This is an optimization exercise on Yosys and OpenROAD, whose aim is small area, not a production implementation. In this exercise RTL edits were held to simulation tests only and were not proved equivalent to the original. No activity file was given, so power comes from the tool's default toggle rates.

==> flow/design.v <==
module tv80_alu ( 
  Q, F_Out, 
  Arith16, Z16, ALU_Op, IR, ISet, BusA, BusB, F_In
  );
  parameter		Mode   = 3;
parameter		Flag_C = 0;
  parameter		Flag_N = 1;
  parameter		Flag_P = 2;
  parameter		Flag_X = 3;
  parameter		Flag_H = 4;
  parameter		Flag_Y = 5;
  parameter		Flag_Z = 6;
  parameter		Flag_S = 7;
  input 		Arith16;
  input 		Z16;
  input [3:0]           ALU_Op ;
  input [5:0]           IR;
  input [1:0]           ISet;
  input [7:0]           BusA;
  input [7:0]           BusB;
  input [7:0]           F_In;
  output [7:0]          Q;
  output [7:0]          F_Out;
  reg [7:0]             Q;
  reg [7:0]             F_Out;
  function [4:0] AddSub4;
    input [3:0] A;
    input [3:0] B;
    input Sub;
    input Carry_In;
    begin
      AddSub4 = { 1'b0, A } + { 1'b0, (Sub)?~B:B } + {4'h0,Carry_In};
    end
  endfunction  
  function [3:0] AddSub3;
    input [2:0] A;
    input [2:0] B;
    input Sub;
    input Carry_In;
    begin
      AddSub3 = { 1'b0, A } + { 1'b0, (Sub)?~B:B } + {3'h0,Carry_In};
    end
  endfunction  
  function [1:0] AddSub1;
    input A;
    input B;
    input Sub;
    input Carry_In;
    begin
      AddSub1 = { 1'b0, A } + { 1'b0, (Sub)?~B:B } + {1'h0,Carry_In};
    end
  endfunction  
  reg UseCarry;
  reg Carry7_v;
  reg OverFlow_v;
  reg HalfCarry_v;
  reg Carry_v;
  reg [7:0] Q_v;
  reg [7:0] BitMask;
  always @( ALU_Op or BusA or BusB or F_In or IR)
    begin
      case (IR[5:3])
        3'b000 : BitMask = 8'b00000001;
        3'b001 : BitMask = 8'b00000010;
        3'b010 : BitMask = 8'b00000100; 
        3'b011 : BitMask = 8'b00001000; 
        3'b100 : BitMask = 8'b00010000; 
        3'b101 : BitMask = 8'b00100000; 
        3'b110 : BitMask = 8'b01000000; 
        default: BitMask = 8'b10000000; 
      endcase  
      UseCarry = ~ ALU_Op[2] && ALU_Op[0];
      { HalfCarry_v, Q_v[3:0] } = AddSub4(BusA[3:0], BusB[3:0], ALU_Op[1], ALU_Op[1] ^ (UseCarry && F_In[Flag_C]) );
      { Carry7_v, Q_v[6:4]  } = AddSub3(BusA[6:4], BusB[6:4], ALU_Op[1], HalfCarry_v);
      { Carry_v, Q_v[7] } = AddSub1(BusA[7], BusB[7], ALU_Op[1], Carry7_v);
      OverFlow_v = Carry_v ^ Carry7_v;
    end  
  reg [7:0] Q_t;
  reg [8:0] DAA_Q;
  always @ ( ALU_Op or Arith16 or BitMask or BusA or BusB
	    or Carry_v or F_In or HalfCarry_v or IR or ISet
	    or OverFlow_v or Q_v or Z16)
    begin
      Q_t = 8'h00;
      DAA_Q = 9'h000;
      F_Out = F_In;
      case (ALU_Op)
	4'b0000, 4'b0001,  4'b0010, 4'b0011, 4'b0100, 4'b0101, 4'b0110, 4'b0111 :
          begin
	    F_Out[Flag_N] = 1'b0;
	    F_Out[Flag_C] = 1'b0;
	    case (ALU_Op[2:0])
	      3'b000, 3'b001 :  
                begin
		  Q_t = Q_v;
		  F_Out[Flag_C] = Carry_v;
		  F_Out[Flag_H] = HalfCarry_v;
		  F_Out[Flag_P] = OverFlow_v;
                end
	      3'b010, 3'b011, 3'b111 :  
                begin
		  Q_t = Q_v;
		  F_Out[Flag_N] = 1'b1;
		  F_Out[Flag_C] = ~ Carry_v;
		  F_Out[Flag_H] = ~ HalfCarry_v;
		  F_Out[Flag_P] = OverFlow_v;
                end
	      3'b100 :  
                begin
		  Q_t[7:0] = BusA & BusB;
		  F_Out[Flag_H] = 1'b1;
                end
	      3'b101 :  
                begin
		  Q_t[7:0] = BusA ^ BusB;
		  F_Out[Flag_H] = 1'b0;
                end
	      default :  
                begin
		  Q_t[7:0] = BusA | BusB;
		  F_Out[Flag_H] = 1'b0;
                end
	    endcase  
	    if (ALU_Op[2:0] == 3'b111 ) 
              begin  
		F_Out[Flag_X] = BusB[3];
		F_Out[Flag_Y] = BusB[5];
	      end 
            else 
              begin
		F_Out[Flag_X] = Q_t[3];
		F_Out[Flag_Y] = Q_t[5];
	      end
	    if (Q_t[7:0] == 8'b00000000 ) 
              begin
		F_Out[Flag_Z] = 1'b1;
		if (Z16 == 1'b1 ) 
                  begin
		    F_Out[Flag_Z] = F_In[Flag_Z];	 
		  end
	      end 
            else 
              begin
		F_Out[Flag_Z] = 1'b0;
	      end  
	    F_Out[Flag_S] = Q_t[7];
	    case (ALU_Op[2:0])
	      3'b000, 3'b001, 3'b010, 3'b011, 3'b111 :  
                ;
	      default :
	        F_Out[Flag_P] = ~(^Q_t);                    
	    endcase  
	    if (Arith16 == 1'b1 ) 
              begin
		F_Out[Flag_S] = F_In[Flag_S];
		F_Out[Flag_Z] = F_In[Flag_Z];
		F_Out[Flag_P] = F_In[Flag_P];
	      end
          end  
	4'b1100 :
          begin
	    F_Out[Flag_H] = F_In[Flag_H];
	    F_Out[Flag_C] = F_In[Flag_C];
	    DAA_Q[7:0] = BusA;
	    DAA_Q[8] = 1'b0;
	    if (F_In[Flag_N] == 1'b0 ) 
              begin
		if (DAA_Q[3:0] > 9 || F_In[Flag_H] == 1'b1 ) 
                  begin
		    if ((DAA_Q[3:0] > 9) ) 
                      begin
			F_Out[Flag_H] = 1'b1;
		      end 
                    else 
                      begin
			F_Out[Flag_H] = 1'b0;
		      end
		    DAA_Q = DAA_Q + 6;
		  end  
		if (DAA_Q[8:4] > 9 || F_In[Flag_C] == 1'b1 ) 
                  begin
		    DAA_Q = DAA_Q + 96;  
		  end
	      end 
            else 
              begin
		if (DAA_Q[3:0] > 9 || F_In[Flag_H] == 1'b1 ) 
                  begin
		    if (DAA_Q[3:0] > 5 ) 
                      begin
			F_Out[Flag_H] = 1'b0;
		      end
		    DAA_Q[7:0] = DAA_Q[7:0] - 6;
		  end
		if (BusA > 153 || F_In[Flag_C] == 1'b1 ) 
                  begin
		    DAA_Q = DAA_Q - 352;  
		  end
	      end  
	    F_Out[Flag_X] = DAA_Q[3];
	    F_Out[Flag_Y] = DAA_Q[5];
	    F_Out[Flag_C] = F_In[Flag_C] || DAA_Q[8];
	    Q_t = DAA_Q[7:0];
	    if (DAA_Q[7:0] == 8'b00000000 ) 
              begin
		F_Out[Flag_Z] = 1'b1;
	      end 
            else 
              begin
		F_Out[Flag_Z] = 1'b0;
	      end
	    F_Out[Flag_S] = DAA_Q[7];
	    F_Out[Flag_P] = ~ (^DAA_Q);
          end  
	4'b1101, 4'b1110 :
          begin
	    Q_t[7:4] = BusA[7:4];
	    if (ALU_Op[0] == 1'b1 ) 
              begin
		Q_t[3:0] = BusB[7:4];
	      end 
            else 
              begin
		Q_t[3:0] = BusB[3:0];
	      end
	    F_Out[Flag_H] = 1'b0;
	    F_Out[Flag_N] = 1'b0;
	    F_Out[Flag_X] = Q_t[3];
	    F_Out[Flag_Y] = Q_t[5];
	    if (Q_t[7:0] == 8'b00000000 ) 
              begin
		F_Out[Flag_Z] = 1'b1;
	      end 
            else 
              begin
		F_Out[Flag_Z] = 1'b0;
	      end
	    F_Out[Flag_S] = Q_t[7];
            F_Out[Flag_P] = ~(^Q_t);
          end  
	4'b1001 :
          begin
	    Q_t[7:0] = BusB & BitMask;
	    F_Out[Flag_S] = Q_t[7];
	    if (Q_t[7:0] == 8'b00000000 ) 
              begin
		F_Out[Flag_Z] = 1'b1;
		F_Out[Flag_P] = 1'b1;
	      end 
            else 
              begin
		F_Out[Flag_Z] = 1'b0;
		F_Out[Flag_P] = 1'b0;
	      end
	    F_Out[Flag_H] = 1'b1;
	    F_Out[Flag_N] = 1'b0;
	    F_Out[Flag_X] = 1'b0;
	    F_Out[Flag_Y] = 1'b0;
	    if (IR[2:0] != 3'b110 ) 
              begin
		F_Out[Flag_X] = BusB[3];
		F_Out[Flag_Y] = BusB[5];
	      end
          end  
	4'b1010 :
	  Q_t[7:0] = BusB | BitMask;
	4'b1011 :
	  Q_t[7:0] = BusB & ~ BitMask;
	4'b1000 :
          begin
	    case (IR[5:3])
	      3'b000 :  
                begin
		  Q_t[7:1] = BusA[6:0];
		  Q_t[0] = BusA[7];
		  F_Out[Flag_C] = BusA[7];
                end
	      3'b010 :  
                begin
		  Q_t[7:1] = BusA[6:0];
		  Q_t[0] = F_In[Flag_C];
		  F_Out[Flag_C] = BusA[7];
                end
	      3'b001 :  
                begin
		  Q_t[6:0] = BusA[7:1];
		  Q_t[7] = BusA[0];
		  F_Out[Flag_C] = BusA[0];
                end
	      3'b011 :  
                begin                        
		  Q_t[6:0] = BusA[7:1];
		  Q_t[7] = F_In[Flag_C];
		  F_Out[Flag_C] = BusA[0];
                end
	      3'b100 :  
                begin
		  Q_t[7:1] = BusA[6:0];
		  Q_t[0] = 1'b0;
		  F_Out[Flag_C] = BusA[7];
                end
	      3'b110 :  
                begin
		  if (Mode == 3 ) 
                    begin
		      Q_t[7:4] = BusA[3:0];
		      Q_t[3:0] = BusA[7:4];
		      F_Out[Flag_C] = 1'b0;                            
		    end 
                  else 
                    begin
		      Q_t[7:1] = BusA[6:0];
		      Q_t[0] = 1'b1;
		      F_Out[Flag_C] = BusA[7];
		    end  
                end  
	      3'b101 :  
                begin
		  Q_t[6:0] = BusA[7:1];
		  Q_t[7] = BusA[7];
		  F_Out[Flag_C] = BusA[0];
                end
	      default :  
                begin
		  Q_t[6:0] = BusA[7:1];
		  Q_t[7] = 1'b0;
		  F_Out[Flag_C] = BusA[0];
                end
	    endcase  
	    F_Out[Flag_H] = 1'b0;
	    F_Out[Flag_N] = 1'b0;
	    F_Out[Flag_X] = Q_t[3];
	    F_Out[Flag_Y] = Q_t[5];
	    F_Out[Flag_S] = Q_t[7];
	    if (Q_t[7:0] == 8'b00000000 ) 
              begin
		F_Out[Flag_Z] = 1'b1;
	      end 
            else 
              begin
		F_Out[Flag_Z] = 1'b0;
	      end
            F_Out[Flag_P] = ~(^Q_t);
	    if (ISet == 2'b00 ) 
              begin
		F_Out[Flag_P] = F_In[Flag_P];
		F_Out[Flag_S] = F_In[Flag_S];
		F_Out[Flag_Z] = F_In[Flag_Z];
	      end
          end  
	default :
	  ;
      endcase  
      Q = Q_t;
    end  
endmodule  
module tv80_reg ( 
  DOBH, DOAL, DOCL, DOBL, DOCH, DOAH, HL,DE,BC,
  AddrC, AddrA, AddrB, DIH, DIL, clk, CEN, WEH, WEL
  );
    input  [2:0] AddrC;
    output [7:0] DOBH;
    input  [2:0] AddrA;
    input  [2:0] AddrB;
    input  [7:0] DIH;
    output [7:0] DOAL;
    output [7:0] DOCL;
    input  [7:0] DIL;
    output [7:0] DOBL;
    output [7:0] DOCH;
    output [7:0] DOAH;
	 output [15:0] HL;
	 output [15:0] DE;
	 	 output [15:0] BC;
    input  clk, CEN, WEH, WEL;
  reg [7:0] RegsH [0:7];
  reg [7:0] RegsL [0:7];
  always @(posedge clk)
    begin
      if (CEN)
        begin
          if (WEH) RegsH[AddrA] <= DIH;
          if (WEL) RegsL[AddrA] <= DIL;
        end
    end
  assign DOAH = RegsH[AddrA];
  assign DOAL = RegsL[AddrA];
  assign DOBH = RegsH[AddrB];
  assign DOBL = RegsL[AddrB];
  assign DOCH = RegsH[AddrC];
  assign DOCL = RegsL[AddrC];
  assign HL = { RegsH[2], RegsL[2] };
  assign DE = { RegsH[1], RegsL[1] };
  assign BC = { RegsH[0], RegsL[0] };
endmodule
module tv80_mcode 
  ( 
  MCycles, TStates, Prefix, Inc_PC, Inc_WZ, IncDec_16, Read_To_Reg, 
  Read_To_Acc, Set_BusA_To, Set_BusB_To, ALU_Op, Save_ALU, PreserveC, 
  Arith16, Set_Addr_To, IORQ, Jump, JumpE, JumpXY, Call, RstP, LDZ, 
  LDW, LDSPHL, Special_LD, ExchangeDH, ExchangeRp, ExchangeAF, 
  ExchangeRS, I_DJNZ, I_CPL, I_CCF, I_SCF, I_RETN, I_BT, I_BC, I_BTR, 
  I_RLD, I_RRD, I_INRC, SetDI, SetEI, IMode, Halt, NoRead, Write, 
  IR, ISet, MCycle, F, NMICycle, IntCycle
  );
  parameter             Mode   = 3;
  parameter             Flag_C = 0;
  parameter             Flag_N = 1;
  parameter             Flag_P = 2;
  parameter             Flag_X = 3;
  parameter             Flag_H = 4;
  parameter             Flag_Y = 5;
  parameter             Flag_Z = 6;
  parameter             Flag_S = 7;
  parameter             Flag_GB_C = 4;
  parameter             Flag_GB_H = 5;
  parameter             Flag_GB_N = 6;
  parameter             Flag_GB_Z = 7;
  input [7:0]           IR;
  input [1:0]           ISet                    ;
  input [6:0]           MCycle                  ;
  input [7:0]           F                       ;
  input                 NMICycle                ;
  input                 IntCycle                ;
  output [2:0]          MCycles                 ;
  output [2:0]          TStates                 ;
  output [1:0]          Prefix                  ;  
  output                Inc_PC                  ;
  output                Inc_WZ                  ;
  output [3:0]          IncDec_16               ;  
  output                Read_To_Reg             ;
  output                Read_To_Acc             ;
  output [3:0]          Set_BusA_To     ;  
  output [3:0]          Set_BusB_To     ;  
  output [3:0]          ALU_Op                  ;
  output                Save_ALU                ;
  output                PreserveC               ;
  output                Arith16                 ;
  output [2:0]          Set_Addr_To             ;  
  output                IORQ                    ;
  output                Jump                    ;
  output                JumpE                   ;
  output                JumpXY                  ;
  output                Call                    ;
  output                RstP                    ;
  output                LDZ                     ;
  output                LDW                     ;
  output                LDSPHL                  ;
  output [2:0]          Special_LD              ;  
  output                ExchangeDH              ;
  output                ExchangeRp              ;
  output                ExchangeAF              ;
  output                ExchangeRS              ;
  output                I_DJNZ                  ;
  output                I_CPL                   ;
  output                I_CCF                   ;
  output                I_SCF                   ;
  output                I_RETN                  ;
  output                I_BT                    ;
  output                I_BC                    ;
  output                I_BTR                   ;
  output                I_RLD                   ;
  output                I_RRD                   ;
  output                I_INRC                  ;
  output                SetDI                   ;
  output                SetEI                   ;
  output [1:0]          IMode                   ;
  output                Halt                    ;
  output                NoRead                  ;
  output                Write   ;                
  reg [2:0]             MCycles                 ;
  reg [2:0]             TStates                 ;
  reg [1:0]             Prefix                  ;  
  reg                   Inc_PC                  ;
  reg                   Inc_WZ                  ;
  reg [3:0]             IncDec_16               ;  
  reg                   Read_To_Reg             ;
  reg                   Read_To_Acc             ;
  reg [3:0]             Set_BusA_To     ;  
  reg [3:0]             Set_BusB_To     ;  
  reg [3:0]             ALU_Op                  ;
  reg                   Save_ALU                ;
  reg                   PreserveC               ;
  reg                   Arith16                 ;
  reg [2:0]             Set_Addr_To             ;  
  reg                   IORQ                    ;
  reg                   Jump                    ;
  reg                   JumpE                   ;
  reg                   JumpXY                  ;
  reg                   Call                    ;
  reg                   RstP                    ;
  reg                   LDZ                     ;
  reg                   LDW                     ;
  reg                   LDSPHL                  ;
  reg [2:0]             Special_LD              ;  
  reg                   ExchangeDH              ;
  reg                   ExchangeRp              ;
  reg                   ExchangeAF              ;
  reg                   ExchangeRS              ;
  reg                   I_DJNZ                  ;
  reg                   I_CPL                   ;
  reg                   I_CCF                   ;
  reg                   I_SCF                   ;
  reg                   I_RETN                  ;
  reg                   I_BT                    ;
  reg                   I_BC                    ;
  reg                   I_BTR                   ;
  reg                   I_RLD                   ;
  reg                   I_RRD                   ;
  reg                   I_INRC                  ;
  reg                   SetDI                   ;
  reg                   SetEI                   ;
  reg [1:0]             IMode                   ;
  reg                   Halt                    ;
  reg                   NoRead                  ;
  reg                   Write   ;                
  parameter             aNone   = 3'b111;
  parameter             aBC     = 3'b000;
  parameter             aDE     = 3'b001;
  parameter             aXY     = 3'b010;
  parameter             aIOA    = 3'b100;
  parameter             aSP     = 3'b101;
  parameter             aZI     = 3'b110;
  function is_cc_true;
    input [7:0] F;
    input [2:0] cc;
    begin
      if (Mode == 3 ) 
        begin
          case (cc)
            3'b000  : is_cc_true = F[Flag_GB_Z] == 1'b0;  
            3'b001  : is_cc_true = F[Flag_GB_Z] == 1'b1;  
            3'b010  : is_cc_true = F[Flag_GB_C] == 1'b0;  
            3'b011  : is_cc_true = F[Flag_GB_C] == 1'b1;  
            3'b100  : is_cc_true = 0;
            3'b101  : is_cc_true = 0;
            3'b110  : is_cc_true = 0;
            3'b111  : is_cc_true = 0;
          endcase
        end 
      else 
        begin
          case (cc)
            3'b000  : is_cc_true = F[6] == 1'b0;  
            3'b001  : is_cc_true = F[6] == 1'b1;  
            3'b010  : is_cc_true = F[0] == 1'b0;  
            3'b011  : is_cc_true = F[0] == 1'b1;  
            3'b100  : is_cc_true = F[2] == 1'b0;  
            3'b101  : is_cc_true = F[2] == 1'b1;  
            3'b110  : is_cc_true = F[7] == 1'b0;  
            3'b111  : is_cc_true = F[7] == 1'b1;  
          endcase
        end
    end
  endfunction  
  reg [2:0] DDD;
  reg [2:0] SSS;
  reg [1:0] DPAIR;
  always @ ( F or IR or ISet or IntCycle or MCycle
            or NMICycle)
    begin
      DDD = IR[5:3];
      SSS = IR[2:0];
      DPAIR = IR[5:4];
      MCycles = 3'b001;
      if (MCycle[0] ) 
        begin
          TStates = 3'b100;
        end 
      else 
        begin
          TStates = 3'b011;
        end
      Prefix = 2'b00;
      Inc_PC = 1'b0;
      Inc_WZ = 1'b0;
      IncDec_16 = 4'b0000;
      Read_To_Acc = 1'b0;
      Read_To_Reg = 1'b0;
      Set_BusB_To = 4'b0000;
      Set_BusA_To = 4'b0000;
      ALU_Op = { 1'b0, IR[5:3] };
      Save_ALU = 1'b0;
      PreserveC = 1'b0;
      Arith16 = 1'b0;
      IORQ = 1'b0;
      Set_Addr_To = aNone;
      Jump = 1'b0;
      JumpE = 1'b0;
      JumpXY = 1'b0;
      Call = 1'b0;
      RstP = 1'b0;
      LDZ = 1'b0;
      LDW = 1'b0;
      LDSPHL = 1'b0;
      Special_LD = 3'b000;
      ExchangeDH = 1'b0;
      ExchangeRp = 1'b0;
      ExchangeAF = 1'b0;
      ExchangeRS = 1'b0;
      I_DJNZ = 1'b0;
      I_CPL = 1'b0;
      I_CCF = 1'b0;
      I_SCF = 1'b0;
      I_RETN = 1'b0;
      I_BT = 1'b0;
      I_BC = 1'b0;
      I_BTR = 1'b0;
      I_RLD = 1'b0;
      I_RRD = 1'b0;
      I_INRC = 1'b0;
      SetDI = 1'b0;
      SetEI = 1'b0;
      IMode = 2'b10;  
      Halt = 1'b0;
      NoRead = 1'b0;
      Write = 1'b0;
      case (ISet)
        2'b00  :
          begin
            casex (IR)
              8'b01xxxxxx :
                begin
                  if (IR[5:0] == 6'b110110)
                    Halt = 1'b1;
                  else if (IR[2:0] == 3'b110)
                    begin
                      MCycles = 3'b010;
                      if (MCycle[0])
                        Set_Addr_To = aXY;
                      if (MCycle[1])
                        begin
                          Set_BusA_To[2:0] = DDD;
                          Read_To_Reg = 1'b1;
                        end
                    end  
                  else if (IR[5:3] == 3'b110)
                    begin
                      MCycles = 3'b010;
                      if (MCycle[0])
                        begin
                          Set_Addr_To = aXY;
                          Set_BusB_To[2:0] = SSS;
                          Set_BusB_To[3] = 1'b0;
                        end
                      if (MCycle[1])
                        Write = 1'b1;
                    end  
                  else
                    begin
                      Set_BusB_To[2:0] = SSS;
                      ExchangeRp = 1'b1;
                      Set_BusA_To[2:0] = DDD;
                      Read_To_Reg = 1'b1;
                    end  
                end  
              8'b00xxx110 :
                begin
                  if (IR[5:3] == 3'b110)
                    begin
                      MCycles = 3'b011;
                      if (MCycle[1])
                        begin
                          Inc_PC = 1'b1;
                          Set_Addr_To = aXY;
                          Set_BusB_To[2:0] = SSS;
                          Set_BusB_To[3] = 1'b0;
                        end
                      if (MCycle[2])
                        Write = 1'b1;
                    end  
                  else
                    begin
                      MCycles = 3'b010;
                      if (MCycle[1])
                        begin
                          Inc_PC = 1'b1;
                          Set_BusA_To[2:0] = DDD;
                          Read_To_Reg = 1'b1;
                        end
                    end
                end
              8'b00001010  :
                begin
                  MCycles = 3'b010;
                  if (MCycle[0])
                    Set_Addr_To = aBC;
                  if (MCycle[1])
                    Read_To_Acc = 1'b1;
                end  
              8'b00011010  :
                begin
                  MCycles = 3'b010;
                  if (MCycle[0])
                    Set_Addr_To = aDE;
                  if (MCycle[1])
                    Read_To_Acc = 1'b1;
                end  
              8'b00111010  :
                begin
                  if (Mode == 3 ) 
                    begin
                      MCycles = 3'b010;
                      if (MCycle[0])
                        Set_Addr_To = aXY;
                      if (MCycle[1])
                        begin
                          Read_To_Acc = 1'b1;
                          IncDec_16 = 4'b1110;
                        end
                    end 
                  else 
                    begin
                      MCycles = 3'b100;
                      if (MCycle[1])
                        begin
                          Inc_PC = 1'b1;
                          LDZ = 1'b1;
                        end
                      if (MCycle[2])
                        begin
                          Set_Addr_To = aZI;
                          Inc_PC = 1'b1;
                        end
                      if (MCycle[3])
                        begin
                          Read_To_Acc = 1'b1;
                        end
                    end  
                end  
              8'b00000010  :
                begin
                  MCycles = 3'b010;
                  if (MCycle[0])
                    begin
                      Set_Addr_To = aBC;
                      Set_BusB_To = 4'b0111;
                    end
                  if (MCycle[1])
                    begin
                      Write = 1'b1;
                    end
                end  
              8'b00010010  :
                begin
                  MCycles = 3'b010;
                  case (1'b1)  
                    MCycle[0] :
                      begin
                        Set_Addr_To = aDE;
                        Set_BusB_To = 4'b0111;
                      end
                    MCycle[1] :
                      Write = 1'b1;
                    default :;
                  endcase  
                end  
              8'b00110010  :
                begin
                  if (Mode == 3 ) 
                    begin
                      MCycles = 3'b010;
                      case (1'b1)  
                        MCycle[0] :
                          begin
                            Set_Addr_To = aXY;
                            Set_BusB_To = 4'b0111;
                          end
                        MCycle[1] :
                          begin
                            Write = 1'b1;
                            IncDec_16 = 4'b1110;
                          end
                        default :;
                      endcase  
                    end 
                  else 
                    begin
                      MCycles = 3'b100;
                      case (1'b1)  
                        MCycle[1] :
                          begin
                            Inc_PC = 1'b1;
                            LDZ = 1'b1;
                          end
                        MCycle[2] :
                          begin
                            Set_Addr_To = aZI;
                            Inc_PC = 1'b1;
                            Set_BusB_To = 4'b0111;
                          end
                        MCycle[3] :
                          begin
                            Write = 1'b1;
                          end
                        default :;
                      endcase
                    end  
                end  
              8'b00000001,8'b00010001,8'b00100001,8'b00110001  :
                begin
                  MCycles = 3'b011;
                  case (1'b1)  
                    MCycle[1] :
                      begin
                        Inc_PC = 1'b1;
                        Read_To_Reg = 1'b1;
                        if (DPAIR == 2'b11 ) 
                          begin
                            Set_BusA_To[3:0] = 4'b1000;
                          end 
                        else 
                          begin
                            Set_BusA_To[2:1] = DPAIR;
                            Set_BusA_To[0] = 1'b1;
                          end
                      end  
                    MCycle[2] :
                      begin
                        Inc_PC = 1'b1;
                        Read_To_Reg = 1'b1;
                        if (DPAIR == 2'b11 ) 
                          begin
                            Set_BusA_To[3:0] = 4'b1001;
                          end 
                        else 
                          begin
                            Set_BusA_To[2:1] = DPAIR;
                            Set_BusA_To[0] = 1'b0;
                          end
                      end  
                    default :;
                  endcase  
                end  
              8'b00101010  :
                begin
                  if (Mode == 3 ) 
                    begin
                      MCycles = 3'b010;
                      case (1'b1)  
                        MCycle[0] :
                          Set_Addr_To = aXY;
                        MCycle[1] :
                          begin
                            Read_To_Acc = 1'b1;
                            IncDec_16 = 4'b0110;
                          end
                        default :;
                      endcase
                    end 
                  else 
                    begin
                      MCycles = 3'b101;
                      case (1'b1)  
                        MCycle[1] :
                          begin
                            Inc_PC = 1'b1;
                            LDZ = 1'b1;
                          end
                        MCycle[2] :
                          begin
                            Set_Addr_To = aZI;
                            Inc_PC = 1'b1;
                            LDW = 1'b1;
                          end
                        MCycle[3] :
                          begin
                            Set_BusA_To[2:0] = 3'b101;  
                            Read_To_Reg = 1'b1;
                            Inc_WZ = 1'b1;
                            Set_Addr_To = aZI;
                          end
                        MCycle[4] :
                          begin
                            Set_BusA_To[2:0] = 3'b100;  
                            Read_To_Reg = 1'b1;
                          end
                        default :;
                      endcase
                    end  
                end  
              8'b00100010  :
                begin
                  if (Mode == 3 ) 
                    begin
                      MCycles = 3'b010;
                      case (1'b1)  
                        MCycle[0] :
                          begin
                            Set_Addr_To = aXY;
                            Set_BusB_To = 4'b0111;
                          end
                        MCycle[1] :
                          begin
                            Write = 1'b1;
                            IncDec_16 = 4'b0110;
                          end
                        default :;
                      endcase
                    end 
                  else 
                    begin
                      MCycles = 3'b101;
                      case (1'b1)  
                        MCycle[1] :
                          begin
                            Inc_PC = 1'b1;
                            LDZ = 1'b1;
                          end
                        MCycle[2] :
                          begin
                            Set_Addr_To = aZI;
                            Inc_PC = 1'b1;
                            LDW = 1'b1;
                            Set_BusB_To = 4'b0101;  
                          end
                        MCycle[3] :
                          begin
                            Inc_WZ = 1'b1;
                            Set_Addr_To = aZI;
                            Write = 1'b1;
                            Set_BusB_To = 4'b0100;  
                          end
                        MCycle[4] :                          
                          Write = 1'b1;
                        default :;
                      endcase
                    end  
                end  
              8'b11111001  :
                begin
                  TStates = 3'b110;
                  LDSPHL = 1'b1;
                end
              8'b11xx0101 :
                begin
                  MCycles = 3'b011;
                  case (1'b1)  
                    MCycle[0] :
                      begin
                        TStates = 3'b101;
                        IncDec_16 = 4'b1111;
                        Set_Addr_To = aSP;
                        if (DPAIR == 2'b11 ) 
                          begin
                            Set_BusB_To = 4'b0111;
                          end 
                        else
                          begin
                            Set_BusB_To[2:1] = DPAIR;
                            Set_BusB_To[0] = 1'b0;
                            Set_BusB_To[3] = 1'b0;
                          end
                      end  
                    MCycle[1] :
                      begin
                        IncDec_16 = 4'b1111;
                        Set_Addr_To = aSP;
                        if (DPAIR == 2'b11 ) 
                          begin
                            Set_BusB_To = 4'b1011;
                          end 
                        else 
                          begin
                            Set_BusB_To[2:1] = DPAIR;
                            Set_BusB_To[0] = 1'b1;
                            Set_BusB_To[3] = 1'b0;
                          end
                        Write = 1'b1;
                      end  
                    MCycle[2] :
                      Write = 1'b1;
                    default :;
                  endcase  
                end  
              8'b11xx0001 :
                begin
                  MCycles = 3'b011;
                  case (1'b1)  
                    MCycle[0] :
                      Set_Addr_To = aSP;
                    MCycle[1] :
                      begin
                        IncDec_16 = 4'b0111;
                        Set_Addr_To = aSP;
                        Read_To_Reg = 1'b1;
                        if (DPAIR == 2'b11 ) 
                          begin
                            Set_BusA_To[3:0] = 4'b1011;
                          end 
                        else 
                          begin
                            Set_BusA_To[2:1] = DPAIR;
                            Set_BusA_To[0] = 1'b1;
                          end
                      end  
                    MCycle[2] :
                      begin
                        IncDec_16 = 4'b0111;
                        Read_To_Reg = 1'b1;
                        if (DPAIR == 2'b11 ) 
                          begin
                            Set_BusA_To[3:0] = 4'b0111;
                          end 
                        else 
                          begin
                            Set_BusA_To[2:1] = DPAIR;
                            Set_BusA_To[0] = 1'b0;
                          end
                      end  
                    default :;
                  endcase  
                end  
              8'b11101011  :
                begin
                  if (Mode != 3 ) 
                    begin
                      ExchangeDH = 1'b1;
                    end
                end
              8'b00001000  :
                begin
                  if (Mode == 3 ) 
                    begin
                      MCycles = 3'b101;
                      case (1'b1)  
                        MCycle[1] :
                          begin
                            Inc_PC = 1'b1;
                            LDZ = 1'b1;
                          end
                        MCycle[2] :
                          begin
                            Set_Addr_To = aZI;
                            Inc_PC = 1'b1;
                            LDW = 1'b1;
                            Set_BusB_To = 4'b1000;
                          end
                        MCycle[3] :
                          begin
                            Inc_WZ = 1'b1;
                            Set_Addr_To = aZI;
                            Write = 1'b1;
                            Set_BusB_To = 4'b1001;
                          end
                        MCycle[4] :
                          Write = 1'b1;
                        default :;
                      endcase
                    end 
                  else if (Mode < 2 ) 
                    begin
                      ExchangeAF = 1'b1;
                    end
                end  
              8'b11011001  :
                begin
                  if (Mode == 3 ) 
                    begin
                      MCycles = 3'b011;
                      case (1'b1)  
                        MCycle[0] :
                          Set_Addr_To = aSP;
                        MCycle[1] :
                          begin
                            IncDec_16 = 4'b0111;
                            Set_Addr_To = aSP;
                            LDZ = 1'b1;
                          end
                        MCycle[2] :
                          begin
                            Jump = 1'b1;
                            IncDec_16 = 4'b0111;
                            I_RETN = 1'b1;  
                            SetEI = 1'b1;
                          end
                        default :;
                      endcase
                    end 
                  else if (Mode < 2 ) 
                    begin
                      ExchangeRS = 1'b1;
                    end
                end  
              8'b11100011  :
                begin
                  if (Mode != 3 ) 
                    begin
                      MCycles = 3'b101;
                      case (1'b1)  
                        MCycle[0] :
                          Set_Addr_To = aSP;
                        MCycle[1] :
                          begin
                            Read_To_Reg = 1'b1;
                            Set_BusA_To = 4'b0101;
                            Set_BusB_To = 4'b0101;
                            Set_Addr_To = aSP;
                          end
                        MCycle[2] :
                          begin
                            IncDec_16 = 4'b0111;
                            Set_Addr_To = aSP;
                            TStates = 3'b100;
                            Write = 1'b1;
                          end
                        MCycle[3] :
                          begin
                            Read_To_Reg = 1'b1;
                            Set_BusA_To = 4'b0100;
                            Set_BusB_To = 4'b0100;
                            Set_Addr_To = aSP;
                          end
                        MCycle[4] :
                          begin
                            IncDec_16 = 4'b1111;
                            TStates = 3'b101;
                            Write = 1'b1;
                          end
                        default :;
                      endcase
                    end  
                end  
              8'b10xxxxxx :
                begin
                  if (IR[2:0] == 3'b110)
                    begin
                      MCycles = 3'b010;
                      case (1'b1)  
                        MCycle[0] :
                          Set_Addr_To = aXY;
                        MCycle[1] :
                          begin
                            Read_To_Reg = 1'b1;
                            Save_ALU = 1'b1;
                            Set_BusB_To[2:0] = SSS;
                            Set_BusA_To[2:0] = 3'b111;
                          end
                        default :;
                      endcase  
                    end  
                  else
                    begin
                      Set_BusB_To[2:0] = SSS;
                      Set_BusA_To[2:0] = 3'b111;
                      Read_To_Reg = 1'b1;
                      Save_ALU = 1'b1;
                    end  
                end  
              8'b11xxx110 :
                begin
                  MCycles = 3'b010;
                  if (MCycle[1] ) 
                    begin
                      Inc_PC = 1'b1;
                      Read_To_Reg = 1'b1;
                      Save_ALU = 1'b1;
                      Set_BusB_To[2:0] = SSS;
                      Set_BusA_To[2:0] = 3'b111;
                    end
                end
              8'b00xxx100 :
                begin
                  if (IR[5:3] == 3'b110)
                    begin
                      MCycles = 3'b011;
                      case (1'b1)  
                        MCycle[0] :
                          Set_Addr_To = aXY;
                        MCycle[1] :
                          begin
                            TStates = 3'b100;
                            Set_Addr_To = aXY;
                            Read_To_Reg = 1'b1;
                            Save_ALU = 1'b1;
                            PreserveC = 1'b1;
                            ALU_Op = 4'b0000;
                            Set_BusB_To = 4'b1010;
                            Set_BusA_To[2:0] = DDD;
                          end  
                        MCycle[2] :
                          Write = 1'b1;
                        default :;
                      endcase  
                    end  
                  else
                    begin
                      Set_BusB_To = 4'b1010;
                      Set_BusA_To[2:0] = DDD;
                      Read_To_Reg = 1'b1;
                      Save_ALU = 1'b1;
                      PreserveC = 1'b1;
                      ALU_Op = 4'b0000;
                    end
                end
              8'b00xxx101 :
                begin               
                  if (IR[5:3] == 3'b110)
                    begin
                      MCycles = 3'b011;
                      case (1'b1)  
                        MCycle[0] :
                          Set_Addr_To = aXY;
                        MCycle[1] :
                          begin
                            TStates = 3'b100;
                            Set_Addr_To = aXY;
                            ALU_Op = 4'b0010;
                            Read_To_Reg = 1'b1;
                            Save_ALU = 1'b1;
                            PreserveC = 1'b1;
                            Set_BusB_To = 4'b1010;
                            Set_BusA_To[2:0] = DDD;
                          end  
                        MCycle[2] :
                          Write = 1'b1;
                        default :;
                      endcase  
                    end
                  else
                    begin
                      Set_BusB_To = 4'b1010;
                      Set_BusA_To[2:0] = DDD;
                      Read_To_Reg = 1'b1;
                      Save_ALU = 1'b1;
                      PreserveC = 1'b1;
                      ALU_Op = 4'b0010;
                    end
                end
              8'b00100111  :
                begin
                  Set_BusA_To[2:0] = 3'b111;
                  Read_To_Reg = 1'b1;
                  ALU_Op = 4'b1100;
                  Save_ALU = 1'b1;
                end
              8'b00101111  :
                I_CPL = 1'b1;
              8'b00111111  :
                I_CCF = 1'b1;
              8'b00110111  :
                I_SCF = 1'b1;
              8'b00000000  :
                begin
                  if (NMICycle == 1'b1 ) 
                    begin
                      MCycles = 3'b011;
                      case (1'b1)  
                        MCycle[0] :
                          begin
                            TStates = 3'b101;
                            IncDec_16 = 4'b1111;
                            Set_Addr_To = aSP;
                            Set_BusB_To = 4'b1101;
                          end
                        MCycle[1] :
                          begin
                            TStates = 3'b100;
                            Write = 1'b1;
                            IncDec_16 = 4'b1111;
                            Set_Addr_To = aSP;
                            Set_BusB_To = 4'b1100;
                          end
                        MCycle[2] :
                          begin
                            TStates = 3'b100;
                            Write = 1'b1;
                          end
                        default :;
                      endcase  
                    end 
                  else if (IntCycle == 1'b1 ) 
                    begin
                      MCycles = 3'b101;
                      case (1'b1)  
                        MCycle[0] :
                          begin
                            LDZ = 1'b1;
                            TStates = 3'b101;
                            IncDec_16 = 4'b1111;
                            Set_Addr_To = aSP;
                            Set_BusB_To = 4'b1101;
                          end
                        MCycle[1] :
                          begin
                            TStates = 3'b100;
                            Write = 1'b1;
                            IncDec_16 = 4'b1111;
                            Set_Addr_To = aSP;
                            Set_BusB_To = 4'b1100;
                          end
                        MCycle[2] :
                          begin
                            TStates = 3'b100;
                            Write = 1'b1;
                          end
                        MCycle[3] :
                          begin
                            Inc_PC = 1'b1;
                            LDZ = 1'b1;
                          end
                        MCycle[4] :
                          Jump = 1'b1;
                        default :;
                      endcase
                    end
                end  
              8'b11110011  :
                SetDI = 1'b1;
              8'b11111011  :
                SetEI = 1'b1;
              8'b00xx1001  :
                begin
                  MCycles = 3'b011;
                  case (1'b1)  
                    MCycle[1] :
                      begin
                        NoRead = 1'b1;
                        ALU_Op = 4'b0000;
                        Read_To_Reg = 1'b1;
                        Save_ALU = 1'b1;
                        Set_BusA_To[2:0] = 3'b101;
                        case (IR[5:4])
                          0,1,2  :
                            begin
                              Set_BusB_To[2:1] = IR[5:4];
                              Set_BusB_To[0] = 1'b1;
                            end
                          default :
                            Set_BusB_To = 4'b1000;
                        endcase  
                        TStates = 3'b100;
                        Arith16 = 1'b1;
                      end  
                    MCycle[2] :
                      begin
                        NoRead = 1'b1;
                        Read_To_Reg = 1'b1;
                        Save_ALU = 1'b1;
                        ALU_Op = 4'b0001;
                        Set_BusA_To[2:0] = 3'b100;
                        case (IR[5:4])
                          0,1,2  :
                            begin
                              Set_BusB_To[2:1] = IR[5:4];
                            end
                          default :
                            Set_BusB_To = 4'b1001;
                        endcase
                        Arith16 = 1'b1;
                      end  
                    default :;
                  endcase  
                end  
              8'b00xx0011 :
                begin
                  TStates = 3'b110;
                  IncDec_16[3:2] = 2'b01;
                  IncDec_16[1:0] = DPAIR;
                end
              8'b00xx1011 :
                begin
                  TStates = 3'b110;
                  IncDec_16[3:2] = 2'b11;
                  IncDec_16[1:0] = DPAIR;
                end
              8'b00000111,
                  8'b00010111,
                  8'b00001111,
                  8'b00011111 :
                    begin
                      Set_BusA_To[2:0] = 3'b111;
                      ALU_Op = 4'b1000;
                      Read_To_Reg = 1'b1;
                      Save_ALU = 1'b1;
                    end  
              8'b11000011  :
                begin
                  MCycles = 3'b011;
                  if (MCycle[1])
                    begin
                      Inc_PC = 1'b1;
                      LDZ = 1'b1;
                    end
                  if (MCycle[2])
                    begin
                      Inc_PC = 1'b1;
                      Jump = 1'b1;
                    end
                end  
              8'b11xxx010  :
                begin
                  if (IR[5] == 1'b1 && Mode == 3 ) 
                    begin
                      case (IR[4:3])
                        2'b00  :
                          begin
                            MCycles = 3'b010;
                            case (1'b1)  
                              MCycle[0] :
                                begin
                                  IORQ = 1'b1;  
                                  Set_Addr_To = aBC;
                                  Set_BusB_To   = 4'b0111;
                                end
                              MCycle[1] :
                                begin
                                  Write = 1'b1;
                                end
                              default :;
                            endcase  
                          end  
                        2'b01  :
                          begin
                            MCycles = 3'b100;
                            case (1'b1)  
                              MCycle[1] :
                                begin
                                  Inc_PC = 1'b1;
                                  LDZ = 1'b1;
                                end
                              MCycle[2] :
                                begin
                                  Set_Addr_To = aZI;
                                  Inc_PC = 1'b1;
                                  Set_BusB_To = 4'b0111;
                                end
                              MCycle[3] :
                                Write = 1'b1;
                              default :;
                            endcase  
                          end  
                        2'b10  :
                          begin
                            MCycles = 3'b010;
                            case (1'b1)  
                              MCycle[0] :
                                Set_Addr_To = aBC;
                              MCycle[1] :
                                begin
                                  Read_To_Acc = 1'b1;
                                  IORQ = 1'b1;
                                end
                              default :;
                            endcase  
                          end  
                        2'b11  :
                          begin
                            MCycles = 3'b100;
                            case (1'b1)  
                              MCycle[1] :
                                begin
                                  Inc_PC = 1'b1;
                                  LDZ = 1'b1;
                                end
                              MCycle[2] :
                                begin
                                  Set_Addr_To = aZI;
                                  Inc_PC = 1'b1;
                                end
                              MCycle[3] :
                                Read_To_Acc = 1'b1;
                              default :;
                            endcase  
                          end
                      endcase
                    end 
                  else 
                    begin
                      MCycles = 3'b011;
                      case (1'b1)  
                        MCycle[1] :
                          begin
                            Inc_PC = 1'b1;
                            LDZ = 1'b1;
                          end
                        MCycle[2] :
                          begin
                            Inc_PC = 1'b1;
                            if (is_cc_true(F, IR[5:3]) ) 
                              begin
                                Jump = 1'b1;
                              end
                          end
                        default :;
                      endcase
                    end  
                end  
              8'b00011000  :
                begin
                  if (Mode != 2 ) 
                    begin
                      MCycles = 3'b011;
                      case (1'b1)  
                        MCycle[1] :
                          Inc_PC = 1'b1;
                        MCycle[2] :
                          begin
                            NoRead = 1'b1;
                            JumpE = 1'b1;
                            TStates = 3'b101;
                          end
                        default :;
                      endcase
                    end  
                end  
              8'b001xx000  :
                begin
                  if (Mode != 2 ) 
                    begin
                      MCycles = 3'd3;
                      case (1'b1)  
                        MCycle[1] :
                          begin
                            Inc_PC = 1'b1;
                            case (IR[4:3])
                              0 : MCycles = (F[Flag_Z]) ? 3'd2 : 3'd3;
                              1 : MCycles = (!F[Flag_Z]) ? 3'd2 : 3'd3;
                              2 : MCycles = (F[Flag_C]) ? 3'd2 : 3'd3;
                              3 : MCycles = (!F[Flag_C]) ? 3'd2 : 3'd3;
                            endcase
                          end
                        MCycle[2] :
                          begin
                            NoRead = 1'b1;
                            JumpE = 1'b1;
                            TStates = 3'd5;
                          end
                        default :;
                      endcase
                    end  
                end  
              8'b11101001  :
                JumpXY = 1'b1;
              8'b00010000  :
                begin
                  if (Mode == 3 ) 
                    begin
                      I_DJNZ = 1'b1;
                    end 
                  else if (Mode < 2 ) 
                    begin
                      MCycles = 3'b011;
                      case (1'b1)  
                        MCycle[0] :
                          begin
                            TStates = 3'b101;
                            I_DJNZ = 1'b1;
                            Set_BusB_To = 4'b1010;
                            Set_BusA_To[2:0] = 3'b000;
                            Read_To_Reg = 1'b1;
                            Save_ALU = 1'b1;
                            ALU_Op = 4'b0010;
                          end
                        MCycle[1] :
                          begin
                            I_DJNZ = 1'b1;
                            Inc_PC = 1'b1;
                          end
                        MCycle[2] :
                          begin
                            NoRead = 1'b1;
                            JumpE = 1'b1;
                            TStates = 3'b101;
                          end
                        default :;
                      endcase
                    end  
                end  
              8'b11001101  :
                begin
                  MCycles = 3'b101;
                  case (1'b1)  
                    MCycle[1] :
                      begin
                        Inc_PC = 1'b1;
                        LDZ = 1'b1;
                      end
                    MCycle[2] :
                      begin
                        IncDec_16 = 4'b1111;
                        Inc_PC = 1'b1;
                        TStates = 3'b100;
                        Set_Addr_To = aSP;
                        LDW = 1'b1;
                        Set_BusB_To = 4'b1101;
                      end
                    MCycle[3] :
                      begin
                        Write = 1'b1;
                        IncDec_16 = 4'b1111;
                        Set_Addr_To = aSP;
                        Set_BusB_To = 4'b1100;
                      end
                    MCycle[4] :
                      begin
                        Write = 1'b1;
                        Call = 1'b1;
                      end
                    default :;
                  endcase  
                end  
              8'b11xxx100  :
                begin
                  if (IR[5] == 1'b0 || Mode != 3 ) 
                    begin
                      MCycles = 3'b101;
                      case (1'b1)  
                        MCycle[1] :
                          begin
                            Inc_PC = 1'b1;
                            LDZ = 1'b1;
                          end
                        MCycle[2] :
                          begin
                            Inc_PC = 1'b1;
                            LDW = 1'b1;
                            if (is_cc_true(F, IR[5:3]) ) 
                              begin
                                IncDec_16 = 4'b1111;
                                Set_Addr_To = aSP;
                                TStates = 3'b100;
                                Set_BusB_To = 4'b1101;
                              end 
                            else 
                              begin
                                MCycles = 3'b011;
                              end  
                          end  
                        MCycle[3] :
                          begin
                            Write = 1'b1;
                            IncDec_16 = 4'b1111;
                            Set_Addr_To = aSP;
                            Set_BusB_To = 4'b1100;
                          end
                        MCycle[4] :
                          begin
                            Write = 1'b1;
                            Call = 1'b1;
                          end
                        default :;
                      endcase
                    end  
                end  
              8'b11001001  :
                begin
                  MCycles = 3'b011;
                  case (1'b1)  
                    MCycle[0] :
                      begin
                        TStates = 3'b101;
                        Set_Addr_To = aSP;
                      end
                    MCycle[1] :
                      begin
                        IncDec_16 = 4'b0111;
                        Set_Addr_To = aSP;
                        LDZ = 1'b1;
                      end
                    MCycle[2] :
                      begin
                        Jump = 1'b1;
                        IncDec_16 = 4'b0111;
                      end
                    default :;
                  endcase  
                end  
              8'b11000000,8'b11001000,8'b11010000,8'b11011000,8'b11100000,8'b11101000,8'b11110000,8'b11111000  :
                begin                  
                  if (IR[5] == 1'b1 && Mode == 3 ) 
                    begin
                      case (IR[4:3])
                        2'b00  :
                          begin
                            MCycles = 3'b011;
                            case (1'b1)  
                              MCycle[1] :
                                begin
                                  Inc_PC = 1'b1;
                                  Set_Addr_To = aIOA;
                                  Set_BusB_To   = 4'b0111;
                                end
                              MCycle[2] :
                                Write = 1'b1;
                              default :;
                            endcase  
                          end  
                        2'b01  :
                          begin
                            MCycles = 3'b011;
                            case (1'b1)  
                              MCycle[1] :
                                begin
                                  ALU_Op = 4'b0000;
                                  Inc_PC = 1'b1;
                                  Read_To_Reg = 1'b1;
                                  Save_ALU = 1'b1;
                                  Set_BusA_To = 4'b1000;
                                  Set_BusB_To = 4'b0110;
                                end
                              MCycle[2] :
                                begin
                                  NoRead = 1'b1;
                                  Read_To_Reg = 1'b1;
                                  Save_ALU = 1'b1;
                                  ALU_Op = 4'b0001;
                                  Set_BusA_To = 4'b1001;
                                  Set_BusB_To = 4'b1110;         
                                end
                              default :;
                            endcase  
                          end  
                        2'b10  :
                          begin
                            MCycles = 3'b011;
                            case (1'b1)  
                              MCycle[1] :
                                begin
                                  Inc_PC = 1'b1;
                                  Set_Addr_To = aIOA;
                                end
                              MCycle[2] :
                                Read_To_Acc = 1'b1;
                              default :;
                            endcase  
                          end  
                        2'b11  :
                          begin
                            MCycles = 3'b101;
                            case (1'b1)  
                              MCycle[1] :
                                begin
                                  Inc_PC = 1'b1;
                                  LDZ = 1'b1;
                                end
                              MCycle[2] :
                                begin
                                  Set_Addr_To = aZI;
                                  Inc_PC = 1'b1;
                                  LDW = 1'b1;
                                end
                              MCycle[3] :
                                begin
                                  Set_BusA_To[2:0] = 3'b101;  
                                  Read_To_Reg = 1'b1;
                                  Inc_WZ = 1'b1;
                                  Set_Addr_To = aZI;
                                end
                              MCycle[4] :
                                begin
                                  Set_BusA_To[2:0] = 3'b100;  
                                  Read_To_Reg = 1'b1;
                                end
                              default :;
                            endcase  
                          end  
                      endcase  
                    end 
                  else 
                    begin
                      MCycles = 3'b011;
                      case (1'b1)  
                        MCycle[0] :
                          begin
                            if (is_cc_true(F, IR[5:3]) )                              
                              begin
                                Set_Addr_To = aSP;
                              end 
                            else 
                              begin
                                MCycles = 3'b001;
                              end
                            TStates = 3'b101;
                          end  
                        MCycle[1] :
                          begin
                            IncDec_16 = 4'b0111;
                            Set_Addr_To = aSP;
                            LDZ = 1'b1;
                          end
                        MCycle[2] :
                          begin
                            Jump = 1'b1;
                            IncDec_16 = 4'b0111;
                          end
                        default :;
                      endcase
                    end  
                end  
              8'b11000111,8'b11001111,8'b11010111,8'b11011111,8'b11100111,8'b11101111,8'b11110111,8'b11111111  :
                begin
                  MCycles = 3'b011;
                  case (1'b1)  
                    MCycle[0] :
                      begin
                        TStates = 3'b101;
                        IncDec_16 = 4'b1111;
                        Set_Addr_To = aSP;
                        Set_BusB_To = 4'b1101;
                      end
                    MCycle[1] :
                      begin
                        Write = 1'b1;
                        IncDec_16 = 4'b1111;
                        Set_Addr_To = aSP;
                        Set_BusB_To = 4'b1100;
                      end
                    MCycle[2] :
                      begin
                        Write = 1'b1;
                        RstP = 1'b1;
                      end
                    default :;
                  endcase  
                end  
              8'b11011011  :
                begin
                  if (Mode != 3 ) 
                    begin
                      MCycles = 3'b011;
                      case (1'b1)  
                        MCycle[1] :
                          begin
                            Inc_PC = 1'b1;
                            Set_Addr_To = aIOA;
                          end
                        MCycle[2] :
                          begin
                            Read_To_Acc = 1'b1;
                            IORQ = 1'b1;
                          end
                        default :;
                      endcase
                    end  
                end  
              8'b11010011  :
                begin
                  if (Mode != 3 ) 
                    begin
                      MCycles = 3'b011;
                      case (1'b1)  
                        MCycle[1] :
                          begin
                            Inc_PC = 1'b1;
                            Set_Addr_To = aIOA;
                            Set_BusB_To = 4'b0111;
                          end
                        MCycle[2] :
                          begin
                            Write = 1'b1;
                            IORQ = 1'b1;
                          end
                        default :;
                      endcase
                    end  
                end  
              8'b11001011  :
                begin
                  if (Mode != 2 ) 
                    begin
                      Prefix = 2'b01;
                    end
                end              
              8'b11101101  :
                begin
                  if (Mode < 2 ) 
                    begin
                      Prefix = 2'b10;
                    end
                end
              8'b11011101,8'b11111101  :
                begin
                  if (Mode < 2 ) 
                    begin
                      Prefix = 2'b11;
                    end
                end
            endcase  
          end  
        2'b01  :
          begin
            Set_BusA_To[2:0] = IR[2:0];
            Set_BusB_To[2:0] = IR[2:0];
            casex (IR)
              8'b00000000,8'b00000001,8'b00000010,8'b00000011,8'b00000100,8'b00000101,8'b00000111,
              8'b00010000,8'b00010001,8'b00010010,8'b00010011,8'b00010100,8'b00010101,8'b00010111,
              8'b00001000,8'b00001001,8'b00001010,8'b00001011,8'b00001100,8'b00001101,8'b00001111,
              8'b00011000,8'b00011001,8'b00011010,8'b00011011,8'b00011100,8'b00011101,8'b00011111,
              8'b00100000,8'b00100001,8'b00100010,8'b00100011,8'b00100100,8'b00100101,8'b00100111,
              8'b00101000,8'b00101001,8'b00101010,8'b00101011,8'b00101100,8'b00101101,8'b00101111,
              8'b00110000,8'b00110001,8'b00110010,8'b00110011,8'b00110100,8'b00110101,8'b00110111,
              8'b00111000,8'b00111001,8'b00111010,8'b00111011,8'b00111100,8'b00111101,8'b00111111 :
                begin
                  if (MCycle[0] ) begin
                    ALU_Op = 4'b1000;
                    Read_To_Reg = 1'b1;
                    Save_ALU = 1'b1;
                  end
                end  
              8'b00xxx110  :
                begin
                  MCycles = 3'b011;
                  case (1'b1)  
                    MCycle[0], MCycle[6] :
                      Set_Addr_To = aXY;
                    MCycle[1] :
                      begin
                        ALU_Op = 4'b1000;
                        Read_To_Reg = 1'b1;
                        Save_ALU = 1'b1;
                        Set_Addr_To = aXY;
                        TStates = 3'b100;
                      end
                    MCycle[2] :
                      Write = 1'b1;
                    default :;
                  endcase  
                end  
              8'b01000000,8'b01000001,8'b01000010,8'b01000011,8'b01000100,8'b01000101,8'b01000111,
                  8'b01001000,8'b01001001,8'b01001010,8'b01001011,8'b01001100,8'b01001101,8'b01001111,
                  8'b01010000,8'b01010001,8'b01010010,8'b01010011,8'b01010100,8'b01010101,8'b01010111,
                  8'b01011000,8'b01011001,8'b01011010,8'b01011011,8'b01011100,8'b01011101,8'b01011111,
                  8'b01100000,8'b01100001,8'b01100010,8'b01100011,8'b01100100,8'b01100101,8'b01100111,
                  8'b01101000,8'b01101001,8'b01101010,8'b01101011,8'b01101100,8'b01101101,8'b01101111,
                  8'b01110000,8'b01110001,8'b01110010,8'b01110011,8'b01110100,8'b01110101,8'b01110111,
                  8'b01111000,8'b01111001,8'b01111010,8'b01111011,8'b01111100,8'b01111101,8'b01111111 :
                    begin
                      if (MCycle[0] )
                        begin
                          Set_BusB_To[2:0] = IR[2:0];
                          ALU_Op = 4'b1001;
                        end
                    end  
              8'b01000110,8'b01001110,8'b01010110,8'b01011110,8'b01100110,8'b01101110,8'b01110110,8'b01111110  :
                begin
                  MCycles = 3'b010;
                  case (1'b1)  
                    MCycle[0], MCycle[6] :
                      Set_Addr_To = aXY;
                    MCycle[1] :
                      begin
                        ALU_Op = 4'b1001;
                        TStates = 3'b100;
                      end
                    default :;
                  endcase  
                end  
              8'b11000000,8'b11000001,8'b11000010,8'b11000011,8'b11000100,8'b11000101,8'b11000111,
                  8'b11001000,8'b11001001,8'b11001010,8'b11001011,8'b11001100,8'b11001101,8'b11001111,
                  8'b11010000,8'b11010001,8'b11010010,8'b11010011,8'b11010100,8'b11010101,8'b11010111,
                  8'b11011000,8'b11011001,8'b11011010,8'b11011011,8'b11011100,8'b11011101,8'b11011111,
                  8'b11100000,8'b11100001,8'b11100010,8'b11100011,8'b11100100,8'b11100101,8'b11100111,
                  8'b11101000,8'b11101001,8'b11101010,8'b11101011,8'b11101100,8'b11101101,8'b11101111,
                  8'b11110000,8'b11110001,8'b11110010,8'b11110011,8'b11110100,8'b11110101,8'b11110111,
                  8'b11111000,8'b11111001,8'b11111010,8'b11111011,8'b11111100,8'b11111101,8'b11111111 :
                    begin
                      if (MCycle[0] ) 
                        begin
                          ALU_Op = 4'b1010;
                          Read_To_Reg = 1'b1;
                          Save_ALU = 1'b1;
                        end
                    end  
              8'b11000110,8'b11001110,8'b11010110,8'b11011110,8'b11100110,8'b11101110,8'b11110110,8'b11111110  :
                begin
                  MCycles = 3'b011;
                  case (1'b1)  
                    MCycle[0], MCycle[6] :
                      Set_Addr_To = aXY;
                    MCycle[1] :
                      begin
                        ALU_Op = 4'b1010;
                        Read_To_Reg = 1'b1;
                        Save_ALU = 1'b1;
                        Set_Addr_To = aXY;
                        TStates = 3'b100;
                      end
                    MCycle[2] :
                      Write = 1'b1;
                    default :;
                  endcase  
                end  
              8'b10000000,8'b10000001,8'b10000010,8'b10000011,8'b10000100,8'b10000101,8'b10000111,
                  8'b10001000,8'b10001001,8'b10001010,8'b10001011,8'b10001100,8'b10001101,8'b10001111,
                  8'b10010000,8'b10010001,8'b10010010,8'b10010011,8'b10010100,8'b10010101,8'b10010111,
                  8'b10011000,8'b10011001,8'b10011010,8'b10011011,8'b10011100,8'b10011101,8'b10011111,
                  8'b10100000,8'b10100001,8'b10100010,8'b10100011,8'b10100100,8'b10100101,8'b10100111,
                  8'b10101000,8'b10101001,8'b10101010,8'b10101011,8'b10101100,8'b10101101,8'b10101111,
                  8'b10110000,8'b10110001,8'b10110010,8'b10110011,8'b10110100,8'b10110101,8'b10110111,
                  8'b10111000,8'b10111001,8'b10111010,8'b10111011,8'b10111100,8'b10111101,8'b10111111 :
                    begin
                      if (MCycle[0] ) 
                        begin
                          ALU_Op = 4'b1011;
                          Read_To_Reg = 1'b1;
                          Save_ALU = 1'b1;
                        end
                    end  
              8'b10000110,8'b10001110,8'b10010110,8'b10011110,8'b10100110,8'b10101110,8'b10110110,8'b10111110  :
                begin
                  MCycles = 3'b011;
                  case (1'b1)  
                    MCycle[0], MCycle[6] :
                      Set_Addr_To = aXY;
                    MCycle[1] :
                      begin
                        ALU_Op = 4'b1011;
                        Read_To_Reg = 1'b1;
                        Save_ALU = 1'b1;
                        Set_Addr_To = aXY;
                        TStates = 3'b100;
                      end
                    MCycle[2] :
                      Write = 1'b1;
                    default :;
                  endcase  
                end  
            endcase  
          end  
        default :
          begin : default_ed_block
            casex (IR)
              8'b01010111  :
                begin
                  Special_LD = 3'b100;
                  TStates = 3'b101;
                end
              8'b01011111  :
                begin
                  Special_LD = 3'b101;
                  TStates = 3'b101;
                end
              8'b01000111  :
                begin
                  Special_LD = 3'b110;
                  TStates = 3'b101;
                end
              8'b01001111  :
                begin
                  Special_LD = 3'b111;
                  TStates = 3'b101;
                end
              8'b01001011,8'b01011011,8'b01101011,8'b01111011  :
                begin
                  MCycles = 3'b101;
                  case (1'b1)  
                    MCycle[1] :
                      begin
                        Inc_PC = 1'b1;
                        LDZ = 1'b1;
                      end
                    MCycle[2] :
                      begin
                        Set_Addr_To = aZI;
                        Inc_PC = 1'b1;
                        LDW = 1'b1;
                      end
                    MCycle[3] :
                      begin
                        Read_To_Reg = 1'b1;
                        if (IR[5:4] == 2'b11 ) 
                          begin
                            Set_BusA_To = 4'b1000;
                          end 
                        else 
                          begin
                            Set_BusA_To[2:1] = IR[5:4];
                            Set_BusA_To[0] = 1'b1;
                          end
                        Inc_WZ = 1'b1;
                        Set_Addr_To = aZI;
                      end  
                    MCycle[4] :
                      begin
                        Read_To_Reg = 1'b1;
                        if (IR[5:4] == 2'b11 ) 
                          begin
                            Set_BusA_To = 4'b1001;
                          end 
                        else 
                          begin
                            Set_BusA_To[2:1] = IR[5:4];
                            Set_BusA_To[0] = 1'b0;
                          end
                      end  
                    default :;
                  endcase  
                end  
              8'b01000011,8'b01010011,8'b01100011,8'b01110011  :
                begin
                  MCycles = 3'b101;
                  case (1'b1)  
                    MCycle[1] :
                      begin
                        Inc_PC = 1'b1;
                        LDZ = 1'b1;
                      end
                    MCycle[2] :
                      begin
                        Set_Addr_To = aZI;
                        Inc_PC = 1'b1;
                        LDW = 1'b1;
                        if (IR[5:4] == 2'b11 ) 
                          begin
                            Set_BusB_To = 4'b1000;
                          end 
                        else 
                          begin
                            Set_BusB_To[2:1] = IR[5:4];
                            Set_BusB_To[0] = 1'b1;
                            Set_BusB_To[3] = 1'b0;
                          end
                      end  
                    MCycle[3] :
                      begin
                        Inc_WZ = 1'b1;
                        Set_Addr_To = aZI;
                        Write = 1'b1;
                        if (IR[5:4] == 2'b11 ) 
                          begin
                            Set_BusB_To = 4'b1001;
                          end 
                        else 
                          begin
                            Set_BusB_To[2:1] = IR[5:4];
                            Set_BusB_To[0] = 1'b0;
                            Set_BusB_To[3] = 1'b0;
                          end
                      end  
                    MCycle[4] :
                      begin
                        Write = 1'b1;
                      end
                    default :;
                  endcase  
                end  
              8'b10100000 , 8'b10101000 , 8'b10110000 , 8'b10111000  :
                begin
                  MCycles = 3'b100;
                  case (1'b1)  
                    MCycle[0] :
                      begin
                        Set_Addr_To = aXY;
                        IncDec_16 = 4'b1100;  
                      end
                    MCycle[1] :
                      begin
                        Set_BusB_To = 4'b0110;
                        Set_BusA_To[2:0] = 3'b111;
                        ALU_Op = 4'b0000;
                        Set_Addr_To = aDE;
                        if (IR[3] == 1'b0 ) 
                          begin
                            IncDec_16 = 4'b0110;  
                          end 
                        else 
                          begin
                            IncDec_16 = 4'b1110;
                          end
                      end  
                    MCycle[2] :
                      begin
                        I_BT = 1'b1;
                        TStates = 3'b101;
                        Write = 1'b1;
                        if (IR[3] == 1'b0 ) 
                          begin
                            IncDec_16 = 4'b0101;  
                          end 
                        else 
                          begin
                            IncDec_16 = 4'b1101;
                          end
                      end  
                    MCycle[3] :
                      begin
                        NoRead = 1'b1;
                        TStates = 3'b101;
                      end
                    default :;
                  endcase  
                end  
              8'b10100001 , 8'b10101001 , 8'b10110001 , 8'b10111001  :
                begin
                  MCycles = 3'b100;
                  case (1'b1)  
                    MCycle[0] :
                      begin
                        Set_Addr_To = aXY;
                        IncDec_16 = 4'b1100;  
                      end
                    MCycle[1] :
                      begin
                        Set_BusB_To = 4'b0110;
                        Set_BusA_To[2:0] = 3'b111;
                        ALU_Op = 4'b0111;
                        Save_ALU = 1'b1;
                        PreserveC = 1'b1;
                        if (IR[3] == 1'b0 ) 
                          begin
                            IncDec_16 = 4'b0110;
                          end 
                        else 
                          begin
                            IncDec_16 = 4'b1110;
                          end
                      end  
                    MCycle[2] :
                      begin
                        NoRead = 1'b1;
                        I_BC = 1'b1;
                        TStates = 3'b101;
                      end
                    MCycle[3] :
                      begin
                        NoRead = 1'b1;
                        TStates = 3'b101;
                      end
                    default :;
                  endcase  
                end  
              8'b01000100,8'b01001100,8'b01010100,8'b01011100,8'b01100100,8'b01101100,8'b01110100,8'b01111100  :
                begin
                  ALU_Op = 4'b0010;
                  Set_BusB_To = 4'b0111;
                  Set_BusA_To = 4'b1010;
                  Read_To_Acc = 1'b1;
                  Save_ALU = 1'b1;
                end
              8'b01000110,8'b01001110,8'b01100110,8'b01101110  :
                begin
                  IMode = 2'b00;
                end
              8'b01010110,8'b01110110  :
                IMode = 2'b01;
              8'b01011110,8'b01110111  :
                IMode = 2'b10;
              8'b01001010,8'b01011010,8'b01101010,8'b01111010  :
                begin
                  MCycles = 3'b011;
                  case (1'b1)  
                    MCycle[1] :
                      begin
                        NoRead = 1'b1;
                        ALU_Op = 4'b0001;
                        Read_To_Reg = 1'b1;
                        Save_ALU = 1'b1;
                        Set_BusA_To[2:0] = 3'b101;
                        case (IR[5:4])
                          0,1,2  :
                            begin
                              Set_BusB_To[2:1] = IR[5:4];
                              Set_BusB_To[0] = 1'b1;
                            end
                          default :
                            Set_BusB_To = 4'b1000;
                        endcase
                        TStates = 3'b100;
                      end  
                    MCycle[2] :
                      begin
                        NoRead = 1'b1;
                        Read_To_Reg = 1'b1;
                        Save_ALU = 1'b1;
                        ALU_Op = 4'b0001;
                        Set_BusA_To[2:0] = 3'b100;
                        case (IR[5:4])
                          0,1,2  :
                            begin
                              Set_BusB_To[2:1] = IR[5:4];
                              Set_BusB_To[0] = 1'b0;
                            end
                          default :
                            Set_BusB_To = 4'b1001;
                        endcase  
                      end  
                    default :;
                  endcase  
                end  
              8'b01000010,8'b01010010,8'b01100010,8'b01110010  :
                begin
                  MCycles = 3'b011;
                  case (1'b1)  
                    MCycle[1] :
                      begin
                        NoRead = 1'b1;
                        ALU_Op = 4'b0011;
                        Read_To_Reg = 1'b1;
                        Save_ALU = 1'b1;
                        Set_BusA_To[2:0] = 3'b101;
                        case (IR[5:4])
                          0,1,2  :
                            begin
                              Set_BusB_To[2:1] = IR[5:4];
                              Set_BusB_To[0] = 1'b1;
                            end
                          default :
                            Set_BusB_To = 4'b1000;
                        endcase
                        TStates = 3'b100;
                      end  
                    MCycle[2] :
                      begin
                        NoRead = 1'b1;
                        ALU_Op = 4'b0011;
                        Read_To_Reg = 1'b1;
                        Save_ALU = 1'b1;
                        Set_BusA_To[2:0] = 3'b100;
                        case (IR[5:4])
                          0,1,2  :
                            Set_BusB_To[2:1] = IR[5:4];
                          default :
                            Set_BusB_To = 4'b1001;
                        endcase
                      end  
                    default :;
                  endcase  
                end  
              8'b01101111  :
                begin
                  MCycles = 3'b100;
                  case (1'b1)  
                    MCycle[1] :
                      begin
                        NoRead = 1'b1;
                        Set_Addr_To = aXY;
                      end
                    MCycle[2] :
                      begin
                        Read_To_Reg = 1'b1;
                        Set_BusB_To[2:0] = 3'b110;
                        Set_BusA_To[2:0] = 3'b111;
                        ALU_Op = 4'b1101;
                        TStates = 3'b100;
                        Set_Addr_To = aXY;
                        Save_ALU = 1'b1;
                      end
                    MCycle[3] :
                      begin
                        I_RLD = 1'b1;
                        Write = 1'b1;
                      end
                    default :;
                  endcase  
                end  
              8'b01100111  :
                begin
                  MCycles = 3'b100;
                  case (1'b1)  
                    MCycle[1] :
                      Set_Addr_To = aXY;
                    MCycle[2] :
                      begin
                        Read_To_Reg = 1'b1;
                        Set_BusB_To[2:0] = 3'b110;
                        Set_BusA_To[2:0] = 3'b111;
                        ALU_Op = 4'b1110;
                        TStates = 3'b100;
                        Set_Addr_To = aXY;
                        Save_ALU = 1'b1;
                      end
                    MCycle[3] :
                      begin
                        I_RRD = 1'b1;
                        Write = 1'b1;
                      end
                    default :;
                  endcase  
                end  
              8'b01000101,8'b01001101,8'b01010101,8'b01011101,8'b01100101,8'b01101101,8'b01110101,8'b01111101  :
                begin
                  MCycles = 3'b011;
                  case (1'b1)  
                    MCycle[0] :
                      Set_Addr_To = aSP;
                    MCycle[1] :
                      begin
                        IncDec_16 = 4'b0111;
                        Set_Addr_To = aSP;
                        LDZ = 1'b1;
                      end
                    MCycle[2] :
                      begin
                        Jump = 1'b1;
                        IncDec_16 = 4'b0111;
                        I_RETN = 1'b1;
                      end
                    default :;
                  endcase  
                end  
              8'b01000000,8'b01001000,8'b01010000,8'b01011000,8'b01100000,8'b01101000,8'b01110000,8'b01111000  :
                begin
                  MCycles = 3'b010;
                  case (1'b1)  
                    MCycle[0] :
                      Set_Addr_To = aBC;
                    MCycle[1] :
                      begin
                        IORQ = 1'b1;
                        if (IR[5:3] != 3'b110 ) 
                          begin
                            Read_To_Reg = 1'b1;
                            Set_BusA_To[2:0] = IR[5:3];
                          end
                        I_INRC = 1'b1;
                      end
                    default :;
                  endcase  
                end  
              8'b01000001,8'b01001001,8'b01010001,8'b01011001,8'b01100001,8'b01101001,8'b01110001,8'b01111001  :
                begin
                  MCycles = 3'b010;
                  case (1'b1)  
                    MCycle[0] :
                      begin
                        Set_Addr_To = aBC;
                        Set_BusB_To[2:0]        = IR[5:3];
                        if (IR[5:3] == 3'b110 ) 
                          begin
                            Set_BusB_To[3] = 1'b1;
                          end
                      end
                    MCycle[1] :
                      begin
                        Write = 1'b1;
                        IORQ = 1'b1;
                      end
                    default :;
                  endcase  
                end  
              8'b10100010 , 8'b10101010 , 8'b10110010 , 8'b10111010  :
                begin
                  MCycles = 3'b100;
                  case (1'b1)  
                    MCycle[0] :
                      begin
                        Set_Addr_To = aBC;
                        Set_BusB_To = 4'b1010;
                        Set_BusA_To = 4'b0000;
                        Read_To_Reg = 1'b1;
                        Save_ALU = 1'b1;
                        ALU_Op = 4'b0010;
                      end
                    MCycle[1] :
                      begin
                        IORQ = 1'b1;
                        Set_BusB_To = 4'b0110;
                        Set_Addr_To = aXY;
                      end
                    MCycle[2] :
                      begin
                        if (IR[3] == 1'b0 ) 
                          begin
			    IncDec_16 = 4'b0110;
                          end 
                        else 
                          begin
			    IncDec_16 = 4'b1110;
                          end
                        TStates = 3'b100;
                        Write = 1'b1;
                        I_BTR = 1'b1;
                      end  
                    MCycle[3] :
                      begin
                        NoRead = 1'b1;
                        TStates = 3'b101;
                      end
                    default :;
                  endcase  
                end  
              8'b10100011 , 8'b10101011 , 8'b10110011 , 8'b10111011  :
                begin
                  MCycles = 3'b100;
                  case (1'b1)  
                    MCycle[0] :
                      begin
                        TStates = 3'b101;
                        Set_Addr_To = aXY;
                        Set_BusB_To = 4'b1010;
                        Set_BusA_To = 4'b0000;
                        Read_To_Reg = 1'b1;
                        Save_ALU = 1'b1;
                        ALU_Op = 4'b0010;
                      end
                    MCycle[1] :
                      begin
                        Set_BusB_To = 4'b0110;
                        Set_Addr_To = aBC;
                        if (IR[3] == 1'b0 ) 
                          begin
                            IncDec_16 = 4'b0110;
                          end 
                        else 
                          begin
                            IncDec_16 = 4'b1110;
                          end
                      end
                    MCycle[2] :
                      begin
                        if (IR[3] == 1'b0 ) 
                          begin
                            IncDec_16 = 4'b0010;
                          end 
                        else 
                          begin
                            IncDec_16 = 4'b1010;
                          end
                        IORQ = 1'b1;
                        Write = 1'b1;
                        I_BTR = 1'b1;
                      end  
                    MCycle[3] :
                      begin
                        NoRead = 1'b1;
                        TStates = 3'b101;
                      end
                    default :;
                  endcase  
                end  
            endcase  
          end  
      endcase  
      if (Mode == 1 ) 
        begin
          if (MCycle[0] ) 
            begin
            end 
          else 
            begin
              TStates = 3'b011;
            end
        end
      if (Mode == 3 ) 
        begin
          if (MCycle[0] ) 
            begin
            end 
          else 
            begin
              TStates = 3'b100;
            end
        end
      if (Mode < 2 ) 
        begin
          if (MCycle[5] ) 
            begin
              Inc_PC = 1'b1;
              if (Mode == 1 ) 
                begin
                  Set_Addr_To = aXY;
                  TStates = 3'b100;
                  Set_BusB_To[2:0] = SSS;
                  Set_BusB_To[3] = 1'b0;
                end
              if (IR == 8'b00110110 || IR == 8'b11001011 ) 
                begin
                  Set_Addr_To = aNone;
                end
            end
          if (MCycle[6] ) 
            begin
              if (Mode == 0 ) 
                begin
                  TStates = 3'b101;
                end
              if (ISet != 2'b01 ) 
                begin
                  Set_Addr_To = aXY;
                end
              Set_BusB_To[2:0] = SSS;
              Set_BusB_To[3] = 1'b0;
              if (IR == 8'b00110110 || ISet == 2'b01 ) 
                begin
                  Inc_PC = 1'b1;
                end 
              else 
                begin
                  NoRead = 1'b1;
                end
            end
        end  
    end  
endmodule  
module tv80_core ( 
  m1_n, iorq, no_read, write, rfsh_n, halt_n, busak_n, A, dout, mc, ts, 
  intcycle_n, IntE, stop, BC, DE, HL, F, ACC, PC, SP, IntE_FF1, IntE_FF2, INT_s,
  reset_n, clk, cen, wait_n, int_n, nmi_n, busrq_n, dinst, di
  );
  parameter Mode = 3;    
  parameter IOWait = 1;  
  parameter Flag_C = 4;
  parameter Flag_N = 0;
  parameter Flag_P = 1;
  parameter Flag_X = 2;
  parameter Flag_H = 5;
  parameter Flag_Y = 6;
  parameter Flag_Z = 7;
  parameter Flag_S = 3;
  input     reset_n;            
  input     clk;                
  input     cen;                
  input     wait_n;             
  input     int_n;              
  input     nmi_n;              
  input     busrq_n;            
  output    m1_n;               
  output    iorq;               
  output    no_read;            
  output    write;              
  output    rfsh_n;             
  output    halt_n;             
  output    busak_n;            
  output [15:0] A; 
  input [7:0]   dinst;  
  input [7:0]   di;     
  output [7:0]  dout;     
  output [6:0]  mc;     
  output [6:0]  ts;     
  output        intcycle_n;     
  output        IntE;           
  output        stop;         
  output [15:0] BC;
  output [15:0] DE;
  output [15:0] HL;
  output [7:0]  F;
  output [7:0]  ACC;
  output [15:0] PC;
  output [15:0] SP;
  output        IntE_FF1;
  output        IntE_FF2;
  output        INT_s;
  reg    m1_n;          
  reg    iorq;          
  assign rfsh_n = 1'b1;
  reg    halt_n;                
  reg    busak_n;               
  reg [15:0] A; 
  reg [7:0]  dout;        
  reg [6:0]  mc;        
  reg [6:0]  ts;        
  reg   intcycle_n;     
  reg   IntE;           
  reg   stop;           
  parameter     aNone    = 3'b111;
  parameter     aBC      = 3'b000;
  parameter     aDE      = 3'b001;
  parameter     aXY      = 3'b010;
  parameter     aIOA     = 3'b100;
  parameter     aSP      = 3'b101;
  parameter     aZI      = 3'b110;
  reg [7:0]     ACC, F;
  reg [7:0]     Ap, Fp;
  reg [7:0]     I;
  wire [7:0]    R = 8'h00;
  reg [15:0]    SP, PC;
  reg [7:0]     RegDIH;
  reg [7:0]     RegDIL;
  wire [15:0]   RegBusA;
  wire [15:0]   RegBusB;
  wire [15:0]   RegBusC;
  reg [2:0]     RegAddrA_r;
  reg [2:0]     RegAddrA;
  reg [2:0]     RegAddrB_r;
  reg [2:0]     RegAddrB;
  reg [2:0]     RegAddrC;
  reg           RegWEH;
  reg           RegWEL;
  reg           Alternate;
  reg [15:0]    TmpAddr;         
  reg [7:0]     IR;              
  reg [1:0]     ISet;            
  reg [15:0]    RegBusA_r;
  reg [15:0]    ID16;
  reg [7:0]     Save_Mux;
  reg [6:0]     tstate;
  reg [6:0]     mcycle;
  reg           last_mcycle, last_tstate;
  reg           IntE_FF1;
  reg           IntE_FF2;
  reg           Halt_FF;
  reg           BusReq_s;
  reg           BusAck;
  reg           ClkEn;
  reg           NMI_s;
  reg           INT_s;
  reg [1:0]     IStatus;
  reg [7:0]     DI_Reg;
  reg           T_Res;
  reg [1:0]     XY_State;
  reg [2:0]     Pre_XY_F_M;
  reg           NextIs_XY_Fetch;
  reg           XY_Ind;
  reg           No_BTR;
  reg           BTR_r;
  reg           Auto_Wait;
  reg           Auto_Wait_t1;
  reg           Auto_Wait_t2;
  reg           IncDecZ;
  reg [7:0]     BusB;
  reg [7:0]     BusA;
  wire [7:0]    ALU_Q;
  wire [7:0]    F_Out;
  reg [4:0]     Read_To_Reg_r;
  reg           Arith16_r;
  reg           Z16_r;
  reg [3:0]     ALU_Op_r;
  reg           Save_ALU_r;
  reg           PreserveC_r;
  reg [2:0]     mcycles;
  wire [2:0]    mcycles_d;
  wire [2:0]    tstates;
  reg           IntCycle;
  reg           NMICycle;
  wire          Inc_PC;
  wire          Inc_WZ;
  wire [3:0]    IncDec_16;
  wire [1:0]    Prefix;
  wire          Read_To_Acc;
  wire          Read_To_Reg;
  wire [3:0]     Set_BusB_To;
  wire [3:0]     Set_BusA_To;
  wire [3:0]     ALU_Op;
  wire           Save_ALU;
  wire           PreserveC;
  wire           Arith16;
  wire [2:0]     Set_Addr_To;
  wire           Jump;
  wire           JumpE;
  wire           JumpXY;
  wire           Call;
  wire           RstP;
  wire           LDZ;
  wire           LDW;
  wire           LDSPHL;
  wire           iorq_i;
  wire [2:0]     Special_LD;
  wire           ExchangeDH;
  wire           ExchangeRp;
  wire           ExchangeAF;
  wire           ExchangeRS;
  wire           I_DJNZ;
  wire           I_CPL;
  wire           I_CCF;
  wire           I_SCF;
  wire           I_RETN;
  wire           I_BT;
  wire           I_BC;
  wire           I_BTR;
  wire           I_RLD;
  wire           I_RRD;
  wire           I_INRC;
  wire           SetDI;
  wire           SetEI;
  wire [1:0]     IMode;
  wire           Halt;
  reg [15:0]     PC16;
  reg [15:0]     PC16_B;
  reg [15:0]     SP16, SP16_A, SP16_B;
  reg [15:0]     ID16_B;
  reg            Oldnmi_n;
  tv80_mcode #(Mode, Flag_C, Flag_N, Flag_P, Flag_X, Flag_H, Flag_Y, Flag_Z, Flag_S) i_mcode
    (
     .IR                   (IR),
     .ISet                 (ISet),
     .MCycle               (mcycle),
     .F                    (F),
     .NMICycle             (NMICycle),
     .IntCycle             (IntCycle),
     .MCycles              (mcycles_d),
     .TStates              (tstates),
     .Prefix               (Prefix),
     .Inc_PC               (Inc_PC),
     .Inc_WZ               (Inc_WZ),
     .IncDec_16            (IncDec_16),
     .Read_To_Acc          (Read_To_Acc),
     .Read_To_Reg          (Read_To_Reg),
     .Set_BusB_To          (Set_BusB_To),
     .Set_BusA_To          (Set_BusA_To),
     .ALU_Op               (ALU_Op),
     .Save_ALU             (Save_ALU),
     .PreserveC            (PreserveC),
     .Arith16              (Arith16),
     .Set_Addr_To          (Set_Addr_To),
     .IORQ                 (iorq_i),
     .Jump                 (Jump),
     .JumpE                (JumpE),
     .JumpXY               (JumpXY),
     .Call                 (Call),
     .RstP                 (RstP),
     .LDZ                  (LDZ),
     .LDW                  (LDW),
     .LDSPHL               (LDSPHL),
     .Special_LD           (Special_LD),
     .ExchangeDH           (ExchangeDH),
     .ExchangeRp           (ExchangeRp),
     .ExchangeAF           (ExchangeAF),
     .ExchangeRS           (ExchangeRS),
     .I_DJNZ               (I_DJNZ),
     .I_CPL                (I_CPL),
     .I_CCF                (I_CCF),
     .I_SCF                (I_SCF),
     .I_RETN               (I_RETN),
     .I_BT                 (I_BT),
     .I_BC                 (I_BC),
     .I_BTR                (I_BTR),
     .I_RLD                (I_RLD),
     .I_RRD                (I_RRD),
     .I_INRC               (I_INRC),
     .SetDI                (SetDI),
     .SetEI                (SetEI),
     .IMode                (IMode),
     .Halt                 (Halt),
     .NoRead               (no_read),
     .Write                (write)
     );
  tv80_alu #(Mode, Flag_C, Flag_N, Flag_P, Flag_X, Flag_H, Flag_Y, Flag_Z, Flag_S) i_alu
    (
     .Arith16              (Arith16_r),
     .Z16                  (Z16_r),
     .ALU_Op               (ALU_Op_r),
     .IR                   (IR[5:0]),
     .ISet                 (ISet),
     .BusA                 (BusA),
     .BusB                 (BusB),
     .F_In                 (F),
     .Q                    (ALU_Q),
     .F_Out                (F_Out)
     );
  function [6:0] number_to_bitvec;
    input [2:0] num;
    begin
      case (num)
        1 : number_to_bitvec = 7'b0000001;
        2 : number_to_bitvec = 7'b0000010;
        3 : number_to_bitvec = 7'b0000100;
        4 : number_to_bitvec = 7'b0001000;
        5 : number_to_bitvec = 7'b0010000;
        6 : number_to_bitvec = 7'b0100000;
        7 : number_to_bitvec = 7'b1000000;
        default : number_to_bitvec = 7'b0;
      endcase  
    end
  endfunction  
  always @( mcycle or mcycles or tstate or tstates)
    begin
      case (mcycles)
        1 : last_mcycle = mcycle[0];
        2 : last_mcycle = mcycle[1];
        3 : last_mcycle = mcycle[2];
        4 : last_mcycle = mcycle[3];
        5 : last_mcycle = mcycle[4];
        6 : last_mcycle = mcycle[5];
        7 : last_mcycle = mcycle[6];
        default : last_mcycle = 1'b0;
      endcase  
      case (tstates)
        0 : last_tstate = tstate[0];
        1 : last_tstate = tstate[1];
        2 : last_tstate = tstate[2];
        3 : last_tstate = tstate[3];
        4 : last_tstate = tstate[4];
        5 : last_tstate = tstate[5];
        6 : last_tstate = tstate[6];
        default : last_tstate = 1'b0;
      endcase
    end  
  always @( ALU_Q or BusAck or BusB or DI_Reg
           or ExchangeRp or IR or Save_ALU_r or Set_Addr_To or XY_Ind
           or XY_State or cen or last_tstate or mcycle)
    begin
      ClkEn = cen && ~ BusAck;
      if (last_tstate)
        T_Res = 1'b1;
      else T_Res = 1'b0;
      if (XY_State != 2'b00 && XY_Ind == 1'b0 &&
          ((Set_Addr_To == aXY) ||
           (mcycle[0] && IR == 8'b11001011) ||
           (mcycle[0] && IR == 8'b00110110)))
        NextIs_XY_Fetch = 1'b1;
      else 
        NextIs_XY_Fetch = 1'b0;
      if (ExchangeRp)
        Save_Mux = BusB;
      else if (!Save_ALU_r)
        Save_Mux = DI_Reg;
      else
        Save_Mux = ALU_Q;
    end  
  always @ (posedge clk)
    begin
      if (reset_n == 1'b0 ) 
        begin
          PC <= 0;   
          A <= 0;
          TmpAddr <= 0;
          IR <= 8'b00000000;
          ISet <= 2'b00;
          XY_State <= 2'b00;
          IStatus <= 2'b00;
          mcycles <= 3'b000;
          dout <= 8'b00000000;
          ACC <= 8'hFF;
          F <= 8'hFF;
          Ap <= 8'hFF;
          Fp <= 8'hFF;
          I <= 8'hFE;  
          SP <= 16'hFFFF;
          Alternate <= 1'b0;
          Read_To_Reg_r <= 5'b00000;
          Arith16_r <= 1'b0;
          BTR_r <= 1'b0;
          Z16_r <= 1'b0;
          ALU_Op_r <= 4'b0000;
          Save_ALU_r <= 1'b0;
          PreserveC_r <= 1'b0;
          XY_Ind <= 1'b0;
        end 
      else 
        begin
          if (ClkEn == 1'b1 ) 
            begin
              ALU_Op_r <= 4'b0000;
              Save_ALU_r <= 1'b0;
              Read_To_Reg_r <= 5'b00000;
              mcycles <= mcycles_d;
              if (IMode != 2'b11 ) 
                begin
                  IStatus <= IMode;
                end
              Arith16_r <= Arith16;
              PreserveC_r <= PreserveC;
              if (ISet == 2'b10 && ALU_Op[2] == 1'b0 && ALU_Op[0] == 1'b1 && mcycle[2] ) 
                begin
                  Z16_r <= 1'b1;
                end 
              else 
                begin
                  Z16_r <= 1'b0;
                end
              if (mcycle[0] && (tstate[1] | tstate[2] | tstate[3] )) 
                begin
                  if (tstate[2] && wait_n == 1'b1 ) 
                    begin
                      if (Jump == 1'b0 && Call == 1'b0 && NMICycle == 1'b0 && IntCycle == 1'b0 && ~ (Halt_FF == 1'b1 || Halt == 1'b1) ) 
                        begin
                          PC <= PC16;
                        end
                      if (IntCycle == 1'b1 && IStatus == 2'b01 ) 
                        begin
                          IR <= 8'b11111111;
                        end 
                      else if (Halt_FF == 1'b1 || (IntCycle == 1'b1 && IStatus == 2'b10) || NMICycle == 1'b1 ) 
                        begin
                          IR <= 8'b00000000;
                        end 
                      else 
                        begin
                          IR <= dinst;
                        end
                      ISet <= 2'b00;
                      if (Prefix != 2'b00 ) 
                        begin
                          if (Prefix == 2'b11 ) 
                            begin
                              if (IR[5] == 1'b1 ) 
                                begin
                                  XY_State <= 2'b10;
                                end 
                              else 
                                begin
                                  XY_State <= 2'b01;
                                end
                            end 
                          else 
                            begin
                              if (Prefix == 2'b10 ) 
                                begin
                                  XY_State <= 2'b00;
                                  XY_Ind <= 1'b0;
                                end
                              ISet <= Prefix;
                            end
                        end 
                      else 
                        begin
                          XY_State <= 2'b00;
                          XY_Ind <= 1'b0;
                        end
                    end  
                end 
              else 
                begin
                  if (mcycle[5] ) 
                    begin
                      XY_Ind <= 1'b1;
                      if (Prefix == 2'b01 ) 
                        begin
                          ISet <= 2'b01;
                        end
                    end
                  if (T_Res == 1'b1 ) 
                    begin
                      BTR_r <= (I_BT || I_BC || I_BTR) && ~ No_BTR;
                      if (Jump == 1'b1 ) 
                        begin
                          A[15:8] <= DI_Reg;
                          A[7:0] <= TmpAddr[7:0];
                          PC[15:8] <= DI_Reg;
                          PC[7:0] <= TmpAddr[7:0];
                        end 
                      else if (JumpXY == 1'b1 ) 
                        begin
                          A <= RegBusC;
                          PC <= RegBusC;
                        end else if (Call == 1'b1 || RstP == 1'b1 ) 
                          begin
                            A <= TmpAddr;
                            PC <= TmpAddr;
                          end 
                        else if (last_mcycle && NMICycle == 1'b1 ) 
                          begin
                            A <= 16'b0000000001100110;
                            PC <= 16'b0000000001100110;
                          end 
                        else if (mcycle[2] && IntCycle == 1'b1 && IStatus == 2'b10 ) 
                          begin
                            A[15:8] <= I;
                            A[7:0] <= TmpAddr[7:0];
                            PC[15:8] <= I;
                            PC[7:0] <= TmpAddr[7:0];
                          end 
                        else 
                          begin
                            case (Set_Addr_To)
                              aXY :
                                begin
                                  if (XY_State == 2'b00 ) 
                                    begin
                                      A <= RegBusC;
                                    end 
                                  else 
                                    begin
                                      if (NextIs_XY_Fetch == 1'b1 )
                                        begin
                                          A <= PC;
                                        end 
                                      else 
                                        begin
                                          A <= TmpAddr;
                                        end
                                    end  
                                end  
                              aIOA :
                                begin
                                  if (Mode == 3 ) 
                                    begin
                                      A[15:8] <= 8'hFF;
                                    end 
                                  else if (Mode == 2 ) 
                                    begin
                                      A[15:8] <= DI_Reg;
                                    end 
                                  else 
                                    begin
                                      A[15:8] <= ACC;
                                    end
                                  A[7:0] <= DI_Reg;
                                end  
                              aSP :
                                begin
                                  A <= SP;
                                end
                              aBC :
                                begin
                                  if (Mode == 3 && iorq_i == 1'b1 ) 
                                    begin
                                      A[15:8] <= 8'hFF;
                                      A[7:0] <= RegBusC[7:0];
                                    end 
                                  else 
                                    begin
                                      A <= RegBusC;
                                    end
                                end  
                              aDE :
                                begin
                                  A <= RegBusC;
                                end
                              aZI :
                                begin                                  
                                  if (Inc_WZ == 1'b1 ) 
                                    begin
                                      A <= TmpAddr + 1;
                                    end 
                                  else 
                                    begin
                                      A[15:8] <= DI_Reg;
                                      A[7:0] <= TmpAddr[7:0];
                                    end
                                end  
                              default   :
                                begin                                    
                                  A <= PC;
                                end
                            endcase  
                          end  
                      Save_ALU_r <= Save_ALU;
                      ALU_Op_r <= ALU_Op;
                      if (I_CPL == 1'b1 ) 
                        begin
                          ACC <= ~ ACC;
                          F[Flag_Y] <= ~ ACC[5];
                          F[Flag_H] <= 1'b1;
                          F[Flag_X] <= ~ ACC[3];
                          F[Flag_N] <= 1'b1;
                        end
                      if (I_CCF == 1'b1 ) 
                        begin
                          F[Flag_C] <= ~ F[Flag_C];
                          F[Flag_Y] <= ACC[5];
                          F[Flag_H] <= F[Flag_C];
                          F[Flag_X] <= ACC[3];
                          F[Flag_N] <= 1'b0;
                        end
                      if (I_SCF == 1'b1 ) 
                        begin
                          F[Flag_C] <= 1'b1;
                          F[Flag_Y] <= ACC[5];
                          F[Flag_H] <= 1'b0;
                          F[Flag_X] <= ACC[3];
                          F[Flag_N] <= 1'b0;
                        end
                    end  
                  if (tstate[2] && wait_n == 1'b1 ) 
                    begin
                      if (ISet == 2'b01 && mcycle[6] ) 
                        begin
                          IR <= dinst;
                        end
                      if (JumpE == 1'b1 ) 
                        begin
                          PC <= PC16;
                        end 
                      else if (Inc_PC == 1'b1 ) 
                        begin
                          PC <= PC16;
                        end
                      if (BTR_r == 1'b1 ) 
                        begin
                          PC <= PC16;
                        end
                      if (RstP == 1'b1 ) 
                        begin
                          TmpAddr <= { 10'h0, IR[5:3], 3'h0 };
                        end
                    end
                  if (tstate[3] && mcycle[5] ) 
                    begin
                      TmpAddr <= SP16;
                    end
                  if ((tstate[2] && wait_n == 1'b1) || (tstate[4] && mcycle[0]) ) 
                    begin
                      if (IncDec_16[2:0] == 3'b111 ) 
                        begin
                          SP <= SP16;
                        end
                    end
                  if (LDSPHL == 1'b1 ) 
                    begin
                      SP <= RegBusC;
                    end
                  if (ExchangeAF == 1'b1 ) 
                    begin
                      Ap <= ACC;
                      ACC <= Ap;
                      Fp <= F;
                      F <= Fp;
                    end
                  if (ExchangeRS == 1'b1 ) 
                    begin
                      Alternate <= ~ Alternate;
                    end
                end  
              if (tstate[3] ) 
                begin
                  if (LDZ == 1'b1 ) 
                    begin
                      TmpAddr[7:0] <= DI_Reg;
                    end
                  if (LDW == 1'b1 ) 
                    begin
                      TmpAddr[15:8] <= DI_Reg;
                    end
                  if (Special_LD[2] == 1'b1 ) 
                    begin
                      case (Special_LD[1:0])
                        2'b00 :
                          begin
                            ACC <= I;
                            F[Flag_P] <= IntE_FF2;
                          end
                        2'b01 :
                          begin
                            ACC <= R;
                            F[Flag_P] <= IntE_FF2;
                          end
                        2'b10 :
                          I <= ACC;
                        default : ;
                      endcase
                    end
                end  
              if ((I_DJNZ == 1'b0 && Save_ALU_r == 1'b1) || ALU_Op_r == 4'b1001 ) 
                begin
                  if (Mode == 3 ) 
                    begin
                      F[6] <= F_Out[6];
                      F[5] <= F_Out[5];
                      F[7] <= F_Out[7];
                      if (PreserveC_r == 1'b0 ) 
                        begin
                          F[4] <= F_Out[4];
                        end
                    end 
                  else 
                    begin
                      F[7:1] <= F_Out[7:1];
                      if (PreserveC_r == 1'b0 ) 
                        begin
                          F[Flag_C] <= F_Out[0];
                        end
                    end
                end  
              if (T_Res == 1'b1 && I_INRC == 1'b1 ) 
                begin
                  F[Flag_H] <= 1'b0;
                  F[Flag_N] <= 1'b0;
                  if (DI_Reg[7:0] == 8'b00000000 ) 
                    begin
                      F[Flag_Z] <= 1'b1;
                    end 
                  else 
                    begin
                      F[Flag_Z] <= 1'b0;
                    end
                  F[Flag_S] <= DI_Reg[7];
                  F[Flag_P] <= ~ (^DI_Reg[7:0]);
                end  
              if (tstate[1] && Auto_Wait_t1 == 1'b0 ) 
                begin
                  dout <= BusB;
                  if (I_RLD == 1'b1 ) 
                    begin
                      dout[3:0] <= BusA[3:0];
                      dout[7:4] <= BusB[3:0];
                    end
                  if (I_RRD == 1'b1 ) 
                    begin
                      dout[3:0] <= BusB[7:4];
                      dout[7:4] <= BusA[3:0];
                    end
                end
              if (T_Res == 1'b1 ) 
                begin
                  Read_To_Reg_r[3:0] <= Set_BusA_To;
                  Read_To_Reg_r[4] <= Read_To_Reg;
                  if (Read_To_Acc == 1'b1 ) 
                    begin
                      Read_To_Reg_r[3:0] <= 4'b0111;
                      Read_To_Reg_r[4] <= 1'b1;
                    end
                end
              if (tstate[1] && I_BT == 1'b1 ) 
                begin
                  F[Flag_X] <= ALU_Q[3];
                  F[Flag_Y] <= ALU_Q[1];
                  F[Flag_H] <= 1'b0;
                  F[Flag_N] <= 1'b0;
                end
              if (I_BC == 1'b1 || I_BT == 1'b1 ) 
                begin
                  F[Flag_P] <= IncDecZ;
                end
              if ((tstate[1] && Save_ALU_r == 1'b0 && Auto_Wait_t1 == 1'b0) ||
                  (Save_ALU_r == 1'b1 && ALU_Op_r != 4'b0111) ) 
                begin
                  case (Read_To_Reg_r)
                    5'b10111 :
                      ACC <= Save_Mux;
                    5'b10110 :
                      dout <= Save_Mux;
                    5'b11000 :
                      SP[7:0] <= Save_Mux;
                    5'b11001 :
                      SP[15:8] <= Save_Mux;
                    5'b11011 :
                      F <= Save_Mux;
                  endcase
                end  
            end  
        end  
    end
  always @ (posedge clk)
    begin
      if (ClkEn == 1'b1 ) 
        begin
          RegAddrA_r <= { Alternate, Set_BusA_To[2:1] };
          if (XY_Ind == 1'b0 && XY_State != 2'b00 && Set_BusA_To[2:1] == 2'b10 ) 
            begin
              RegAddrA_r <= { XY_State[1],  2'b11 };
            end
          RegAddrB_r <= { Alternate, Set_BusB_To[2:1] };
          if (XY_Ind == 1'b0 && XY_State != 2'b00 && Set_BusB_To[2:1] == 2'b10 ) 
            begin
              RegAddrB_r <= { XY_State[1],  2'b11 };
            end
          RegAddrC <= { Alternate,  Set_Addr_To[1:0] };
          if ((JumpXY == 1'b1 || LDSPHL == 1'b1) ) 
            begin
              RegAddrC <= { Alternate, 2'b10 };
            end
          if (((JumpXY == 1'b1 || LDSPHL == 1'b1) && XY_State != 2'b00) || (mcycle[5]) ) 
            begin
              RegAddrC <= { XY_State[1],  2'b11 };
            end
          if (I_DJNZ == 1'b1 && Save_ALU_r == 1'b1 && Mode < 2 ) 
            begin
              IncDecZ <= F_Out[Flag_Z];
            end
          if ((tstate[2] || (tstate[3] && mcycle[0])) && IncDec_16[2:0] == 3'b100 ) 
            begin
              if (ID16 == 0 ) 
                begin
                  IncDecZ <= 1'b0;
                end 
              else 
                begin
                  IncDecZ <= 1'b1;
                end
            end
          RegBusA_r <= RegBusA;
        end
    end  
  always @( Alternate or ExchangeDH or IncDec_16
           or RegAddrA_r or RegAddrB_r or XY_State or mcycle or tstate)
    begin
      if ((tstate[2] || (tstate[3] && mcycle[0] && IncDec_16[2] == 1'b1)) && XY_State == 2'b00)
        RegAddrA = { Alternate, IncDec_16[1:0] };
      else if ((tstate[2] || (tstate[3] && mcycle[0] && IncDec_16[2] == 1'b1)) && IncDec_16[1:0] == 2'b10)
        RegAddrA = { XY_State[1], 2'b11 };
      else if (ExchangeDH == 1'b1 && tstate[3])
        RegAddrA = { Alternate, 2'b10 };
      else if (ExchangeDH == 1'b1 && tstate[4])
        RegAddrA = { Alternate, 2'b01 };
      else
        RegAddrA = RegAddrA_r;
      if (ExchangeDH == 1'b1 && tstate[3])
        RegAddrB = { Alternate, 2'b01 };
      else
        RegAddrB = RegAddrB_r;
    end  
  always @( ALU_Op_r or Auto_Wait_t1 or ExchangeDH
           or IncDec_16 or Read_To_Reg_r or Save_ALU_r or mcycle
           or tstate or wait_n)
    begin
      RegWEH = 1'b0;
      RegWEL = 1'b0;
      if ((tstate[1] && Save_ALU_r == 1'b0 && Auto_Wait_t1 == 1'b0) ||
          (Save_ALU_r == 1'b1 && ALU_Op_r != 4'b0111) ) 
        begin
          case (Read_To_Reg_r)
            5'b10000 , 5'b10001 , 5'b10010 , 5'b10011 , 5'b10100 , 5'b10101 :
              begin
                RegWEH = ~ Read_To_Reg_r[0];
                RegWEL = Read_To_Reg_r[0];
              end
          endcase  
        end  
      if (ExchangeDH == 1'b1 && (tstate[3] || tstate[4]) ) 
        begin
          RegWEH = 1'b1;
          RegWEL = 1'b1;
        end
      if (IncDec_16[2] == 1'b1 && ((tstate[2] && wait_n == 1'b1 && mcycle != 3'b001) || (tstate[3] && mcycle[0])) ) 
        begin
          case (IncDec_16[1:0])
            2'b00 , 2'b01 , 2'b10 :
              begin
                RegWEH = 1'b1;
                RegWEL = 1'b1;
              end
          endcase
        end
    end  
  always @( ExchangeDH or ID16 or IncDec_16 or RegBusA_r
           or RegBusB or Save_Mux or mcycle or tstate)
    begin
      RegDIH = Save_Mux;
      RegDIL = Save_Mux;
      if (ExchangeDH == 1'b1 && tstate[3] ) 
        begin
          RegDIH = RegBusB[15:8];
          RegDIL = RegBusB[7:0];
        end
      else if (ExchangeDH == 1'b1 && tstate[4] ) 
        begin
          RegDIH = RegBusA_r[15:8];
          RegDIL = RegBusA_r[7:0];
        end
      else if (IncDec_16[2] == 1'b1 && ((tstate[2] && mcycle != 3'b001) || (tstate[3] && mcycle[0])) ) 
        begin
          RegDIH = ID16[15:8];
          RegDIL = ID16[7:0];
        end
    end
  tv80_reg i_reg
    (
     .clk                  (clk),
     .CEN                  (ClkEn),
     .WEH                  (RegWEH),
     .WEL                  (RegWEL),
     .AddrA                (RegAddrA),
     .AddrB                (RegAddrB),
     .AddrC                (RegAddrC),
     .DIH                  (RegDIH),
     .DIL                  (RegDIL),
     .DOAH                 (RegBusA[15:8]),
     .DOAL                 (RegBusA[7:0]),
     .DOBH                 (RegBusB[15:8]),
     .DOBL                 (RegBusB[7:0]),
     .DOCH                 (RegBusC[15:8]),
     .DOCL                 (RegBusC[7:0]),
	  .BC                   (BC),
	  .DE                   (DE),
	  .HL                   (HL)
     );
  always @ (posedge clk)
    begin
      if (ClkEn == 1'b1 ) 
        begin
          case (Set_BusB_To)
            4'b0111 :
              BusB <= ACC;
            4'b0000 , 4'b0001 , 4'b0010 , 4'b0011 , 4'b0100 , 4'b0101 :
              begin
                if (Set_BusB_To[0] == 1'b1 ) 
                  begin
                    BusB <= RegBusB[7:0];
                  end 
                else 
                  begin
                    BusB <= RegBusB[15:8];
                  end
              end
            4'b0110 :
              BusB <= DI_Reg;
            4'b1000 :
              BusB <= SP[7:0];
            4'b1001 :
              BusB <= SP[15:8];
            4'b1010 :
              BusB <= 8'b00000001;
            4'b1011 :
              BusB <= F;
            4'b1100 :
              BusB <= PC[7:0];
            4'b1101 :
              BusB <= PC[15:8];
            4'b1110 :
              BusB <= 8'b00000000;
            default :
              BusB <= 8'h00;
          endcase
          case (Set_BusA_To)
            4'b0111 :
              BusA <= ACC;
            4'b0000 , 4'b0001 , 4'b0010 , 4'b0011 , 4'b0100 , 4'b0101 :
              begin
                if (Set_BusA_To[0] == 1'b1 )
                  begin
                    BusA <= RegBusA[7:0];
                  end 
                else 
                  begin
                    BusA <= RegBusA[15:8];
                  end
              end
            4'b0110 :
              BusA <= DI_Reg;
            4'b1000 :
              BusA <= SP[7:0];
            4'b1001 :
              BusA <= SP[15:8];
            4'b1010 :
              BusA <= 8'b00000000;
            default :
              BusB <= 8'h00;
          endcase
        end
    end
  always @( BusAck or Halt_FF or I_DJNZ or IntCycle
           or IntE_FF1 or di or iorq_i or mcycle or tstate)
    begin
      mc = mcycle;
      ts = tstate;
      DI_Reg = di;
      halt_n = ~ Halt_FF;
      busak_n = ~ BusAck;
      intcycle_n = ~ IntCycle;
      IntE = IntE_FF1;
      iorq = iorq_i;
      stop = I_DJNZ;
    end
  always @ (posedge clk)
    begin : sync_inputs
      if (reset_n == 1'b0 ) 
        begin
          BusReq_s <= 1'b0;
          INT_s <= 1'b0;
          NMI_s <= 1'b0;
          Oldnmi_n <= 1'b0;
        end 
      else
        begin
          if (cen == 1'b1 ) 
            begin
              BusReq_s <= ~ busrq_n;
              INT_s <= ~ int_n;
              if (NMICycle == 1'b1 ) 
                begin
                  NMI_s <= 1'b0;
                end 
              else if (nmi_n == 1'b0 && Oldnmi_n == 1'b1 ) 
                begin
                  NMI_s <= 1'b1;
                end
              Oldnmi_n <= nmi_n;
            end
        end
    end
  always @ (posedge clk)
    begin
      if (reset_n == 1'b0 ) 
        begin
          mcycle <= 7'b0000001;
          tstate <= 7'b0000001;
          Pre_XY_F_M <= 3'b000;
          Halt_FF <= 1'b0;
          BusAck <= 1'b0;
          NMICycle <= 1'b0;
          IntCycle <= 1'b0;
          IntE_FF1 <= 1'b0;
          IntE_FF2 <= 1'b0;
          No_BTR <= 1'b0;
          Auto_Wait_t1 <= 1'b0;
          Auto_Wait_t2 <= 1'b0;
          m1_n <= 1'b1;
        end 
      else
        begin
          if (cen == 1'b1 ) 
            begin
              if (T_Res == 1'b1 ) 
                begin
                  Auto_Wait_t1 <= 1'b0;
                end 
              else 
                begin
                  Auto_Wait_t1 <= Auto_Wait || iorq_i;
                end
              Auto_Wait_t2 <= Auto_Wait_t1;
              No_BTR <= (I_BT && (~ IR[4] || ~ F[Flag_P])) ||
                        (I_BC && (~ IR[4] || F[Flag_Z] || ~ F[Flag_P])) ||
                        (I_BTR && (~ IR[4] || F[Flag_Z]));
              if (tstate[2] ) 
                begin
                  if (SetEI == 1'b1 ) 
                    begin
                      IntE_FF1 <= 1'b1;
                      IntE_FF2 <= 1'b1;
                    end
                  if (I_RETN == 1'b1 ) 
                    begin
                      IntE_FF1 <= IntE_FF2;
                    end
                end
              if (tstate[3] ) 
                begin
                  if (SetDI == 1'b1 ) 
                    begin
                      IntE_FF1 <= 1'b0;
                      IntE_FF2 <= 1'b0;
                    end
                end
              if (IntCycle == 1'b1 || NMICycle == 1'b1 ) 
                begin
                  Halt_FF <= 1'b0;
                end
              if (mcycle[0] && tstate[2] && wait_n == 1'b1 ) 
                begin
                  m1_n <= 1'b1;
                end
              if (BusReq_s == 1'b1 && BusAck == 1'b1 ) 
                begin
                end 
              else 
                begin
                  BusAck <= 1'b0;
                  if (tstate[2] && wait_n == 1'b0 ) 
                    begin
                    end 
                  else if (T_Res == 1'b1 ) 
                    begin
                      if (Halt == 1'b1 ) 
                        begin
                          Halt_FF <= 1'b1;
                        end
                      if (BusReq_s == 1'b1 ) 
                        begin
                          BusAck <= 1'b1;
                        end 
                      else 
                        begin
                          tstate <= 7'b0000010;
                          if (NextIs_XY_Fetch == 1'b1 ) 
                            begin
                              mcycle <= 7'b0100000;
                              Pre_XY_F_M <= mcycle;
                              if (IR == 8'b00110110 && Mode == 0 ) 
                                begin
                                  Pre_XY_F_M <= 3'b010;
                                end
                            end 
                          else if ((mcycle[6]) || (mcycle[5] && Mode == 1 && ISet != 2'b01) ) 
                            begin
                              mcycle <= number_to_bitvec(Pre_XY_F_M + 1);
                            end 
                          else if ((last_mcycle) ||
                                   No_BTR == 1'b1 ||
                                   (mcycle[1] && I_DJNZ == 1'b1 && IncDecZ == 1'b1) ) 
                            begin
                              m1_n <= 1'b0;
                              mcycle <= 7'b0000001;
                              IntCycle <= 1'b0;
                              NMICycle <= 1'b0;
                              if (NMI_s == 1'b1 && Prefix == 2'b00 ) 
                                begin
                                  NMICycle <= 1'b1;
                                  IntE_FF1 <= 1'b0;
                                end 
                              else if ((IntE_FF1 == 1'b1 && INT_s == 1'b1) && Prefix == 2'b00 && SetEI == 1'b0 ) 
                                begin
                                  IntCycle <= 1'b1;
                                  IntE_FF1 <= 1'b0;
                                  IntE_FF2 <= 1'b0;
                                end
                            end 
                          else 
                            begin
                              mcycle <= { mcycle[5:0], mcycle[6] };
                            end
                        end
                    end 
                  else 
                    begin    
                      if ( ~(Auto_Wait == 1'b1 && Auto_Wait_t2 == 1'b0) &&
                           ~(IOWait == 1 && iorq_i == 1'b1 && Auto_Wait_t1 == 1'b0) ) 
                        begin
                          tstate <= { tstate[5:0], tstate[6] };
                        end
                    end
                end
              if (tstate[0]) 
                begin
                  m1_n <= 1'b0;
                end
            end
        end
    end
  always @( BTR_r or DI_Reg or IncDec_16 or JumpE or PC
           or RegBusA or RegBusC or SP or tstate)
    begin
      if (JumpE == 1'b1 ) 
        begin
          PC16_B = { {8{DI_Reg[7]}}, DI_Reg };
        end 
      else if (BTR_r == 1'b1 ) 
        begin
          PC16_B = -2;
        end
      else
        begin
          PC16_B = 1;
        end
      if (tstate[3])
        begin
          SP16_A = RegBusC;
          SP16_B = { {8{DI_Reg[7]}}, DI_Reg };
        end
      else
        begin
          SP16_A = SP;
          if (IncDec_16[3] == 1'b1)
            SP16_B = -1;
          else
            SP16_B = 1;
        end
      if (IncDec_16[3])  
        ID16_B = -1;
      else
        ID16_B = 1;
      ID16 = RegBusA + ID16_B;
      PC16 = PC + PC16_B;
      SP16 = SP16_A + SP16_B;
    end  
  always @( IntCycle or NMICycle or mcycle)
    begin
      Auto_Wait = 1'b0;
      if (IntCycle == 1'b1 || NMICycle == 1'b1 ) 
        begin
          if (mcycle[0] ) 
            begin
              Auto_Wait = 1'b1;
            end
        end
    end  
endmodule  
module tv80s ( 
  m1_n, mreq_n, iorq_n, rd_n, wr_n, rfsh_n, halt_n, busak_n, A, dout, PC,HL,ACC,F,DE,
  reset_n, clk, wait_n, int_n, nmi_n, busrq_n, di
  );
  parameter Mode = 3;     
  parameter T2Write = 1;  
  parameter IOWait  = 1;  
  input         reset_n;   
  input         clk;    
  input         wait_n;  
  input         int_n;   
  input         nmi_n;   
  input         busrq_n;   
  output        m1_n;  
  output        mreq_n;  
  output        iorq_n;   
  output        rd_n;    
  output        wr_n;    
  output        rfsh_n;  
  output        halt_n;  
  output        busak_n;  
  output [15:0] A;    
  input [7:0]   di;    
  output [7:0]  dout;  
output [15:0] PC;
output [15:0] HL;
output [15:0] DE;
output [7:0] ACC;
output [7:0] F;
  reg           mreq_n; 
  reg           iorq_n; 
  reg           rd_n; 
  reg           wr_n; 
  wire          cen;
  wire          intcycle_n;
  wire          no_read;
  wire          write;
  wire          iorq;
  reg [7:0]     di_reg;
  wire [6:0]    mcycle;
  wire [6:0]    tstate;
  assign    cen = 1;
  tv80_core #(Mode, IOWait) i_tv80_core
    (
     .cen (cen),
     .m1_n (m1_n),
     .iorq (iorq),
     .no_read (no_read),
     .write (write),
     .rfsh_n (rfsh_n),
     .halt_n (halt_n),
     .wait_n (wait_n),
     .int_n (int_n),
     .nmi_n (nmi_n),
     .reset_n (reset_n),
     .busrq_n (busrq_n),
     .busak_n (busak_n),
     .clk (clk),
     .IntE (),
     .stop (),
     .A (A),
     .dinst (di),
     .di (di_reg),
     .dout (dout),
     .mc (mcycle),
     .ts (tstate),
     .intcycle_n (intcycle_n),
	  .PC(PC),
	  .ACC(ACC),
	  .HL(HL),
	  .F(F),
	  .DE(DE)
     );  
  always @(posedge clk or negedge reset_n)
    begin
      if (!reset_n)
        begin
          rd_n   <= 1'b1;
          wr_n   <= 1'b1;
          iorq_n <= 1'b1;
          mreq_n <= 1'b1;
          di_reg <= 0;
        end
      else
        begin
          rd_n <= 1'b1;
          wr_n <= 1'b1;
          iorq_n <= 1'b1;
          mreq_n <= 1'b1;
          if (mcycle[0])
            begin
              if (tstate[1] || (tstate[2] && wait_n == 1'b0))
                begin
                  rd_n <= ~ intcycle_n;
                  mreq_n <= ~ intcycle_n;
                  iorq_n <= intcycle_n;
                end
            end  
          else
            begin
              if ((tstate[1] || (tstate[2] && wait_n == 1'b0)) && no_read == 1'b0 && write == 1'b0)
                begin
                  rd_n <= 1'b0;
                  iorq_n <= ~ iorq;
                  mreq_n <= iorq;
                end
              if (T2Write == 0)
                begin                          
                  if (tstate[2] && write == 1'b1)
                    begin
                      wr_n <= 1'b0;
                      iorq_n <= ~ iorq;
                      mreq_n <= iorq;
                    end
                end
              else
                begin
                  if ((tstate[1] || (tstate[2] && wait_n == 1'b0)) && write == 1'b1)
                    begin
                      wr_n <= 1'b0;
                      iorq_n <= ~ iorq;
                      mreq_n <= iorq;
                  end
                end  
            end  
          if (tstate[2] && wait_n == 1'b1)
            di_reg <= di;
        end  
    end  
endmodule  
==> flow/run.sh <==
#!/bin/bash
# synth_recipe.tcl (not shown) runs the flow's synth.tcl, then flattens the netlist and writes it again
# the make line also repeats each setting of config.mk as NAME=value (left out here)
make -C /OpenROAD-flow-scripts/flow DESIGN_CONFIG=/design/flow/config.mk WORK_HOME=/design/flow/orfs CLKGATE_MAP_FILE= SYNTH_SCRIPT=/design/flow/synth_recipe.tcl finish
==> flow/config.mk <==
export PLATFORM = sky130hd
export DESIGN_NAME = tv80s
export DESIGN_NICKNAME = tv80s
export VERILOG_FILES = /design/flow/design.v
export SDC_FILE = /design/flow/constraint.sdc
export NUM_CORES = 4
export LEC_CHECK = 0
export CAP_MARGIN = 20
export CORE_MARGIN = 2
export CORE_UTILIZATION = 40
export PLACE_DENSITY = 0.6
export SLEW_MARGIN = 20
==> flow/constraint.sdc <==
create_clock -name core_clock -period 10.0 [get_ports {clk}]
set_input_delay 2.0000 -clock core_clock [delete_from_list [all_inputs] [get_ports {clk}]]
set_output_delay 2.0000 -clock core_clock [all_outputs]
set_load 0.01 [all_outputs]
==> impl_metrics.ini <==
[cells_and_area]
drive_above_1_share = 0.0973
mostFrequentLayoutCells = nand2_1 (394), nor2_1 (304), a21oi_1 (292)
fin_area_sq_mm = 0.0264
reg_top3 = i_tv80_core.i_reg.RegsH: 32 flops, i_tv80_core.i_reg.RegsL: 32 flops
final_common_cell = nand2_1
area_growth_pct = 12.1
final_nets = 3270

[logic_synthesis]
synthArstFlopShare = 0.0502
synth_adder_area_share = 0.0476
yosysWarningCount = 5
synth_fp_nets = 3287
synth_flop_cell = dfxtp_1
synth_cell_types = 109
synth_xor_area_frac = 0.0290
synth_top_family_by_area = compound AO/OA/AOI/OAI gates
yosysSeqAreaShare = 0.243
synth_edf_count = 87
synthSimpleGateAreaFrac = 0.236
ys_seq_elements = 239
synthCells = 3189
syn_avg_cell_area_sq_um = 7.39
synth_compound_area_frac = 0.306
syn_area_sq_mm = 0.0236
synth_mux_area_frac = 0.0733

[drt]
drc_errors = 0
vias = 28300
viasPerCell = 7.15
drt_iter0_markers = 4510
wirelength_um = 140000
first_pass_iters = 7
wl_per_cell_um = 35.3
ant_nets = 0

[die]
die_area_sq_mm = 0.0609
chipWidth_um = 247
fp-row-count = 88
coreArea_sq_mm = 0.0580
die_height_um = 247
start_util = 0.406
io_pins = 110

[pwr]
power_w = 0.00353
ir_drop_mv = 0.164
p_leak_nw = 9.81

[critical_path]
path_class = flop to flop
r2r_setup_slack_ns = 1.79
critPathLaunchType = flop
startpoint = i_tv80_core.IR[2]
cp_max_fo = 45
cp.arrival_ns = 8.54
crit_path_end_kind = flop
crit_required_ns = 10.33
timing.rr.start = i_tv80_core.IR[2]

[sta]
finClkSkew_ns = 0.0212
tightest_slew_ns = 1.27
final-hold-violation-count = 0
setup_viol = 0
rsz0062_at_grt = no
final_max_slew_viol_count = 0
period_minus_slack_ns = 8.21
timing.fmax_ghz = 0.122
fin_setup_tns_ns = 0
relSlewSlack = 0.146
worst_slack_ns = 1.79
finalCritPeriodShare = 0.821
whs_ns = 0.478

[global_routing]
grtUsageMet3 = 0.170
gr-total-overflow = 0
grt_usage = 0.448
grt_pass1_wl_um = 196000
met1_usage = 0.606
top_usage_layer = met2
grt_start_max_net_pins = 62
grtUsageMet2 = 0.635
antenna_found_initial = 7
grt_pass1_vias = 26100

[clock_tree]
clkLatencyLatePin_ns = 0.62
numCtsBuffers = 29
cts-htree-levels = 1
clock_path_buffers = 3
cts_root_buffer = clkbuf_16
ctsHoldBuffers = 0
cts_resized = 0
cts_tree = built
clkTransAtPathRegs_ns = 0.07
post-cts-setup-buffers = 0
numClockSinks = 239

[placement]
hpwl_um = 107000
gp_congestion = 1.11
place_ws_ns = 2.12
portBuffers = 108
placedInstanceArea_sq_mm = 0.0254

[run_status]
status = no timing/DRC/antenna violations

[min_path]
hp-class = flop to flop
min_from = i_tv80_core.IntE_FF1

[run]
cap_violations = 0
## worst max-delay path, stage by stage, from the launching register on
cell       delay, ns
dfxtp_2         0.98
buf_4           0.42
inv_1           0.19
nand2_1         0.16
nor2_1          0.18
or4_1           0.55
or4_4           0.50
o21ba_1         0.33
a211o_1         0.33
nand2_1         0.44
buf_4           0.39
mux2_2          0.37
nand2_1         0.06
o21ai_0         0.27
ha_1            0.49
and3_1          0.23
o2bb2ai_1       0.14
o41ai_1         0.41
xor2_1          0.29
nand4_1         0.15
a311oi_1        0.28
nand4_1         0.15
a2111oi_2       0.40
o311ai_1        0.15
## kinds of logic (layout without fill, tap and decap cells)
kind of cell / Yosys count / count (layout)
xor gates and xnor gates: 78 / 78
adders and majority gates: 85 / 85
and+or+nand+nor: 1170 / 1170
other: 1 / 8
muxes: 127 / 127
DFF: 239 / 239
AOI/OAI and AO/OA: 1108 / 1108
buffers and inverters: 381 / 387
## synthesized netlist by cell type (21+ instances only)
cell / number / area, sq um
a211oi_1: 39 / 293
a21o_1: 32 / 240
a21oi_1: 293 / 1470
a221oi_1: 30 / 263
a22oi_1: 50 / 375
a31oi_1: 37 / 231
and2_1: 25 / 156
and3_1: 33 / 206
buf_1: 22 / 82.6
buf_2: 41 / 205
clkbuf_1: 187 / 702
dfxtp_1: 140 / 2800
edfxtp_1: 87 / 2610
ha_1: 76 / 951
inv_1: 115 / 432
mux2_2: 34 / 383
mux2i_1: 60 / 601
mux4_2: 33 / 743
nand2_1: 394 / 1480
nand2b_1: 36 / 225
nand3_1: 87 / 435
nand4_1: 29 / 181
nor2_1: 305 / 1140
nor2b_1: 32 / 200
nor3_1: 80 / 400
nor4_1: 28 / 175
o211ai_1: 48 / 360
o21ai_0: 266 / 1330
o221ai_1: 30 / 263
o22ai_1: 48 / 300
or2_2: 21 / 131
xnor2_1: 54 / 473
xor2_1: 24 / 210
## layout make-up
type,instances,area [sq um]
flip-flops and latches,239,5730
clock buffers,34,801
fillers,5766,31600
multi-input cells,2569,16400
clock inverters,20,183
well taps,765,957
diodes,7,17.5
repair buffers,213,1890
inverters,120,450
## where the power goes
part           switching, W  leakage, nW  internal [W]
sequential        0.0000875         2.10       0.00107
combinational      0.000864         7.22      0.000378
clock              0.000494        0.490      0.000630
## path summary, 6_finish.rpt
kind	endpoint	cells past startpoint
setup / recovery	i_tv80_core.IncDecZ	23
hold / removal	i_tv80_core.IntE_FF1	2
setup reg to reg	i_tv80_core.IncDecZ	23
hold reg to reg	i_tv80_core.IntE_FF1	2
max in group asynchronous	di_reg[2]	3
min in group asynchronous	rd_n	2
## layer usage
layer,up-vias,part of all wire
li1,11800,-
met4,6,0.052
met2,2260,0.40
met3,426,0.15
met5,-,0.00029
met1,13800,0.40
## through the flow
| step | cells | utilization |
|---|---|---|
| 2_1_floorplan | 3189 | - |
| 3_3_place_gp | 3904 | 0.437 |
| 3_5_place_dp | 3905 | 0.438 |
| 4_1_cts | 3959 | 0.455 |
| 5_1_grt | 3961 | 0.455 |
| 6_report | 3967 | 0.455 |
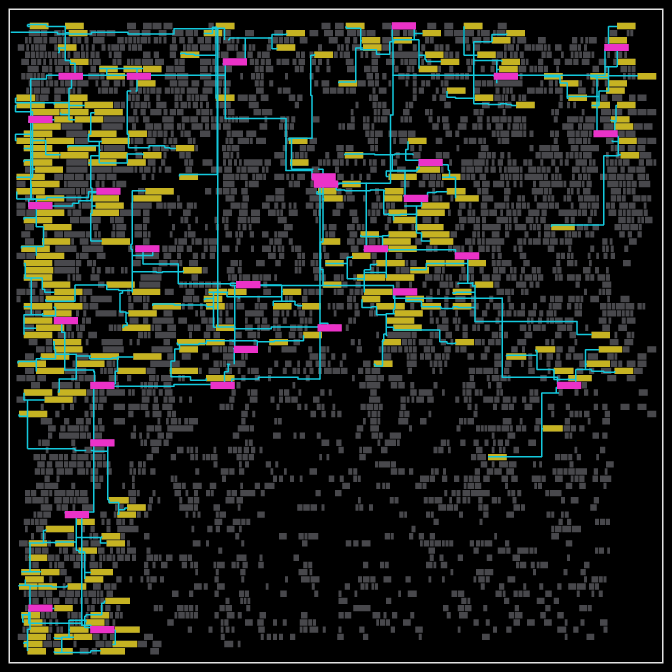
Figure 1: clock distribution.
[magenta] clock drivers | count: 29
[cyan] clock wires | length: 3900 um
[yellow] flip-flops | count: 239
flops lie	all over the die

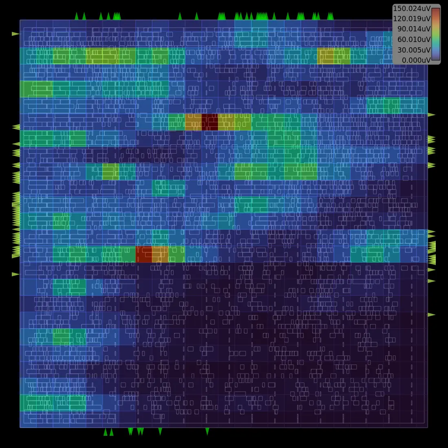
Figure 2: supply voltage drop heat map.
reported net switching power: 0.00145 W
pwr dens: 133 mW/mm^2
Pint: 0.00208 W

re-timing with driven ports:
No port has a modelled driver above. Below, the same layout with a new extraction and two added sets of constraints.
Step 1 sets driving cells, clkbuf_16 on the clock port and buf_2 on the other inputs (assumed; they add their load-dependent delay and slew).
Step 2 also shifts input and output timing later by t, the mid clock arrival at the registers, as if the neighbouring blocks saw the same clock.
Slacks: ideal / step 1 / step 2; pairs: ideal / step 1.
t (ns): 0.673
setup slack, ns: 1.795 / 1.795 / 1.795
worst setup path after step 2: register to register
worst register clock-pin slew, ns: 0.07 / 0.07
worst slew at a driven data input, ns: 0.07
After both steps this run still meets setup and hold. For this run, drivers alone change the setup slack by 0.000 ns; drivers and shift together by 0.000 ns.
